Context: an optimization exercise on an open-source flow, tuned for a short achievable clock period and few clock cycles per item. The choices shown serve that exercise and are no tape-out recipe. In this exercise RTL edits were held to simulation tests only and were not proved equivalent to the original. Some runs may be left out. An edit can pass the tests and still lose a function that they never use. The clock cells of runs 5 to 7 come from the design's own scripts or RTL, not from TritonCTS. No driver is modelled on the clock port, so clock power and skew are understated where the tree is cut down; a real chip needs a root buffer or a tree.

Fig. 1: run 1, met1 routing
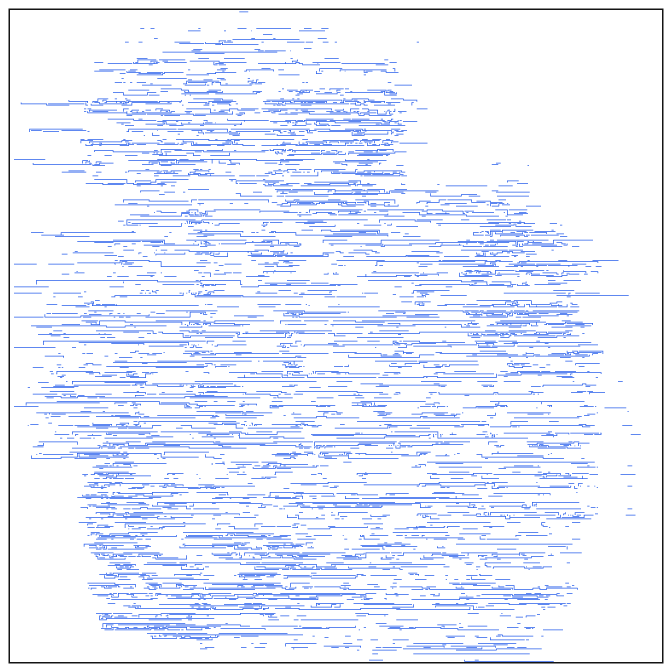
Fig. 2: run 1, met2 routing
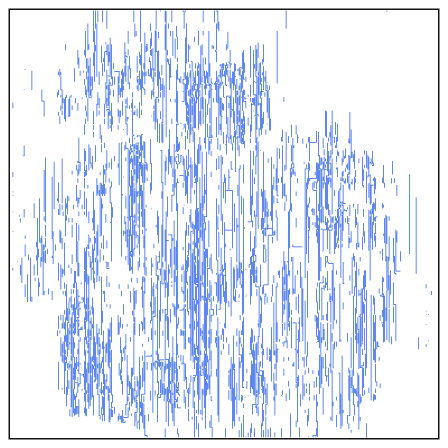
Fig. 3: run 1, M3 wires
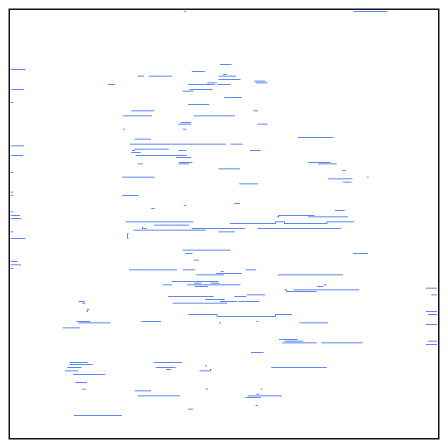
==> flow/design.v <==
`timescale 1ns / 1ps
module process(
    input clk,                 
    input rst,                 
    input [23:0] in_pix,     
    output reg [5:0] row, col,      
    output reg out_we,              
    output reg [23:0] out_pix,     
    output reg mirror_done,         
    output reg gray_done,         
    output reg filter_done);     
	reg [5:0] index_row, index_col;
   reg [5:0] state, next_state;
	reg[24:0] temp_pix_low, temp_pix_high;
	reg[23:0] temp_pix;
	reg[7:0] MAX, MIN;
	reg[8:0] medie;
	reg[7:0] r, g, b;
	reg [2:0] filter_state;
   always @(posedge clk) begin
   if (rst) begin
		state = 0;
		next_state = 0;
		index_row = 0;
		index_col = 0;
		row = 0;
		col = 0;
		mirror_done = 0;
		gray_done = 0;
		filter_done = 0;
		out_we = 0;
   end else begin
	state = next_state;
       case(state) 
			0 : begin  
								out_we = 0;    
								row = index_row;
								col = index_col; 
								next_state = 1;
								end 
			1 : begin  
								temp_pix_low = in_pix;
								next_state = 2;
								end 					
			2 : begin  
								row = 63 - index_row;
								next_state = 3;
								end 
			3 : begin  
								temp_pix_high = in_pix;
								next_state = 4;
								end 
			4 : begin  
								out_we = 1;
								out_pix = temp_pix_low;
								next_state = 5;
								end 
			5 : begin  
								out_we = 0;
								row = index_row;
								next_state = 6;
								end 
			6: begin  
								out_we = 1;
								out_pix = temp_pix_high;
								next_state = 7;
								end 
			7: begin  
							out_we = 0;
							index_col = index_col + 1;
							next_state = 8;
							end 
			8: begin  
							if(index_col == 0) begin
								index_row  = index_row + 1;
							end
							next_state = 9;
							end 
			9: begin  
						if(index_col == 0 && index_row == 32) begin 
								mirror_done = 1;
								index_col = 0;
								index_row = 0;
								next_state = 10;
						end else begin 
										next_state = 0;
									end 
					end
			10  : begin  
						row = index_row;
						col = index_col;
						next_state = 11;
					end 
			11	: begin  
						temp_pix = in_pix;
						next_state = 12;
					end
			12 : begin  
						r = temp_pix >> 16;
						g = temp_pix >> 8;
						b = temp_pix;
						next_state = 13;
					end
			13 : begin  
						MIN = (r < g) ? (r < b) ? r : b : (g < b) ? g : b;
						MAX = (r > g) ? (r > b) ? r : b : (g > b) ? g : b;
						next_state = 14;
					end
			14 : begin  
						medie = (MAX + MIN)/2;
						temp_pix = 0;
						next_state = 15;
					end
			15 : begin  
						temp_pix = medie << 8;
						next_state = 16;
					end
			16 : begin  
						out_we = 1;
						out_pix = temp_pix;
						next_state = 17;
					end
			17: begin  
							out_we = 0;
							index_col = index_col + 1;
							next_state = 18;
							end 
			18: begin  
							if(index_col == 0) begin
								index_row  = index_row + 1;
							end
							next_state = 19;
							end 
			19: begin  
						if(index_col == 0 && index_row == 0) begin 
								gray_done = 1;
								index_col = 0;
								index_row = 0;
								next_state = 20;
						end else begin 
										next_state = 10;
									end 
					end
		 20: begin  
			  filter_done = 0; 
			  index_col = 0;  
			  next_state = 21;
		 end
			21: begin  
					 filter_state = 0;
					 next_state = 22;
					end
			22: begin  
						 out_we = 0; 
						 row = index_row;
						 col = index_col;
						 next_state = 23;
					end
			23: begin  
						 temp_pix_low = in_pix;
						 next_state = 24;
					end
			24: begin  
						 filter_state = 2;
						 next_state = 25;
					end
			25: begin  
					 temp_pix_high = in_pix;
					 if (index_row > 0 && index_row < 63 && index_col > 0 && index_col < 63) begin
						  temp_pix = temp_pix_low + (9 * temp_pix_high) - in_pix;
						  if (temp_pix < 0) begin
								temp_pix = 0;
						  end else if (temp_pix > 255) begin
								temp_pix = 255;
						  end
					 end else begin
						  temp_pix = temp_pix_high;
					 end
					 out_we = 1;
					 out_pix = temp_pix;
					 next_state = 26;
				end
			26: begin
						 out_we = 0;
						 filter_state = 0;
						 index_col = index_col + 1;
						 next_state = (index_col == 0) ? 27 : 22;
					end
		27: begin  
			if (index_row == 0 && index_col == 0) begin
				filter_done = 1; 
				index_col = 0;
				index_row = 0;
				next_state = 28;
			end else begin
				next_state = 21;
			end
		end
		28: begin
		end
		endcase
   end
	end
endmodule
==> flow/run.sh <==
#!/bin/bash
# synth_recipe.tcl (not shown) runs the flow's synth.tcl, then flattens the netlist and writes it again
# the make line also repeats each setting of config.mk as NAME=value (left out here)
make -C /OpenROAD-flow-scripts/flow DESIGN_CONFIG=/design/flow/config.mk WORK_HOME=/design/flow/orfs CLKGATE_MAP_FILE= SYNTH_SCRIPT=/design/flow/synth_recipe.tcl finish
==> flow/config.mk <==
export PLATFORM = sky130hd
export DESIGN_NAME = process
export DESIGN_NICKNAME = process
export VERILOG_FILES = /design/flow/design.v
export SDC_FILE = /design/flow/constraint.sdc
export NUM_CORES = 4
export LEC_CHECK = 0
export CAP_MARGIN = 20
export CORE_MARGIN = 2
export CORE_UTILIZATION = 40
export PLACE_DENSITY = 0.6
export SLEW_MARGIN = 20
==> flow/constraint.sdc <==
create_clock -name core_clock -period 6.5 [get_ports {clk}]
set_input_delay 1.3000 -clock core_clock [delete_from_list [all_inputs] [get_ports {clk}]]
set_output_delay 1.3000 -clock core_clock [all_outputs]
set_load 0.01 [all_outputs]
==> results.yml, run 1 <==
synth:
  yosysSeqAreaShare_pct: 42.2
  synth_fp_nets: 1341
  ys_seq_elements: 177
  syn_area_per_cell_um2: 10.1
  yosys-top-cells-area: "edfxtp_1 37%, ha_1 11%, fa_1 7.3%, inv_1 5.6%, dfxtp_1 5.6%"
  syn_area_mm2: 0.0118
  yosysTopAreaCellShare_pct: 36.6
  synth_ff_type: "edfxtp_1"
  synth_edf_count: 144
  ys_async_sr_fraction_pct: 0
  syn_inst: 1170
  yosysTopAreaCell: "edfxtp_1"
  ys_warn_count: 1
  synth_cell_types: 77
route:
  firstDrtPassIters: 8
  drtAntennaViolNets: 0
  drc_errors: 0
  drt_iter0_markers: 903
  avgRoutedWirePerCell_um: 18.1
worst_setup_path:
  crit_path_max_fanout: 9
  critPathArrivalTime_ns: 6.31
  cp.required_ns: 6.67
  critPathCaptureType: "register"
  critPathKind: "in2reg"
  startpoint_type: "input port"
final_layout:
  layout_common_cells: "177 x inv_1, 144 x edfxtp_1, 102 x ha_1, 98 x nand2_1, 82 x nor2_1"
  final_util_pct: 48.4
  final_area_mm2: 0.0140
  n_antenna_cell: 0
  final_common_cell: "inv_1"
  syn_to_final_growth_pct: 18.3
  multi_input_area_mm2: 0.00602
  final-seq-area_mm2: 0.00498
  drive_gt1_share_pct: 11.1
placement:
  io_buffer_count: 65
  finalWeightedCongestion: 0.861
  placed_cell_area_mm2: 0.0133
sta:
  drv_slew: 0
  tightest_slew_ns: 1.06
  fmax_mhz: 163
  hold_slack_ns: 0.461
  setup_violations: 0
  slew_headroom_pct: 29.3
global_routing:
  grt_pass1_wl_mm: 48.0
  first_global_vias: 8686
  antenna_found_initial: 0
  grt_max_degree: 34
hold_path:
  min_path_type: "reg2reg"
clock_network:
  h-tree-depth: 4
  clock_path_buffers: 2
  cts_tree: "yes"
  root_buffer: "clkbuf_16"
  cts.sinks: 177
  path_clk_slew_ns: 0.07
  numCtsBuffers: 17
  cts_setup_buffers: 0
floorplan:
  core_area_mm2: 0.0289
  die_h_um: 176
  rows: 62
  io_pins: 66
  die_area_mm2: 0.0309
  die-width_um: 176
flow_run:
  cap_violations: 0
run_status:
  status: "complete, no violations"
Testbench counts for the RTL of run 1, summed over its fixed seeds: cycles 1,482,312, images 24.
-- Fig. 1 (at the start) --
wire length on this layer: 14600 um
main direction: horizontal
nets with wire on the layer: 1374
share of all routed wire: 48%
longest straight run: 45.1 um

-- Fig. 2 (at the start) --
main direction: vertical
wire length on this layer: 13900 um
share of all routed wire: 46%
nets with wire on the layer: 1200
longest straight run: 75.8 um

-- Fig. 3 (at the start) --
nets with wire on the layer: 120
share of all routed wire: 4.1%
longest straight run: 39.1 um
wire length on this layer: 1250 um
Via Count: 9176
GR Util met3: 2.38%
total wire length: 30.2 mm

==> run 1: critical path, stage by stage <==
cell	delay [ns]
clkdlybuf4s50_1	0.65
ha_1	0.31
fa_1	0.54
inv_1	0.06
fa_1	0.53
inv_1	0.05
ha_1	0.39
a21oi_1	0.29
or3b_4	0.43
and3_4	0.19
a2111oi_4	0.32
nand4_2	0.17
nor4_4	0.38
o311ai_4	0.26
o31ai_1	0.34
nand3_1	0.10
==> run 1: repair_timing <==
action | 4_1_cts | 5_1_grt
resized for setup | 0 | 1
setup endpoints to repair | 0 | 1
hold buffers | 0 | 0
==> run 1: layout make-up <==
type                    instances  area share [%]
multi-input cells             766            43.1
flip-flops and latches        177            35.7
repair buffers                135            8.43
inverters                     178            4.79
well taps                     384            3.44
clock buffers                  17            3.05
clock inverters                15            1.49
==> run 1: stage by stage <==
| stage | TNS, ns | setup slack, ns |
|---|---|---|
| 6_report | 0 | 0.362 |
| 5_1_grt | 0 | 0.0879 |
| 4_1_cts | 0 | 0.352 |
| 3_5_place_dp | -0.879 | -0.103 |
| 3_3_place_gp | 0 | 0.00674 |
| 2_1_floorplan | 0 | 0.888 |
==> run 1: flip-flops by register name, indices dropped and copies added, names as in the netlist <==
register       cells
MAX                8
MIN                8
b                  8
col                6
filter_done        1
g                  8
gray_done          1
index_col          6
index_row          6
medie              8
mirror_done        1
next_state         5
out_pix           24
out_we             1
r                  8
row                6
temp_pix          24
temp_pix_high     24
temp_pix_low      24
==> run 1: cell families after synthesis <==
logic type	share of synthesized area [%]
XOR/XNOR	2.08
adder cells (fa/ha/maj)	18.1
buffers and inverters	7.24
AO/OA/AOI/OAI	16.3
flip-flops	42.2
multiplexers	0.880
AND/OR/NAND/NOR	13.2
==> run 1: layer usage <==
metal  up-vias  part of all wire (%)  track usage [%]
met3        35                   4.1             2.38
met4         0                   1.7             5.03
li1       4390                     -                -
met5         -                     0                0
met2       273                    46             30.8
met1      4478                    48             29.7
==> run 1: final timing paths <==
check	startpoint	slack (ns)	endpoint	cells past startpoint
max	in_pix[6]	0.36	out_pix[2]	16
max reg2reg	temp_pix_low[9]	1.50	out_pix[2]	15
min	temp_pix[0]	0.46	b[0]	0
min reg2reg	temp_pix[0]	0.46	b[0]	0
Fig. 4: run 1, track usage over the die
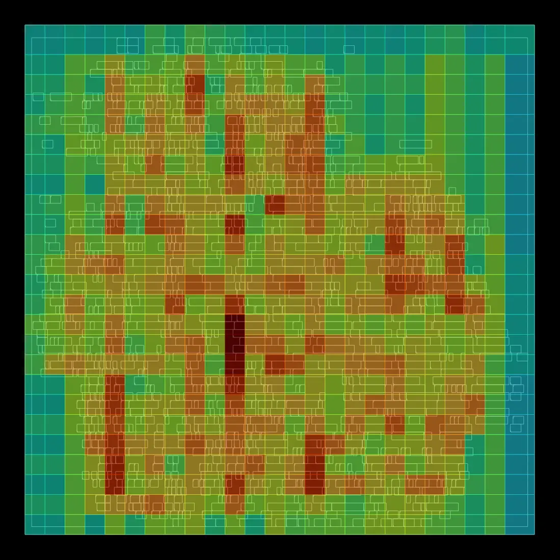

==> run 1 -> run 2 <==
==> flow/design.v (replaced) <==
`timescale 1ns / 1ps
module process(
    input clk,
    input rst,
    input [23:0] in_pix,
    output reg [5:0] row, col,
    output reg out_we,
    output reg [23:0] out_pix,
    output reg mirror_done,
    output reg gray_done,
    output reg filter_done);
    reg [1:0]  phase;      
    reg        rds;        
    reg        ld;         
    reg        last;       
    reg [11:0] cnt;        
    reg [23:0] in_q;       
    wire [11:0] addr = {row, col};
    wire [7:0] r = in_q[23:16];
    wire [7:0] g = in_q[15:8];
    wire [7:0] b = in_q[7:0];
    wire [7:0] mx = (r > g) ? ((r > b) ? r : b) : ((g > b) ? g : b);
    wire [7:0] mn = (r < g) ? ((r < b) ? r : b) : ((g < b) ? g : b);
    wire [8:0] sum = {1'b0, mx} + {1'b0, mn};
    always @(posedge clk) begin
        in_q <= in_pix;
        if (rst) begin
            row <= 6'd0;
            col <= 6'd0;
            out_we <= 1'b0;
            phase <= 2'd0;
            rds <= 1'b0;
            ld <= 1'b0;
            last <= 1'b0;
            cnt <= 12'd0;
            mirror_done <= 1'b0;
            gray_done <= 1'b0;
            filter_done <= 1'b0;
        end else if (!mirror_done) begin
            out_pix <= in_pix;
            case (phase)
                2'd0: begin
                    row <= ~row;
                    out_we <= 1'b1;
                    phase <= 2'd1;
                end
                2'd1: begin
                    row <= ~row;
                    out_we <= 1'b1;
                    phase <= 2'd2;
                end
                default: begin
                    phase <= 2'd0;
                    out_we <= 1'b0;
                    if (addr == 12'h7FF) begin
                        mirror_done <= 1'b1;
                        {row, col} <= 12'h840;    
                        rds <= 1'b1;
                        ld <= 1'b1;
                        cnt <= 12'd4095;
                    end else begin
                        {row, col} <= addr + 12'd1;
                    end
                end
            endcase
        end else if (!gray_done) begin
            if (ld)
                out_pix <= {8'd0, sum[8:1], 8'd0};
            if (last) begin
                out_we <= 1'b0;
                gray_done <= 1'b1;
                filter_done <= 1'b1;
            end else if (rds) begin
                {row, col} <= addr - 12'd1;
                out_we <= 1'b1;
                rds <= 1'b0;
                ld <= 1'b1;
            end else begin
                cnt <= cnt - 12'd1;
                if (cnt == 12'd1) begin
                    {row, col} <= addr + 12'd1;
                    out_we <= 1'b1;
                    last <= 1'b1;
                    ld <= 1'b0;
                end else begin
                    {row, col} <= addr + 12'd2;
                    out_we <= 1'b0;
                    rds <= 1'b1;
                    ld <= 1'b0;
                end
            end
        end else begin
            out_we <= 1'b0;
        end
    end
endmodule
--- a/flow/config.mk
+++ b/flow/config.mk
@@ -5,8 +5,10 @@
 export SDC_FILE = /design/flow/constraint.sdc
 export NUM_CORES = 4
 export LEC_CHECK = 0
+export ABC_CLOCK_PERIOD_IN_PS = 2000
 export CAP_MARGIN = 20
 export CORE_MARGIN = 2
 export CORE_UTILIZATION = 40
 export PLACE_DENSITY = 0.6
+export SETUP_SLACK_MARGIN = 4.3
 export SLEW_MARGIN = 20
Fig. 5: run 2, track usage over the die
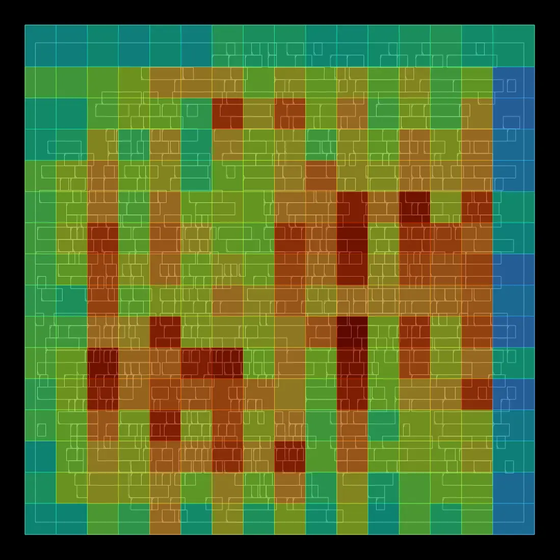
GR Util met3: 5.78%
Routed WL per cell: 18.0 um
fin util: 58.7%
met1 Track Usage GR: 26.6%

Fig. 6: run 2, met1 routing
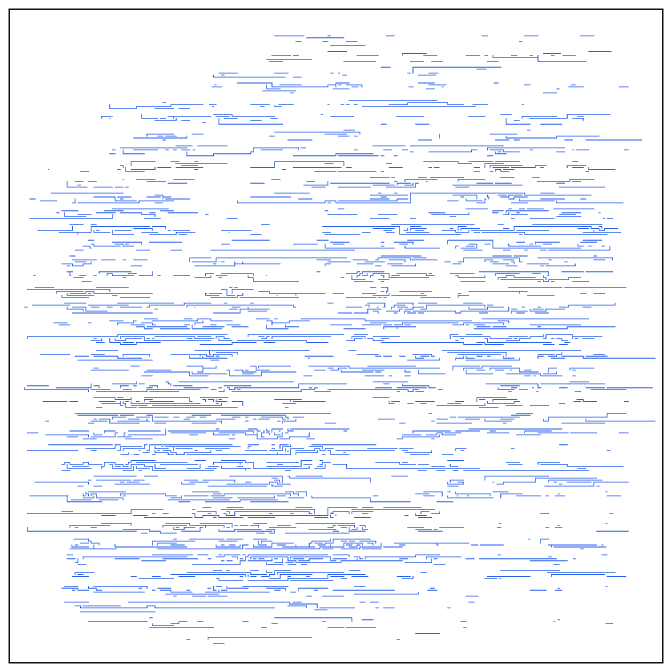
main direction: horizontal
wire length on this layer: 6040 um
nets with wire on the layer: 670
share of all routed wire: 42%
longest straight run: 44.2 um
total wire length: 14.5 mm
Via Count: 4577

==> run 2 against run 1 <==
Clock skew down 0.015 ns; still clean on timing, DRC and antenna; clock-buffer cell count down 8; non-clock buffer count up 3; area after synthesis down 60%; global-route usage up 2.1 points.
==> results.yml, run 2 <==
clock_network:
  clock_path_buffers: 2
  cts_tree: "yes"
  cts.sinks: 81
synth:
  yosysTopAreaCell: "dfxtp_1"
  syn_area_per_cell_um2: 8.83
  yosysSeqAreaShare_pct: 39.4
  syn_area_mm2: 0.00473
  synth_ff_type: "dfxtp_1"
  synth_fp_nets: 600
  yosysTopAreaCellShare_pct: 24.1
  ys_seq_elements: 81
run_status:
  status: "complete, no violations"
global_routing:
  first_global_vias: 4337
  grt_pass1_wl_mm: 22.1
  grt_max_degree: 42
  antenna_found_initial: 0
worst_setup_path:
  critPathArrivalTime_ns: 3.72
  crit_chain: "inv_4 > ha_4 > nor2b_4 > o211ai_1 > a21o_1 > a21oi_4 > or2_4 > a21oi_4 > or4_4 > fa_2 > nor2b_1 > o21ai_1 > nand2b_1 > a21oi_1 > o21bai_2 > xor2_1 > mux2_2"
  critPathKind: "reg2reg"
  critPathSlowestCell: "or4_4"
  critPathCaptureType: "register"
  cp-startpoint: "in_q[9]"
  cp.required_ns: 6.60
  crit_path_max_fanout: 7
  path_buf_inv: 1
  startpoint_type: "register"
final_layout:
  syn_to_final_growth_pct: 42.2
  drive_gt1_share_pct: 36.6
  n_antenna_cell: 0
  top_regs: "in_q (24), out_pix (24), cnt (12)"
  final_common_cell: "buf_4"
  layout_common_cells: "59 x buf_4, 47 x nor2_1, 43 x a21oi_1, 35 x buf_2, 33 x nand2_1"
  final-seq-area_mm2: 0.00194
floorplan:
  die_area_mm2: 0.0127
  core_area_mm2: 0.0115
  io_pins: 66
  rows: 39
  die_h_um: 113
  die-width_um: 113
placement:
  pre_cts_slack_ns: 2.43
  finalWeightedCongestion: 0.923
hold_path:
  min_path_type: "reg2reg"
route:
  drtAntennaViolNets: 0
  drt_iter0_markers: 357
  drc_errors: 0
  firstDrtPassIters: 5
sta:
  fmax_mhz: 276
  slew_headroom_pct: 41.6
  setup_tns_ns: 0
  tightest_slew_ns: 0.874
flow_run:
  cap_violations: 0
Testbench counts for the RTL of run 2, summed over its fixed seeds: cycles 344,040, images 24.
Fig. 7: run 2, metal 4
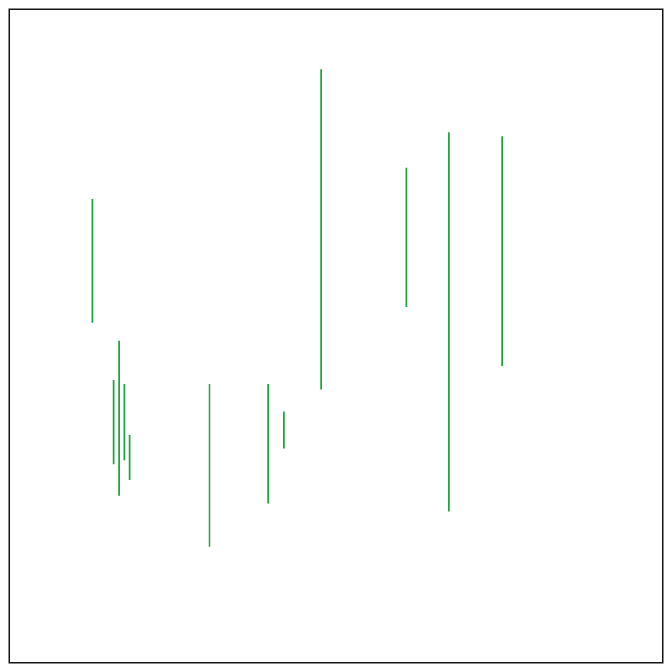
nets with wire on the layer: 12
longest straight run: 65.3 um
share of all routed wire: 2.2%
wire length on this layer: 320 um

-- run 2: cells by family (layout without fill, tap and decap cells) --
logic type	after synthesis	count (layout)	share of synthesized area [%]
flops	81	81	39.4
xor+xnor	22	22	4.07
compound gates	153	153	20.4
mux	7	7	1.64
buf+inv	56	185	4.52
simple gates	179	180	19.8
fa+ha+maj	38	38	10.2
-- run 2: cell type report --
cell class / count / share of cell area (%)
clock inverter: 7 / 0.707
inverter: 31 / 1.82
timing repair buffer: 138 / 17.0
sequential: 81 / 28.9
clock buffer: 9 / 3.35
multi-input combinational: 400 / 45.6
tap: 143 / 2.66
-- run 2: timing repair --
item                       in CTS  in global routing
resized for setup             235                 49
cloned                          1                  3
setup buffers                  45                 22
pin swaps                      45                 41
setup endpoints to repair      95                 64
-- run 2: final timing paths --
kind | cells after the start | endpoint
hold reg to reg | 2 | phase[1]
setup / recovery | 17 | out_pix[13]
setup reg to reg | 17 | out_pix[13]
hold / removal | 2 | phase[1]
-- run 2: routing by layer --
layer  track usage [%]  share of wire [%]  vias up
li1                  -                  -     2207
met1              26.6                 42     2177
met2              38.2                 50      165
met3              5.78                6.1       28
met4              7.48                2.2        0
met5                 0                  0        -
-- run 2: metrics by stage --
step                      util [%]  cell area (um2)  hold WS (ns)
after floorplan                  -             4790         0.450
after global placement        48.1             5520         0.463
after detailed placement      48.1             5520         0.471
after CTS                     55.0             6310         0.486
after global routing          58.7             6730         0.518
final                         58.7             6730         0.490
-- run 2: worst register-to-register path, stage by stage, from the launching register on --
cell      delay (ns)
dfxtp_4         0.38
inv_4           0.04
ha_4            0.25
nor2b_4         0.12
o211ai_1        0.08
a21o_1          0.24
a21oi_4         0.22
or2_4           0.21
a21oi_4         0.08
or4_4           0.52
fa_2            0.35
nor2b_1         0.12
o21ai_1         0.07
nand2b_1        0.10
a21oi_1         0.09
o21bai_2        0.18
xor2_1          0.08
mux2_2          0.26
==> run 2 -> run 3 <==
==> flow/design.v (replaced) <==
`timescale 1ns / 1ps
module process(
    input clk,
    input rst,
    input [23:0] in_pix,
    output reg [5:0] row, col,
    output reg out_we,
    output reg [23:0] out_pix,
    output reg mirror_done,
    output reg gray_done,
    output reg filter_done);
    reg        mm;         
    reg        gm;         
    reg [1:0]  ph;         
    reg        rds;        
    reg        e1, e2;     
    reg [11:0] ptr;        
    reg [23:0] in_q;
    reg [7:0]  mx, mn;
    wire [7:0] r = in_q[23:16];
    wire [7:0] g = in_q[15:8];
    wire [7:0] b = in_q[7:0];
    wire rg = r > g;
    wire rb = r > b;
    wire gb = g > b;
    wire [8:0] sum = {1'b0, mx} + {1'b0, mn};
    always @(posedge clk) begin
        in_q <= in_pix;
        mx <= rg ? (rb ? r : b) : (gb ? g : b);
        mn <= rg ? (gb ? b : g) : (rb ? b : r);
        out_pix <= mm ? in_pix : {8'd0, sum[8:1], 8'd0};
    end
    wire [11:0] inc = ptr + 12'd1;
    always @(posedge clk) begin
        if (rst) begin
            mm <= 1'b1;
            gm <= 1'b0;
            ph <= 2'd0;
            rds <= 1'b0;
            e1 <= 1'b0;
            e2 <= 1'b0;
            ptr <= 12'd0;
            {row, col} <= 12'd0;
            out_we <= 1'b0;
            mirror_done <= 1'b0;
            gray_done <= 1'b0;
            filter_done <= 1'b0;
        end else if (mm) begin
            case (ph)
                2'd0: begin
                    {row, col} <= {1'b1, ~ptr[10:6], ptr[5:0]};
                    out_we <= 1'b1;
                    ph <= 2'd1;
                end
                2'd1: begin
                    {row, col} <= {1'b0, ptr[10:0]};
                    out_we <= 1'b1;
                    ph <= 2'd2;
                end
                default: begin
                    {row, col} <= inc;
                    ptr <= inc;
                    out_we <= 1'b0;
                    ph <= 2'd0;
                    if (ptr[10:0] == 11'h7FF) begin
                        mm <= 1'b0;
                        gm <= 1'b1;
                        rds <= 1'b1;
                        mirror_done <= 1'b1;
                    end
                end
            endcase
        end else if (gm) begin
            if (e2) begin
                out_we <= 1'b0;
                gm <= 1'b0;
                gray_done <= 1'b1;
                filter_done <= 1'b1;
            end else if (e1) begin
                {row, col} <= ptr;
                out_we <= 1'b1;
                e2 <= 1'b1;
            end else if (rds) begin
                {row, col} <= ptr - 12'd1;
                out_we <= 1'b1;
                rds <= 1'b0;
            end else begin
                out_we <= 1'b0;
                if (ptr == 12'h7FE) begin
                    e1 <= 1'b1;
                end else begin
                    {row, col} <= inc;
                    ptr <= inc;
                    rds <= 1'b1;
                end
            end
        end else begin
            out_we <= 1'b0;
        end
    end
endmodule
==> flow/config.mk (replaced) <==
export PLATFORM = sky130hd
export DESIGN_NAME = process
export DESIGN_NICKNAME = process
export VERILOG_FILES = /design/flow/design.v
export SDC_FILE = /design/flow/constraint.sdc
export NUM_CORES = 4
export LEC_CHECK = 0
export ABC_CLOCK_PERIOD_IN_PS = 1500
export CAP_MARGIN = 20
export CORE_MARGIN = 2
export CORE_UTILIZATION = 40
export PLACE_DENSITY = 0.6
export SETUP_SLACK_MARGIN = 4.5
export SLEW_MARGIN = 20
Fig. 8: run 3, met2 routing
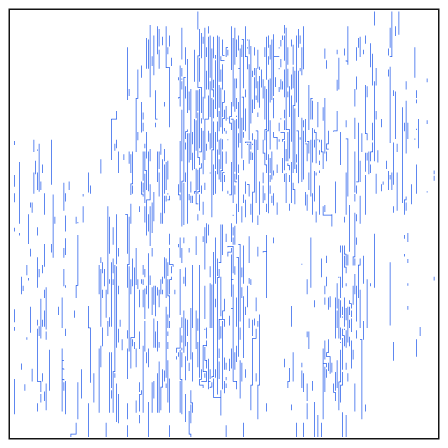
wire length on this layer: 5070 um
share of all routed wire: 42%
main direction: vertical
longest straight run: 32.5 um
nets with wire on the layer: 539
grt met2 use: 27.4%
total wire length: 12.0 mm
Via Count: 4034

Fig. 9: run 3, M3 wires
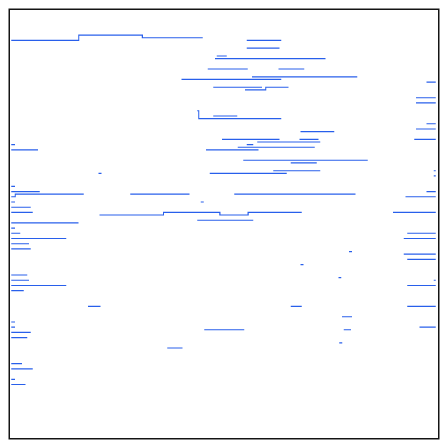
main direction: horizontal
share of all routed wire: 6.2%

==> run 3 against run 2 <==
Still clean on timing, DRC and antenna; wire length fell by 18%; sequential share of layout area up 3.5 points; non-clock buffer count shrank 41; via count is 12% lower; synthesized cell count is 3.4% lower; worst hold slack got worse by 0.025 ns; critical path depth fell by 16; clock-buffer cell count up 1.
==> results.yml, run 3 <==
run_status:
  status: "complete, no violations"
clock_network:
  clock_path_buffers: 2
  hold_buffers: 0
  numCtsBuffers: 9
  clkLatencyLatePin_ns: 0.34
  h-tree-depth: 3
  root_buffer: "clkbuf_16"
  cts.sinks: 98
  cts_tree: "yes"
  path_clk_slew_ns: 0.07
synth:
  synth_ff_type: "dfxtp_1"
  ys_async_sr_fraction_pct: 0
  ys_warn_count: 1
  ys_seq_elements: 98
  synth_fp_nets: 579
  synth_cell_types: 58
  synth_most_common_cell: "dfxtp_1"
  yosysTopAreaCell: "dfxtp_1"
  synth_edf_count: 0
  synthTopCellsByCount: "98 x dfxtp_1, 45 x nor2_1, 34 x a21oi_1, 34 x ha_1, 32 x nand2_1"
  syn_inst: 518
  syn_area_mm2: 0.00463
  yosysTopAreaCellShare_pct: 42.4
  yosys-top-cells-area: "dfxtp_1 42%, ha_1 9.2%, a21oi_1 3.7%, nor2_1 3.6%, nand2_1 2.6%"
  yosysSeqAreaShare_pct: 42.4
  syn_area_per_cell_um2: 8.94
worst_setup_path:
  critPathSlowestCell: "dfxtp_4"
  critPathArrivalTime_ns: 0.81
  crit_path_max_fanout: 3
  critPathKind: "reg2out"
  startpoint_type: "register"
  critPathTopFamily: "flip-flops"
  critPathCaptureType: "primary output"
  r2r_slack_ns: 4.48
  cpPeakStageDelay_ns: 0.36
  cp.required_ns: 5.20
  path_buf_inv: 1
  crit_chain: "buf_6"
route:
  drtAntennaViolNets: 0
  drt_iter0_markers: 294
  firstDrtPassIters: 5
  avgRoutedWirePerCell_um: 16.1
  drc_errors: 0
global_routing:
  antenna_found_initial: 0
  first_global_vias: 3839
  grt_pass1_wl_mm: 19.2
  grt_max_degree: 48
sta:
  fin_ws_ns: 4.39
  fmax_mhz: 474
  drv_slew: 0
  period_minus_slack_ns: 2.11
  tightest_slew_ns: 0.473
  setup_violations: 0
  slew_headroom_pct: 68.2
  min_period_over_period_pct: 32.5
  setup_tns_ns: 0
floorplan:
  die_area_mm2: 0.0125
  die_h_um: 112
  core_area_mm2: 0.0114
  start_util_pct: 40.7
  die-width_um: 112
  io_pins: 66
  rows: 39
flow_run:
  cap_violations: 0
placement:
  finalWeightedCongestion: 0.925
  pre_cts_slack_ns: 3.81
  io_buffer_count: 65
hold_path:
  min_path_type: "reg2reg"
final_layout:
  syn_to_final_growth_pct: 37.4
  instances_no_fill: 744
  n_antenna_cell: 0
  final_common_cell: "dfxtp_1"
  layout_common_cells: "51 x dfxtp_1, 41 x nor2_1, 32 x dfxtp_2, 31 x nand2_1, 27 x ha_1"
  drive_gt1_share_pct: 33.3
  top_regs: "in_q (24), out_pix (24), ptr (12)"
Testbench counts for the RTL of run 3, summed over its fixed seeds: cycles 344,064, images 24.
Fig. 10: run 3, met1 routing
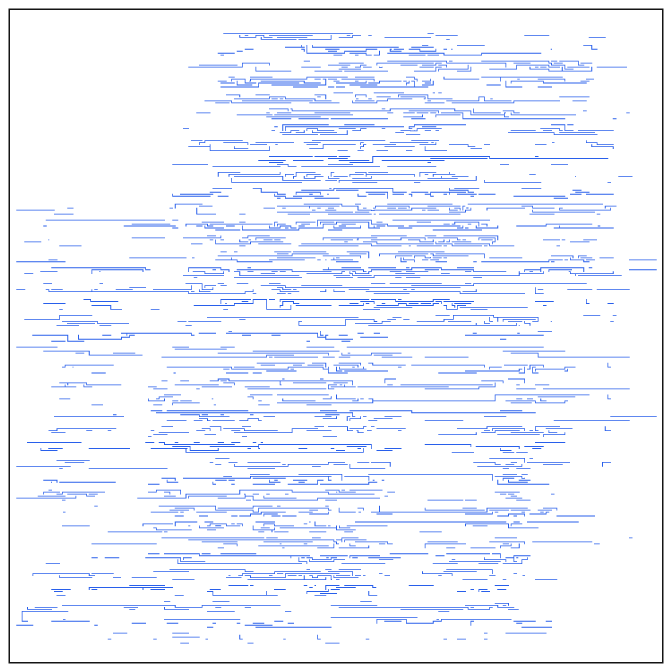
share of all routed wire: 50%
wire length on this layer: 6000 um
main direction: horizontal

[run 3: cell count changes after synthesis, moves of 11 or more]
cell      change
dfxtp_1      +41
a21oi_1      -18
and2_1       +16
a31oi_1      -12
edfxtp_1     -24
o22ai_1      -13
nor2b_1      -16
or3_1        +11
[run 3: metrics by stage]
step | hold WS (ns) | area, um2 | utilization, %
after floorplan | 0.467 | 4680 | -
after global placement | 0.442 | 5400 | 47.5
after global routing | 0.497 | 6360 | 56.0
after CTS | 0.465 | 5960 | 52.4
final | 0.465 | 6360 | 56.0
after detailed placement | 0.452 | 5400 | 47.5
[run 3: cell families (layout without fill, tap and decap cells)]
group / count (synthesis) / after routing / synth area share (%)
simple gates: 180 / 180 / 20.0
xor+xnor: 16 / 16 / 3.03
mux: 7 / 7 / 1.54
fa+ha+maj: 35 / 35 / 9.62
flops: 98 / 98 / 42.4
buf+inv: 58 / 141 / 5.19
compound gates: 124 / 124 / 18.3
[run 3: worst paths after layout]
path          startpoint  depth (start not counted)         to
max          filter_done                          1  gray_done
min               row[1]                          2     row[1]
max reg2reg       ptr[3]                          6     row[1]
min reg2reg       row[1]                          2     row[1]
[run 3: metal layers]
| metal | global-route usage [%] | wire length, um | vias up |
|---|---|---|---|
| met3 | 4.41 | 740 | 13 |
| met1 | 27.9 | 6000 | 1889 |
| met5 | 0 | 0 | - |
| met2 | 27.4 | 5070 | 123 |
| met4 | 7.24 | 160 | 0 |
| li1 | - | - | 2009 |
[run 3: layout make-up]
class                      count  area, um2
clock inverter                 5       63.8
clock buffer                  10        229
inverter                      29        119
tap                          143        179
fill                        1062       5000
multi-input combinational    362       2790
timing repair buffer          97        928
sequential                    98       2060
[run 3: timing repair]
action | in CTS | in global routing
resized for setup | 246 | 78
setup endpoints to repair | 82 | 85
setup buffers | 15 | 10
pin swaps | 30 | 26
cloned | 3 | 1
==> run 3 -> run 4 <==
--- a/flow/design.v
+++ b/flow/design.v
@@ -16,19 +16,24 @@
     reg        e1, e2;     
     reg [11:0] ptr;        
     reg [23:0] in_q;
-    reg [7:0]  mx, mn;
+    reg [7:0]  s_rg, s_rb, s_gb;    
+    reg        c_rg, c_rb, c_gb;    
     wire [7:0] r = in_q[23:16];
     wire [7:0] g = in_q[15:8];
     wire [7:0] b = in_q[7:0];
-    wire rg = r > g;
-    wire rb = r > b;
-    wire gb = g > b;
-    wire [8:0] sum = {1'b0, mx} + {1'b0, mn};
+    wire [8:0] rg = {1'b0, r} + {1'b0, g};
+    wire [8:0] rb = {1'b0, r} + {1'b0, b};
+    wire [8:0] gb = {1'b0, g} + {1'b0, b};
+    wire [7:0] gray = (c_rg ^ c_rb) ? s_gb : (c_rg ^ c_gb) ? s_rg : s_rb;
     always @(posedge clk) begin
         in_q <= in_pix;
-        mx <= rg ? (rb ? r : b) : (gb ? g : b);
-        mn <= rg ? (gb ? b : g) : (rb ? b : r);
-        out_pix <= mm ? in_pix : {8'd0, sum[8:1], 8'd0};
+        s_rg <= rg[8:1];
+        s_rb <= rb[8:1];
+        s_gb <= gb[8:1];
+        c_rg <= r > g;
+        c_rb <= r > b;
+        c_gb <= g > b;
+        out_pix <= mm ? in_pix : {8'd0, gray, 8'd0};
     end
     wire [11:0] inc = ptr + 12'd1;
     always @(posedge clk) begin
--- a/flow/config.mk
+++ b/flow/config.mk
@@ -8,7 +8,8 @@
 export ABC_CLOCK_PERIOD_IN_PS = 1500
 export CAP_MARGIN = 20
 export CORE_MARGIN = 2
-export CORE_UTILIZATION = 40
-export PLACE_DENSITY = 0.6
-export SETUP_SLACK_MARGIN = 4.5
+export CORE_UTILIZATION = 55
+export GPL_TIMING_DRIVEN = 1
+export PLACE_DENSITY = 0.7
+export SETUP_SLACK_MARGIN = 4.6
 export SLEW_MARGIN = 20
==> run 4 against run 3 <==
Still clean; critical path depth unchanged; clock skew is 0.0012 ns lower; worst setup slack worse by 0.029 ns; final area grew 5.1%.
==> results.yml, run 4 <==
floorplan:
  start_util_pct: 56.1
  die_h_um: 103
  rows: 36
  io_pins: 66
  die-width_um: 103
  die_area_mm2: 0.0107
worst_setup_path:
  r2r_slack_ns: 4.66
  critPathSlowestCell: "dfxtp_2"
  startpoint_type: "register"
  critPathArrivalTime_ns: 0.84
  critPathCaptureType: "primary output"
  r2r_cells: 8
  critPathTopFamily: "flip-flops"
  cp.required_ns: 5.20
  worstSetupPathDepth: 1
  cp-startpoint: "gray_done"
  cp-endpoint: "gray_done"
  path_buf_inv: 1
  crit_path_max_fanout: 3
  crit_chain: "buf_6"
  r2r_start: "in_q[2]"
synth:
  ys_warn_count: 1
  synth_cell_types: 59
  synth_edf_count: 0
  synthTopCellsByCount: "109 x dfxtp_1, 51 x ha_1, 45 x nor2_1"
  yosys-top-cells-area: "dfxtp_1 40%, ha_1 12%, a21oi_1 3.8%, o21ai_0 3.7%, xor2_1 3.4%"
  synth_most_common_cell: "dfxtp_1"
  yosysTopAreaCellShare_pct: 40.2
  ys_async_sr_fraction_pct: 0
  yosysSeqAreaShare_pct: 40.2
  synth_fp_nets: 673
  yosysTopAreaCell: "dfxtp_1"
  syn_area_per_cell_um2: 9.16
clock_network:
  cts_tree: "yes"
  path_clk_slew_ns: 0.10
  hold_buffers: 0
  clock_path_buffers: 2
  root_buffer: "clkbuf_8"
  numCtsBuffers: 9
  h-tree-depth: 3
  cts.sinks: 109
route:
  drtAntennaViolNets: 0
  firstDrtPassIters: 4
  drc_errors: 0
  drt_iter0_markers: 137
flow_run:
  cap_violations: 0
final_layout:
  syn_to_final_growth_pct: 23.1
  fin_nets: 744
  n_antenna_cell: 0
  drive_gt1_share_pct: 25.7
  final_common_cell: "dfxtp_1"
  fillCellCount: 768
  final_area_mm2: 0.00669
  final-seq-area_mm2: 0.00225
  layout_common_cells: "67 x dfxtp_1, 47 x ha_1, 44 x nand2_1, 40 x nor2_1, 40 x o21ai_0"
  multi_input_area_mm2: 0.00311
  top_regs: "in_q (24), out_pix (24), ptr (12)"
hold_path:
  min_path_type: "reg2reg"
  hold_depth: 2
sta:
  slew_headroom_pct: 45.9
  setup_tns_ns: 0
  period_minus_slack_ns: 2.14
  setup_violations: 0
  drv_slew: 0
  tightest_slew_ns: 0.806
  min_period_over_period_pct: 32.9
  fmax_mhz: 467
global_routing:
  first_global_vias: 4168
  antenna_found_initial: 0
  grt_max_degree: 33
placement:
  placed_cell_area_mm2: 0.00606
  finalWeightedCongestion: 0.896
  io_buffer_count: 65
run_status:
  status: "complete, no violations"
Testbench counts for the RTL of run 4, summed over its fixed seeds: cycles 344,064, images 24.
[run 4: area by class of cell]
type / count / area share (%)
Clock inverter: 6 / 0.711
Timing Repair Buffer: 88 / 12.5
Tap cell: 133 / 2.49
Inverter: 38 / 2.13
Clock buffer: 10 / 2.06
Multi-Input combinational cell: 418 / 46.5
Sequential cell: 109 / 33.7
[run 4: per-layer routing]
metal / vias up / wire length (um) / GRT usage [%]
met3: 38 / 472 / 3.70
met1: 2090 / 5390 / 28.5
met5: - / 0 / 0
met2: 109 / 6500 / 40.4
li1: 2193 / - / -
met4: 0 / 381 / 10.2
[run 4: worst min path at each step]
| stage | to | from | slack (ns) |
|---|---|---|---|
| 4_1_cts | mirror_done | mirror_done | 0.47 |
| 3_3_place_gp | mirror_done | mirror_done | 0.43 |
| 5_1_grt | row[1] | row[1] | 0.50 |
| 2_1_floorplan | ph[0] | ph[0] | 0.47 |
| 6_report | mirror_done | mirror_done | 0.46 |
| 3_5_place_dp | mirror_done | mirror_done | 0.44 |
[run 4: repair_timing]
item	4_1_cts	5_1_grt
setup endpoints to repair	78	74
setup buffers	8	13
cloned	0	0
resized for setup	226	61
pin swaps	2	11
[run 4: metrics by stage]
step	util, %	hold slack (ns)	worst slack, ns
6_report	69.1	0.463	4.36
5_1_grt	69.1	0.496	4.31
4_1_cts	65.6	0.467	4.34
3_5_place_dp	62.6	0.444	3.75
3_3_place_gp	62.6	0.435	3.77
2_1_floorplan	-	0.469	4.66
[run 4: cell families (layout without fill, tap and decap cells)]
family | count (synthesis) | after routing | share of synthesized area (%)
AOI/OAI and AO/OA | 151 | 151 | 17.6
xor gates and xnor gates | 38 | 38 | 6.12
adders and majority gates | 54 | 54 | 12.8
buffers and inverters | 66 | 142 | 6.38
DFF | 109 | 109 | 40.2
and+or+nand+nor | 175 | 175 | 16.9
Fig. 11: run 4, M3 wires
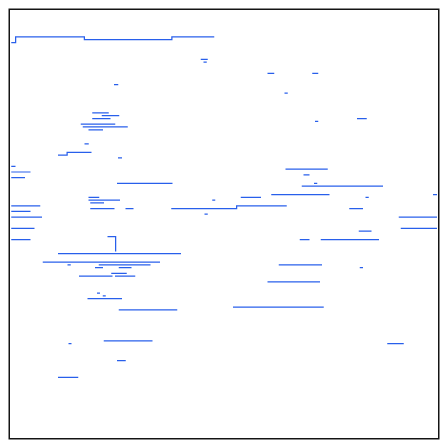
longest straight run: 29.4 um
wire length on this layer: 473 um
nets with wire on the layer: 48
main direction: horizontal
Via Count: 4430
total wire length: 12.7 mm

Fig. 12: run 4, track usage over the die
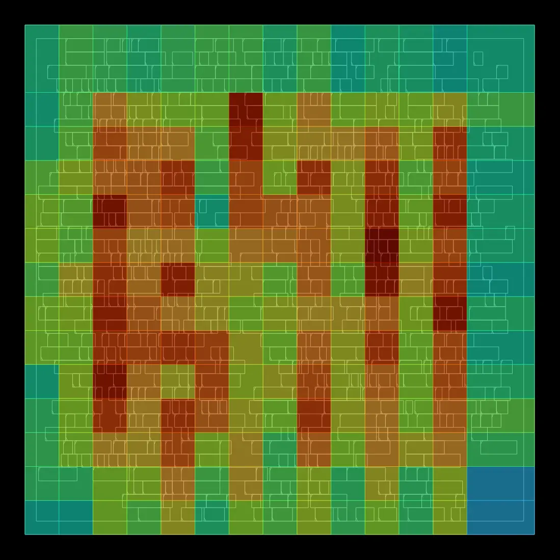
GR Util met3: 3.70%
Routed WL per cell: 15.9 um

Fig. 13: run 4, metal 4
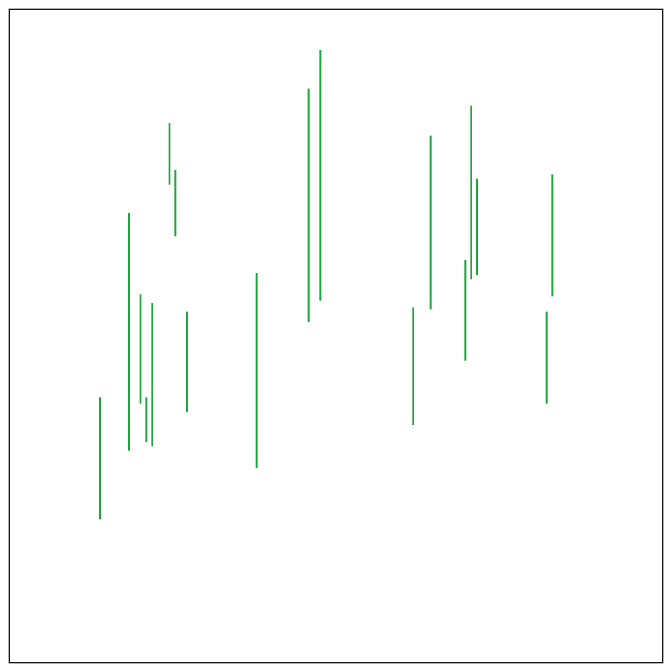
main direction: vertical
share of all routed wire: 3.0%
longest straight run: 39.4 um
wire length on this layer: 382 um
nets with wire on the layer: 16

==> run 4 -> run 5 <==
==> flow/flow/run.sh (new file) <==
#!/bin/bash
# Standard layout, except the clock tree: instead of TritonCTS's H-tree
# (root buffer + leaf buffers, two buffer levels), the clock port drives
# NBUF clkbuf_16 buffers in parallel, each feeding one cluster of flip-flops
# (flow/manual_cts.tcl).  Every flip-flop sees one buffer level.
set -uo pipefail
work=$PWD
# copy of the ORFS scripts with clock_tree_synthesis replaced
rm -rf $work/scripts_cts
cp -r $FLOW_HOME/scripts $work/scripts_cts
python3 - <<PY
p = "$work/scripts_cts/cts.tcl"
s = open(p).read()
old = "log_cmd clock_tree_synthesis {*}\$cts_args"
assert old in s
s = s.replace(old, "source $work/flow/manual_cts.tcl")
open(p, "w").write(s)
PY
export MANUAL_CTS_NBUF=${MANUAL_CTS_NBUF:-4}
bash standard.sh SCRIPTS_DIR=$work/scripts_cts finish > standard.log 2>&1
rc=$?
# keep each tool's logs in this folder
cp -r orfs/logs flow_logs 2>/dev/null
exit $rc
==> flow/flow/manual_cts.tcl (new file) <==
# Clock tree: the clock port drives NBUF clkbuf_16 buffers; each drives the
# clock pins of one cluster of flip-flops (k-means on placed locations).
set nbuf $::env(MANUAL_CTS_NBUF)
set block [ord::get_db_block]
set clknet [$block findNet clk]
set master [[ord::get_db] findMaster sky130_fd_sc_hd__clkbuf_16]

set sinks {}
foreach it [$clknet getITerms] {
  set inst [$it getInst]
  set loc [$inst getLocation]
  lappend sinks [list $it [lindex $loc 0] [lindex $loc 1]]
}
set n [llength $sinks]
puts "manual_cts: $n clock sinks, $nbuf buffers"

# initial centres: sinks sorted by x, split evenly
set sorted [lsort -integer -index 1 $sinks]
set cx {}; set cy {}
for {set k 0} {$k < $nbuf} {incr k} {
  set e [lindex $sorted [expr {int(($k + 0.5) * $n / $nbuf)}]]
  lappend cx [lindex $e 1]; lappend cy [lindex $e 2]
}
# k-means, with a soft cap on cluster size
set cap [expr {int(ceil(1.2 * $n / $nbuf))}]
for {set iter 0} {$iter < 30} {incr iter} {
  set assign {}
  set cnt [lrepeat $nbuf 0]
  # assign farthest-first ordering is overkill; greedy by distance with cap
  set pairs {}
  set i 0
  foreach s $sinks {
    for {set k 0} {$k < $nbuf} {incr k} {
      set d [expr {abs([lindex $s 1] - [lindex $cx $k]) + abs([lindex $s 2] - [lindex $cy $k])}]
      lappend pairs [list $d $i $k]
    }
    incr i
  }
  set pairs [lsort -integer -index 0 $pairs]
  set assign [lrepeat $n -1]
  foreach p $pairs {
    lassign $p d i k
    if {[lindex $assign $i] >= 0} continue
    if {[lindex $cnt $k] >= $cap} continue
    lset assign $i $k
    lset cnt $k [expr {[lindex $cnt $k] + 1}]
  }
  set sx [lrepeat $nbuf 0]; set sy [lrepeat $nbuf 0]
  set i 0
  foreach s $sinks {
    set k [lindex $assign $i]
    lset sx $k [expr {[lindex $sx $k] + [lindex $s 1]}]
    lset sy $k [expr {[lindex $sy $k] + [lindex $s 2]}]
    incr i
  }
  for {set k 0} {$k < $nbuf} {incr k} {
    if {[lindex $cnt $k] > 0} {
      lset cx $k [expr {[lindex $sx $k] / [lindex $cnt $k]}]
      lset cy $k [expr {[lindex $sy $k] / [lindex $cnt $k]}]
    }
  }
}
puts "manual_cts: cluster sizes $cnt"

for {set k 0} {$k < $nbuf} {incr k} {
  set bi [odb::dbInst_create $block $master clkbuf_root_$k]
  $bi setLocation [lindex $cx $k] [lindex $cy $k]
  $bi setPlacementStatus PLACED
  set net [odb::dbNet_create $block clknet_root_$k]
  $net setSigType CLOCK
  [$bi findITerm A] connect $clknet
  [$bi findITerm X] connect $net
}
set i 0
foreach s $sinks {
  set it [lindex $s 0]
  set k [lindex $assign $i]
  $it disconnect
  $it connect [$block findNet clknet_root_$k]
  incr i
}
set_propagated_clock [all_clocks]
==> flow/standard.sh (new file) <==
#!/bin/bash
# synth_recipe.tcl (not shown) runs the flow's synth.tcl, then flattens the netlist and writes it again
# the make line also repeats each setting of config.mk as NAME=value (left out here)
make -C /OpenROAD-flow-scripts/flow DESIGN_CONFIG=/design/flow/config.mk WORK_HOME=/design/flow/orfs CLKGATE_MAP_FILE= SYNTH_SCRIPT=/design/flow/synth_recipe.tcl "${@:-finish}"
removed: flow/run.sh
==> run 5 against run 4 <==
Critical endpoint unchanged; still clean; wire length up 1.1%.
==> results.yml, run 5 <==
hold_path:
  whs_endpoint: "mirror_done"
  min_path_type: "reg2reg"
  hold_depth: 2
  hold_start: "mirror_done"
route:
  drt_iter0_markers: 182
  firstDrtPassIters: 4
  drc_errors: 0
worst_setup_path:
  crit_path_max_fanout: 3
  reg2reg_to: "row[2]"
  r2r_start: "ptr[1]"
  critPathArrivalTime_ns: 0.63
  critPathCaptureType: "primary output"
  startpoint_type: "register"
  r2r_cells: 7
  cp.required_ns: 5.20
  critPathKind: "reg2out"
  cpPeakStageDelay_ns: 0.37
  critPathSlowestCell: "dfxtp_2"
  critPathTopFamily: "flip-flops"
synth:
  synth_most_common_cell: "dfxtp_1"
  yosysTopAreaCell: "dfxtp_1"
  yosysSeqAreaShare_pct: 40.2
  ys_async_sr_fraction_pct: 0
  yosys-top-cells-area: "dfxtp_1 40%, ha_1 12%, a21oi_1 3.8%, o21ai_0 3.7%, xor2_1 3.4%"
  ys_seq_elements: 109
  synthTopCellsByCount: "109 x dfxtp_1, 51 x ha_1, 45 x nor2_1"
  synth_cell_types: 59
  synth_fp_nets: 673
  syn_area_per_cell_um2: 9.16
  yosysTopAreaCellShare_pct: 40.2
  synth_ff_type: "dfxtp_1"
  ys_warn_count: 1
  syn_inst: 593
  synth_edf_count: 0
floorplan:
  io_pins: 66
  die_h_um: 103
  start_util_pct: 56.1
  core_area_mm2: 0.00968
  die_area_mm2: 0.0107
sta:
  hold_slack_ns: 0.459
  tightest_slew_ns: 0.869
  setup_tns_ns: 0
  fin_ws_ns: 4.57
  drv_slew: 0
  min_period_over_period_pct: 29.7
  slew_headroom_pct: 41.6
  period_minus_slack_ns: 1.93
  fmax_mhz: 518
global_routing:
  antenna_found_initial: 0
  grt_pass1_wl_mm: 19.2
  grt_max_degree: 34
  first_global_vias: 4072
placement:
  pre_cts_slack_ns: 3.75
  finalWeightedCongestion: 0.896
  io_buffer_count: 65
final_layout:
  fin_nets: 736
  drive_gt1_share_pct: 23.5
  n_antenna_cell: 0
  layout_common_cells: "67 x dfxtp_1, 48 x ha_1, 44 x nand2_1, 40 x nor2_1, 40 x o21ai_0"
  syn_to_final_growth_pct: 21.4
  final_common_cell: "dfxtp_1"
  top_regs: "in_q (24), out_pix (24), ptr (12)"
  final_util_pct: 68.1
run_status:
  status: "complete, no violations"
clock_network:
  clkLatencyLatePin_ns: 0.17
  path_clk_slew_ns: 0.09
flow_run:
  cap_violations: 0
run 5: through the flow:
step | cell area [um2] | instances
global placement | 6060 | 765
finish | 6600 | 787
floorplan | 5440 | 593
detailed placement | 6060 | 765
CTS | 6270 | 776
global route | 6600 | 787
run 5: area by class of cell:
type	count	area (um2)
buffer	4	100
sequential	109	2250
multi-input combinational	418	3090
tap	133	166
timing repair buffer	85	840
fill	779	3090
inverter	38	143
run 5: cells by family (layout without fill, tap and decap cells):
| group | Yosys count | in the layout | synth area share, % |
|---|---|---|---|
| xor+xnor | 38 | 38 | 6.12 |
| compound gates | 151 | 151 | 17.6 |
| buf+inv | 66 | 127 | 6.38 |
| fa+ha+maj | 54 | 54 | 12.8 |
| flops | 109 | 109 | 40.2 |
| simple gates | 175 | 175 | 16.9 |
run 5: worst reg2reg max path, stage by stage, from the launching register on:
cell and delay (ns):
dfxtp_4 0.39, inv_1 0.11, ha_1 0.20, nor3b_4 0.31, a41oi_1 0.19, o31ai_2 0.24, xnor2_1 0.11, a211oi_1 0.21
run 5: how the worst max path moves through the flow:
| stage | from | endpoint | cells past startpoint |
|---|---|---|---|
| after CTS | gray_done | gray_done | 1 |
| final | gray_done | gray_done | 1 |
| after floorplan | ptr[0] | ptr[10] | 10 |
| after global placement | rst | row[4] | 5 |
| after global routing | gray_done | gray_done | 1 |
| after detailed placement | rst | row[4] | 5 |
run 5: metal layers:
layer | up-vias | wire (um) | track usage, %
met5 | - | 0 | 0
met4 | 0 | 327 | 6.28
met1 | 2043 | 5420 | 28.4
li1 | 2167 | - | -
met2 | 113 | 6650 | 40.6
met3 | 29 | 485 | 1.55
run 5: repair_timing:
item	in CTS	in global routing
pin swaps	2	6
setup buffers	7	9
hold buffers	0	0
setup endpoints to repair	77	78
cloned	0	2
hold endpoints to repair	0	0
resized for setup	228	59
Fig. 14: run 5, met2 routing
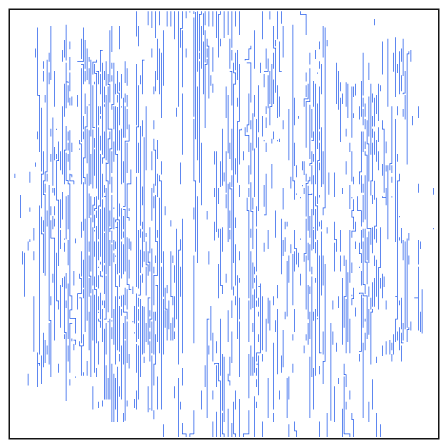
share of all routed wire: 52%
longest straight run: 43.5 um
Via Count: 4352
total wire length: 12.9 mm
grt met2 use: 40.6%

Fig. 15: run 5, track usage over the die
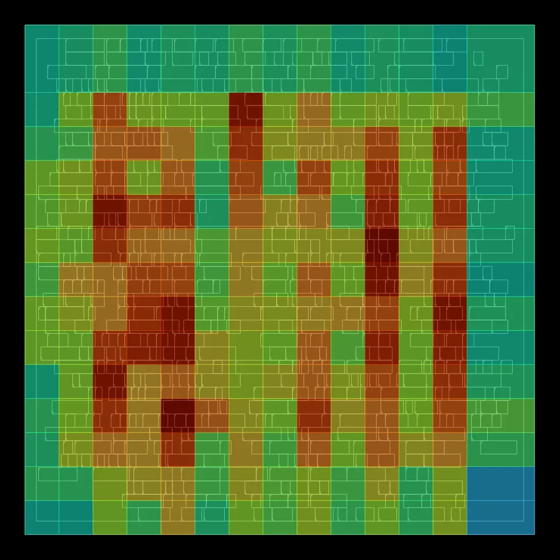
total global-route track usage: 22.3%
met1 Track Usage GR: 28.4%
gr busiest metal: met2

Fig. 16: run 5, metal 4
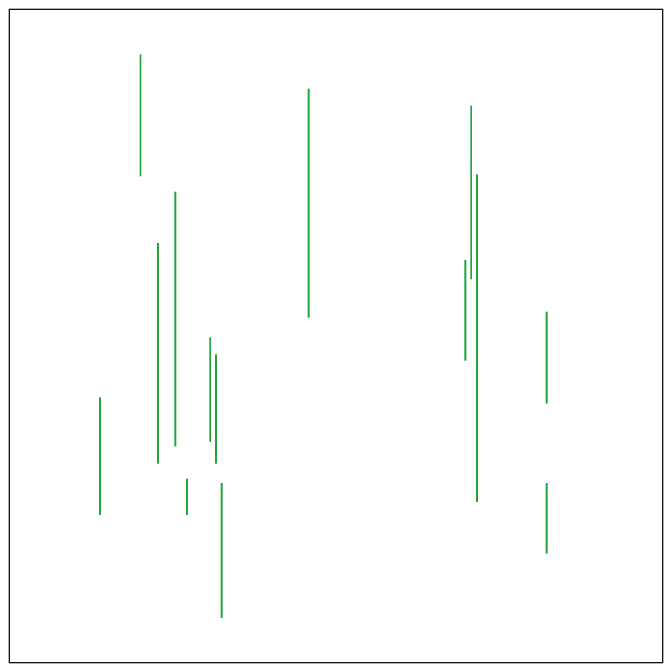
main direction: vertical
longest straight run: 51.7 um
share of all routed wire: 2.5%
nets with wire on the layer: 13
wire length on this layer: 328 um

==> run 5 -> run 6 <==
==> flow/design.v (replaced) <==
`timescale 1ns / 1ps
module process(
    input clk,
    input rst,
    input [23:0] in_pix,
    output reg [5:0] row, col,
    output reg out_we,
    output reg [23:0] out_pix,
    output reg mirror_done,
    output reg gray_done,
    output reg filter_done);
    reg s_m0, s_m1, s_m2, s_gr, s_gw, s_e1, s_e2;
    reg mm;                
    reg [11:0] ptr;        
    wire [11:0] ptr_inc = ptr + 12'd1;
    wire [11:0] ptr_dec = ptr - 12'd1;
    reg        at_end;     
    reg [23:0] in_q;
    reg [7:0]  s_rg, s_rb, s_gb;    
    reg        c_rg, c_rb, c_gb;    
    wire [7:0] r = in_q[23:16];
    wire [7:0] g = in_q[15:8];
    wire [7:0] b = in_q[7:0];
    wire [8:0] rg = {1'b0, r} + {1'b0, g};
    wire [8:0] rb = {1'b0, r} + {1'b0, b};
    wire [8:0] gb = {1'b0, g} + {1'b0, b};
    wire [7:0] gray = (c_rg ^ c_rb) ? s_gb : (c_rg ^ c_gb) ? s_rg : s_rb;
    always @(posedge clk) begin
        in_q <= in_pix;
        s_rg <= rg[8:1];
        s_rb <= rb[8:1];
        s_gb <= gb[8:1];
        c_rg <= r > g;
        c_rb <= r > b;
        c_gb <= g > b;
        out_pix <= mm ? in_pix : {8'd0, gray, 8'd0};
    end
    wire adv = s_m2 | (s_gw & !at_end);
    wire m_last = s_m2 & at_end;             
    wire g_last = s_gw & at_end;             
    always @(posedge clk) begin
        if (rst) begin
            s_m0 <= 1'b1;
            s_m1 <= 1'b0;
            s_m2 <= 1'b0;
            s_gr <= 1'b0;
            s_gw <= 1'b0;
            s_e1 <= 1'b0;
            s_e2 <= 1'b0;
            mm <= 1'b1;
            ptr <= 12'd0;
            {row, col} <= 12'd0;
            out_we <= 1'b0;
            mirror_done <= 1'b0;
            gray_done <= 1'b0;
        end else begin
            s_m0 <= s_m2 & !at_end;
            s_m1 <= s_m0;
            s_m2 <= s_m1;
            s_gr <= m_last | (s_gw & !at_end);
            s_gw <= s_gr;
            s_e1 <= g_last;
            s_e2 <= s_e1;
            if (m_last)
                mm <= 1'b0;
            if (adv)
                ptr <= ptr_inc;
            case (1'b1)
                s_m0:        {row, col} <= {1'b1, ~ptr[10:6], ptr[5:0]};
                s_gr:        {row, col} <= ptr_dec;
                s_m2, s_gw:  {row, col} <= ptr_inc;
                default:     {row, col} <= ptr;
            endcase
            out_we <= s_m0 | s_m1 | s_gr | s_e1;
            if (m_last)
                mirror_done <= 1'b1;
            if (s_e2)
                gray_done <= 1'b1;
        end
    end
    always @(posedge clk)
        at_end <= ptr == (mm ? 12'h7FF : 12'h7FE);
    always @(posedge clk) begin
        if (rst)
            filter_done <= 1'b0;
        else if (s_e2 && !mm)
            filter_done <= 1'b1;
    end
endmodule
--- a/flow/flow/run.sh
+++ b/flow/flow/run.sh
@@ -17,6 +17,10 @@
 open(p, "w").write(s)
 PY
 export MANUAL_CTS_NBUF=${MANUAL_CTS_NBUF:-4}
+export MANUAL_CTS_CELL=${MANUAL_CTS_CELL:-clkbuf_16}
+# port buffers: empty for the standard choice
+PORT_BUF=${PORT_BUF:-}
+if [[ -n "$PORT_BUF" ]]; then export BUFFER_PORTS_ARGS="-buffer_cell sky130_fd_sc_hd__$PORT_BUF"; fi
 bash standard.sh SCRIPTS_DIR=$work/scripts_cts finish > standard.log 2>&1
 rc=$?
 # keep each tool's logs in this folder
--- a/flow/flow/manual_cts.tcl
+++ b/flow/flow/manual_cts.tcl
@@ -1,9 +1,9 @@
-# Clock tree: the clock port drives NBUF clkbuf_16 buffers; each drives the
+# Clock tree: the clock port drives NBUF buffers (MANUAL_CTS_CELL); each drives the
 # clock pins of one cluster of flip-flops (k-means on placed locations).
 set nbuf $::env(MANUAL_CTS_NBUF)
 set block [ord::get_db_block]
 set clknet [$block findNet clk]
-set master [[ord::get_db] findMaster sky130_fd_sc_hd__clkbuf_16]
+set master [[ord::get_db] findMaster sky130_fd_sc_hd__$::env(MANUAL_CTS_CELL)]
 
 set sinks {}
 foreach it [$clknet getITerms] {
@@ -22,7 +22,7 @@
   lappend cx [lindex $e 1]; lappend cy [lindex $e 2]
 }
 # k-means, with a soft cap on cluster size
-set cap [expr {int(ceil(1.2 * $n / $nbuf))}]
+set cap [expr {int(ceil(1.0 * $n / $nbuf)) + 1}]
 for {set iter 0} {$iter < 30} {incr iter} {
   set assign {}
   set cnt [lrepeat $nbuf 0]
==> flow/config.mk (replaced) <==
export PLATFORM = sky130hd
export DESIGN_NAME = process
export DESIGN_NICKNAME = process
export VERILOG_FILES = /design/flow/design.v
export SDC_FILE = /design/flow/constraint.sdc
export NUM_CORES = 4
export LEC_CHECK = 0
export ABC_CLOCK_PERIOD_IN_PS = 1000
export CAP_MARGIN = 20
export CORE_MARGIN = 2
export CORE_UTILIZATION = 55
export GPL_TIMING_DRIVEN = 1
export PLACE_DENSITY = 0.7
export SETUP_SLACK_MARGIN = 4.7
export SLEW_MARGIN = 20
Fig. 17: run 6, met1 routing
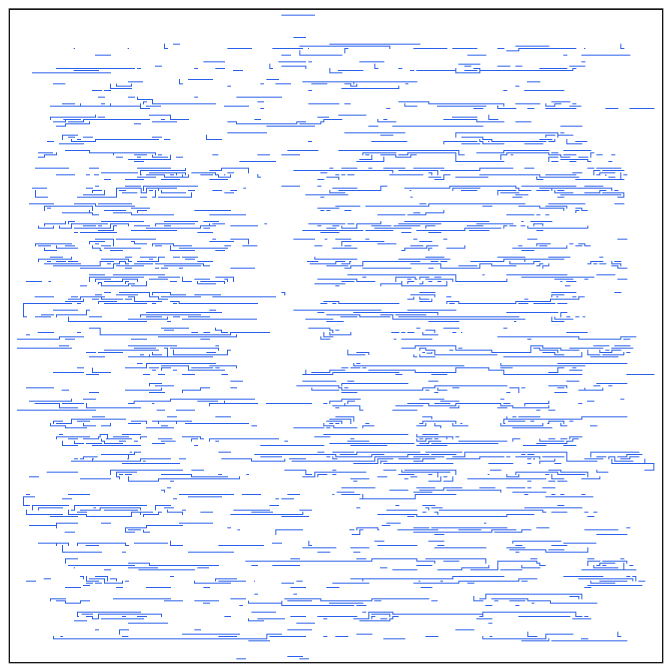
main direction: horizontal
share of all routed wire: 44%
met1 Track Usage GR: 27.7%
total wire length: 11.0 mm
Via Count: 3764

Fig. 18: run 6, M3 wires
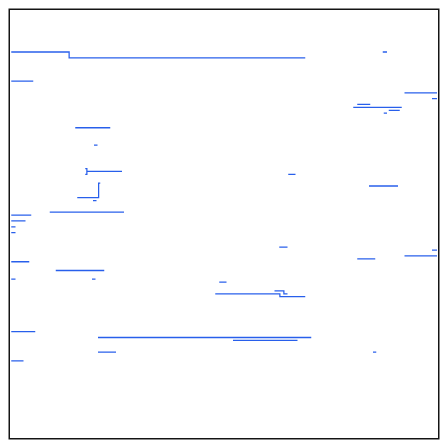
share of all routed wire: 2.7%
main direction: horizontal
longest straight run: 55.0 um
wire length on this layer: 292 um
nets with wire on the layer: 31
GR Util met3: 1.32%

Fig. 19: run 6, track usage over the die
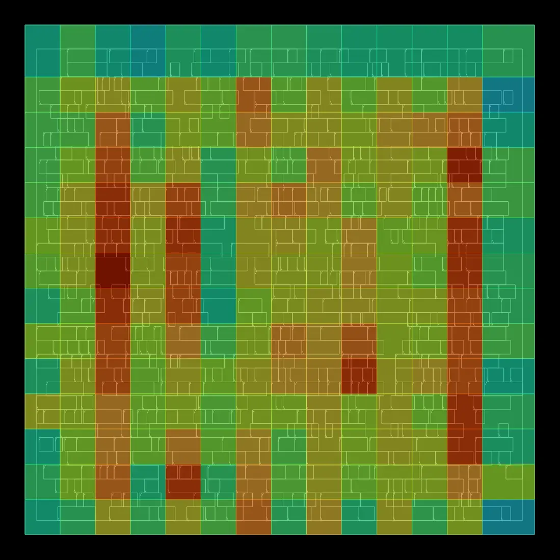
grt met2 use: 39.2%
total global-route track usage: 21.1%
fin util: 68.6%
Routed WL per cell: 15.7 um

==> run 6 against run 5 <==
Synthesized cell count shrank 11%; utilization up 0.48 points; worst setup slack better by 0.013 ns; first-iteration DRC count down 29%; die area is 6.6% lower; fmax up 0.66%; sequential cell count up 3; wire length is 15% lower; clock skew decreased by 0.011 ns; still clean on timing, DRC and antenna; largest cell class unchanged; sequential share of layout area is 4.2 points higher.
==> results.yml, run 6 <==
synth:
  synth_edf_count: 0
  syn_inst: 530
  synth_compound_area_share_pct: 14.9
  synthTopCellsByCount: "112 x dfxtp_1, 50 x ha_1, 50 x nor2_1"
  synth_fa_ha_area_share_pct: 13.6
  syn_area_per_cell_um2: 9.54
  yosysTopAreaCell: "dfxtp_1"
  synth_ff_type: "dfxtp_1"
  synth_cell_types: 51
  syn_area_mm2: 0.00506
  muxShareOfSynthArea_pct: 0.223
  synth_top_family_by_area: "simple AND/OR/NAND/NOR gates"
  ys_async_sr_fraction_pct: 0
  yosys-top-cells-area: "dfxtp_1 44%, ha_1 12%, o21ai_0 4.1%, xor2_1 4.0%, nor2_1 3.7%"
worst_setup_path:
  crit_path_max_fanout: 2
  crit_chain: "buf_6"
  startpoint_type: "register"
  path_buf_inv: 1
  reg2reg_to: "s_gb[6]"
  cpPeakStageDelay_ns: 0.34
  critPathKind: "reg2out"
  r2r_slack_ns: 4.68
  critPathSlowestCell: "dfxtp_2"
  cp.required_ns: 5.20
  critPathTopFamily: "flip-flops"
  worstSetupPathDepth: 1
  critPathArrivalTime_ns: 0.62
placement:
  io_buffer_count: 65
  finalWeightedCongestion: 0.843
floorplan:
  die-width_um: 99.9
  die_area_mm2: 0.00998
  io_pins: 66
sta:
  tightest_slew_ns: 0.769
  setup_violations: 0
  min_period_over_period_pct: 29.5
  setup_tns_ns: 0
  period_minus_slack_ns: 1.92
  slew_headroom_pct: 48.4
route:
  drc_errors: 0
  drt_iter0_markers: 129
  drtAntennaViolNets: 0
hold_path:
  hold_start: "s_e1"
  whs_endpoint: "s_e2"
final_layout:
  drive_gt1_share_pct: 22.1
  layout_common_cells: "78 x dfxtp_1, 48 x nor2_1, 40 x ha_1, 33 x inv_1, 31 x o21ai_0"
  fin_nets: 669
  fillCellCount: 751
  final-seq-area_mm2: 0.00231
  top_regs: "in_q (24), out_pix (24), ptr (12)"
global_routing:
  grt_max_degree: 37
  first_global_vias: 3639
run_status:
  status: "complete, no violations"
clock_network:
  path_clk_slew_ns: 0.11
  clkLatencyLatePin_ns: 0.17
Testbench counts for the RTL of run 6, summed over its fixed seeds: cycles 344,064, images 24.
==> run 6: cell count changes after synthesis, moves of 6 or more <==
cell and change:
nor2b_1 +6, nand2_1 -23, o31ai_1 -8, o21a_1 -9, and3_1 -6, a21oi_1 -14
==> run 6: cell families after synthesis <==
family	count (synthesis)
multiplexers	1
AND/OR/NAND/NOR	152
buffers and inverters	54
AO/OA/AOI/OAI	120
adder cells (fa/ha/maj)	53
XOR/XNOR	38
flip-flops	112
==> run 6: per-layer routing <==
metal | vias to the layer above | GRT usage (%) | wire [um]
li1 | 1945 | - | -
met1 | 1753 | 27.7 | 4860
met2 | 54 | 39.2 | 5660
met3 | 12 | 1.32 | 291
met4 | 0 | 3.06 | 134
met5 | - | 0 | 0
==> run 6: through the flow <==
stage / util [%] / hold WS (ns) / area, um2
after floorplan: - / 0.433 / 5060
after global placement: 64.8 / 0.450 / 5710
after detailed placement: 64.8 / 0.455 / 5710
after CTS: 66.1 / 0.479 / 5820
after global routing: 68.6 / 0.491 / 6040
final: 68.6 / 0.470 / 6040
==> run 6: worst max-delay path by stage <==
stage           startpoint          end  slack (ns)
5_1_grt            in_q[3]      s_gb[6]        4.55
4_1_cts        out_pix[21]  out_pix[21]        4.58
2_1_floorplan          rst       col[2]        4.64
3_5_place_dp   filter_done  filter_done        4.34
6_report         gray_done    gray_done        4.58
3_3_place_gp           rst         s_m0        3.61
==> run 6: cell type report <==
type	count	area share, %
repair buffers	75	9.67
plain buffers	4	1.66
flip-flops and latches	112	38.3
inverters	33	2.05
multi-input cells	364	46.1
well taps	108	2.24
==> run 6: what timing repair did <==
action / 4_1_cts / 5_1_grt
hold buffers: 0 / 0
pin swaps: 12 / 15
setup endpoints to repair: 109 / 55
gates resized for setup: 254 / 43
buffers inserted: 6 / 4
cloned: 0 / 0
==> run 6 -> run 7 <==
--- a/flow/design.v
+++ b/flow/design.v
@@ -72,10 +72,8 @@
                 default:     {row, col} <= ptr;
             endcase
             out_we <= s_m0 | s_m1 | s_gr | s_e1;
-            if (m_last)
-                mirror_done <= 1'b1;
-            if (s_e2)
-                gray_done <= 1'b1;
+            mirror_done <= !mm || m_last;
+            gray_done <= !(s_m0 | s_m1 | s_m2 | s_gr | s_gw | s_e1);
         end
     end
     always @(posedge clk)
@@ -83,7 +81,7 @@
     always @(posedge clk) begin
         if (rst)
             filter_done <= 1'b0;
-        else if (s_e2 && !mm)
+        else if (s_e2)
             filter_done <= 1'b1;
     end
 endmodule
--- a/flow/flow/run.sh
+++ b/flow/flow/run.sh
@@ -17,7 +17,7 @@
 open(p, "w").write(s)
 PY
 export MANUAL_CTS_NBUF=${MANUAL_CTS_NBUF:-4}
-export MANUAL_CTS_CELL=${MANUAL_CTS_CELL:-clkbuf_16}
+export MANUAL_CTS_CELL=${MANUAL_CTS_CELL:-buf_16}
 # port buffers: empty for the standard choice
 PORT_BUF=${PORT_BUF:-}
 if [[ -n "$PORT_BUF" ]]; then export BUFFER_PORTS_ARGS="-buffer_cell sky130_fd_sc_hd__$PORT_BUF"; fi
==> run 7 against run 6 <==
Sequential cell count unchanged; sequential share of layout area increased by 0.49 points; highest routed layer unchanged; via count increased by 2.6%; still clean on timing, DRC and antenna; utilization decreased by 1.0 points; register-to-register slack got worse by 0.04 ns.
==> results.yml, run 7 <==
synth:
  yosysTopAreaCell: "dfxtp_1"
  synth_xor_area_share_pct: 6.87
  syn_area_mm2: 0.00497
  synth_fa_ha_area_share_pct: 13.8
  yosys-top-cells-area: "dfxtp_1 45%, ha_1 13%, xor2_1 4.2%, o21ai_0 4.1%, nor2_1 3.8%"
  synth_fp_nets: 606
  syn_area_per_cell_um2: 9.44
  synth_edf_count: 0
  yosysSeqAreaShare_pct: 45.1
  synth_most_common_cell: "dfxtp_1"
  synth_compound_area_share_pct: 14.6
  ys_warn_count: 1
  synth_ff_type: "dfxtp_1"
  synth_top_family_by_area: "simple AND/OR/NAND/NOR gates"
  synthTopCellsByCount: "112 x dfxtp_1, 50 x ha_1, 50 x nor2_1"
  synth_simple_gate_area_share_pct: 15.3
  ys_seq_elements: 112
  syn_inst: 527
  yosysTopAreaCellShare_pct: 45.1
  ys_async_sr_fraction_pct: 0
global_routing:
  antenna_found_initial: 0
  first_global_vias: 3791
  grt_pass1_wl_mm: 17.7
  grt_max_degree: 36
  grt_usage_pct: 21.5
route:
  drt_iter0_markers: 146
  num_vias: 3862
  drt_wl_total_mm: 10.7
  vias_per_cell: 5.61
  drtAntennaViolNets: 0
  firstDrtPassIters: 4
run_status:
  status: "complete, no violations"
sta:
  tightest_slew_ns: 0.731
  slew_headroom_pct: 50.8
  min_period_over_period_pct: 29.1
  period_minus_slack_ns: 1.89
  hold_slack_ns: 0.464
  fmax_mhz: 529
  setup_violations: 0
worst_setup_path:
  crit_chain: "buf_2"
  path_buf_inv: 1
  startpoint_type: "register"
  critPathTopFamily: "flip-flops"
  critPathKind: "reg2out"
  critPathArrivalTime_ns: 0.59
  cpPeakStageDelay_ns: 0.33
  crit_path_max_fanout: 1
  cp.required_ns: 5.20
final_layout:
  fin_nets: 662
  layout_common_cells: "79 x dfxtp_1, 49 x nor2_1, 40 x ha_1, 33 x inv_1, 31 x o21ai_0"
  final-seq-area_mm2: 0.00230
  syn_to_final_growth_pct: 19.0
  fillCellCount: 761
  final_common_cell: "dfxtp_1"
  top_regs: "in_q (24), out_pix (24), ptr (12)"
  multi_input_area_mm2: 0.00269
  drive_gt1_share_pct: 19.6
flow_run:
  cap_violations: 0
clock_network:
  clkLatencyLatePin_ns: 0.14
  path_clk_slew_ns: 0.11
floorplan:
  die-width_um: 99.1
  io_pins: 66
  die_area_mm2: 0.00982
  die_h_um: 99.1
  start_util_pct: 56.8
  core_area_mm2: 0.00876
hold_path:
  min_path_type: "reg2reg"
placement:
  io_buffer_count: 65
  finalWeightedCongestion: 0.883
  pre_cts_slack_ns: 3.51
Testbench counts for the RTL of run 7, summed over its fixed seeds: cycles 344,064, images 24.
run 7: changes by cell type after synthesis, moves of 3 or more:
cell	change
buf_6	-4
buf_2	+3
nor3_1	+6
nand3_1	-6
run 7: final timing paths:
kind,from,endpoint,slack [ns],depth (start not counted)
setup / recovery,out_pix[18],out_pix[18],4.61,1
hold / removal,s_e2,filter_done,0.46,2
hold reg to reg,s_e2,filter_done,0.46,2
setup reg to reg,in_q[10],s_rg[5],4.64,7
run 7: layout make-up:
class	count	share of cell area (%)
well taps	108	2.28
repair buffers	70	9.45
plain buffers	4	1.86
multi-input cells	362	45.5
flip-flops and latches	112	38.8
inverters	33	2.09
run 7: cells by family (layout without fill, tap and decap cells):
group / Yosys count / in the layout
AND/OR/NAND/NOR: 153 / 153
multiplexers: 1 / 1
adder cells (fa/ha/maj): 53 / 53
buffers and inverters: 53 / 107
AO/OA/AOI/OAI: 116 / 116
XOR/XNOR: 39 / 39
flip-flops: 112 / 112
run 7: per-layer routing:
layer  global-route usage [%]  wire length (um)  share of wire [%]  vias to the layer above
met2                     41.2              5680                 53                       77
met3                    0.843               276                2.6                       13
li1                         -                 -                  -                     1910
met1                     27.2              4610                 43                     1862
met5                        0                 0                  0                        -
met4                     3.37               176                1.6                        0
run 7: repair_timing:
item / in CTS / in global routing
gates cloned: 0 / 0
gates resized for setup: 248 / 39
endpoints found under the setup margin: 112 / 61
pin swaps: 9 / 12
setup buffers: 2 / 3
run 7: stage by stage:
stage	instances	cell area, um2
floorplan	527	4990
global placement	680	5680
detailed placement	680	5680
CTS	686	5750
global route	689	5920
finish	689	5920
Fig. 20: run 7, M3 wires
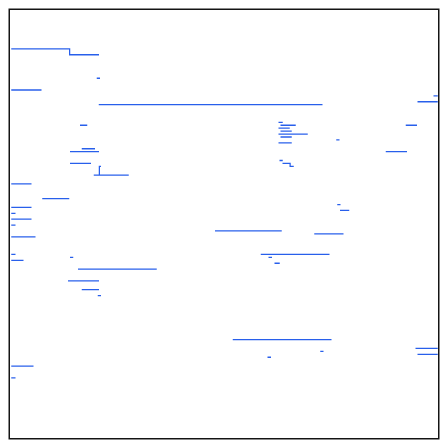
share of all routed wire: 2.6%
main direction: horizontal

Fig. 21: run 7, met1 routing
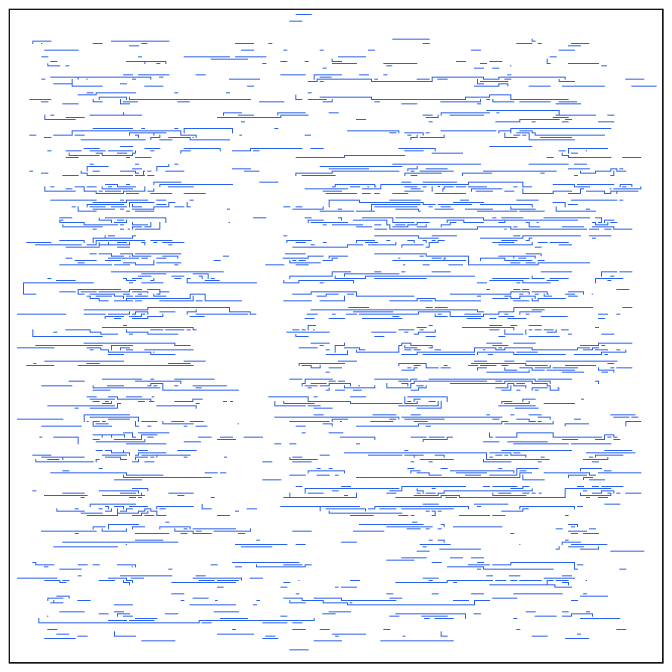
longest straight run: 25.3 um
wire length on this layer: 4610 um

Fig. 22: run 7, track usage over the die
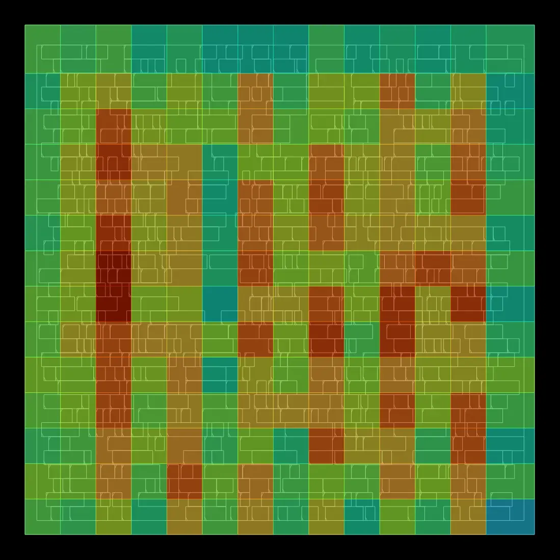
grt met2 use: 41.2%
GR Util met3: 0.843%
met1 Track Usage GR: 27.2%
fin util: 67.6%
Routed WL per cell: 15.6 um

-- separate check: timing with driven ports --
No port has a modelled driver above. Below, the same layouts with a new extraction and two added sets of constraints. Step 1 assumes that a clkbuf_16 drives the clock port and a buf_2 every other input. Step 2 moves the port delays by t, midway between the first and last clock arrival at a register: inputs arrive t later, outputs are due t later. That takes back most of the time a late clock gives input paths. Slacks: no drivers / after step 1 / after step 2; pairs: no drivers / after step 1.
run	t (ns)	setup slack, ns	slew at the worst register clock pin (ns)	cell pins on the clock port's net
run 1	0.474	0.362 / 0.388 / -0.086	0.08 / 0.08	1
run 2	0.383	2.876 / 2.876 / 2.876	0.07 / 0.07	1
run 3	0.375	4.388 / 4.349 / 4.330	0.07 / 0.07	1
run 4	0.395	4.360 / 4.327 / 4.294	0.10 / 0.10	1
run 5	0.244	4.571 / 4.487 / 4.418	0.12 / 0.12	4
run 6	0.244	4.583 / 4.499 / 4.646	0.11 / 0.11	4
run 7	0.244	4.610 / 4.502 / 4.633	0.11 / 0.11	4
Met with ideal ports but missed after step 2: setup timing in run 1. For run 1, which loses most, drivers alone change the setup slack by +0.026 ns; drivers and shift together by -0.448 ns.
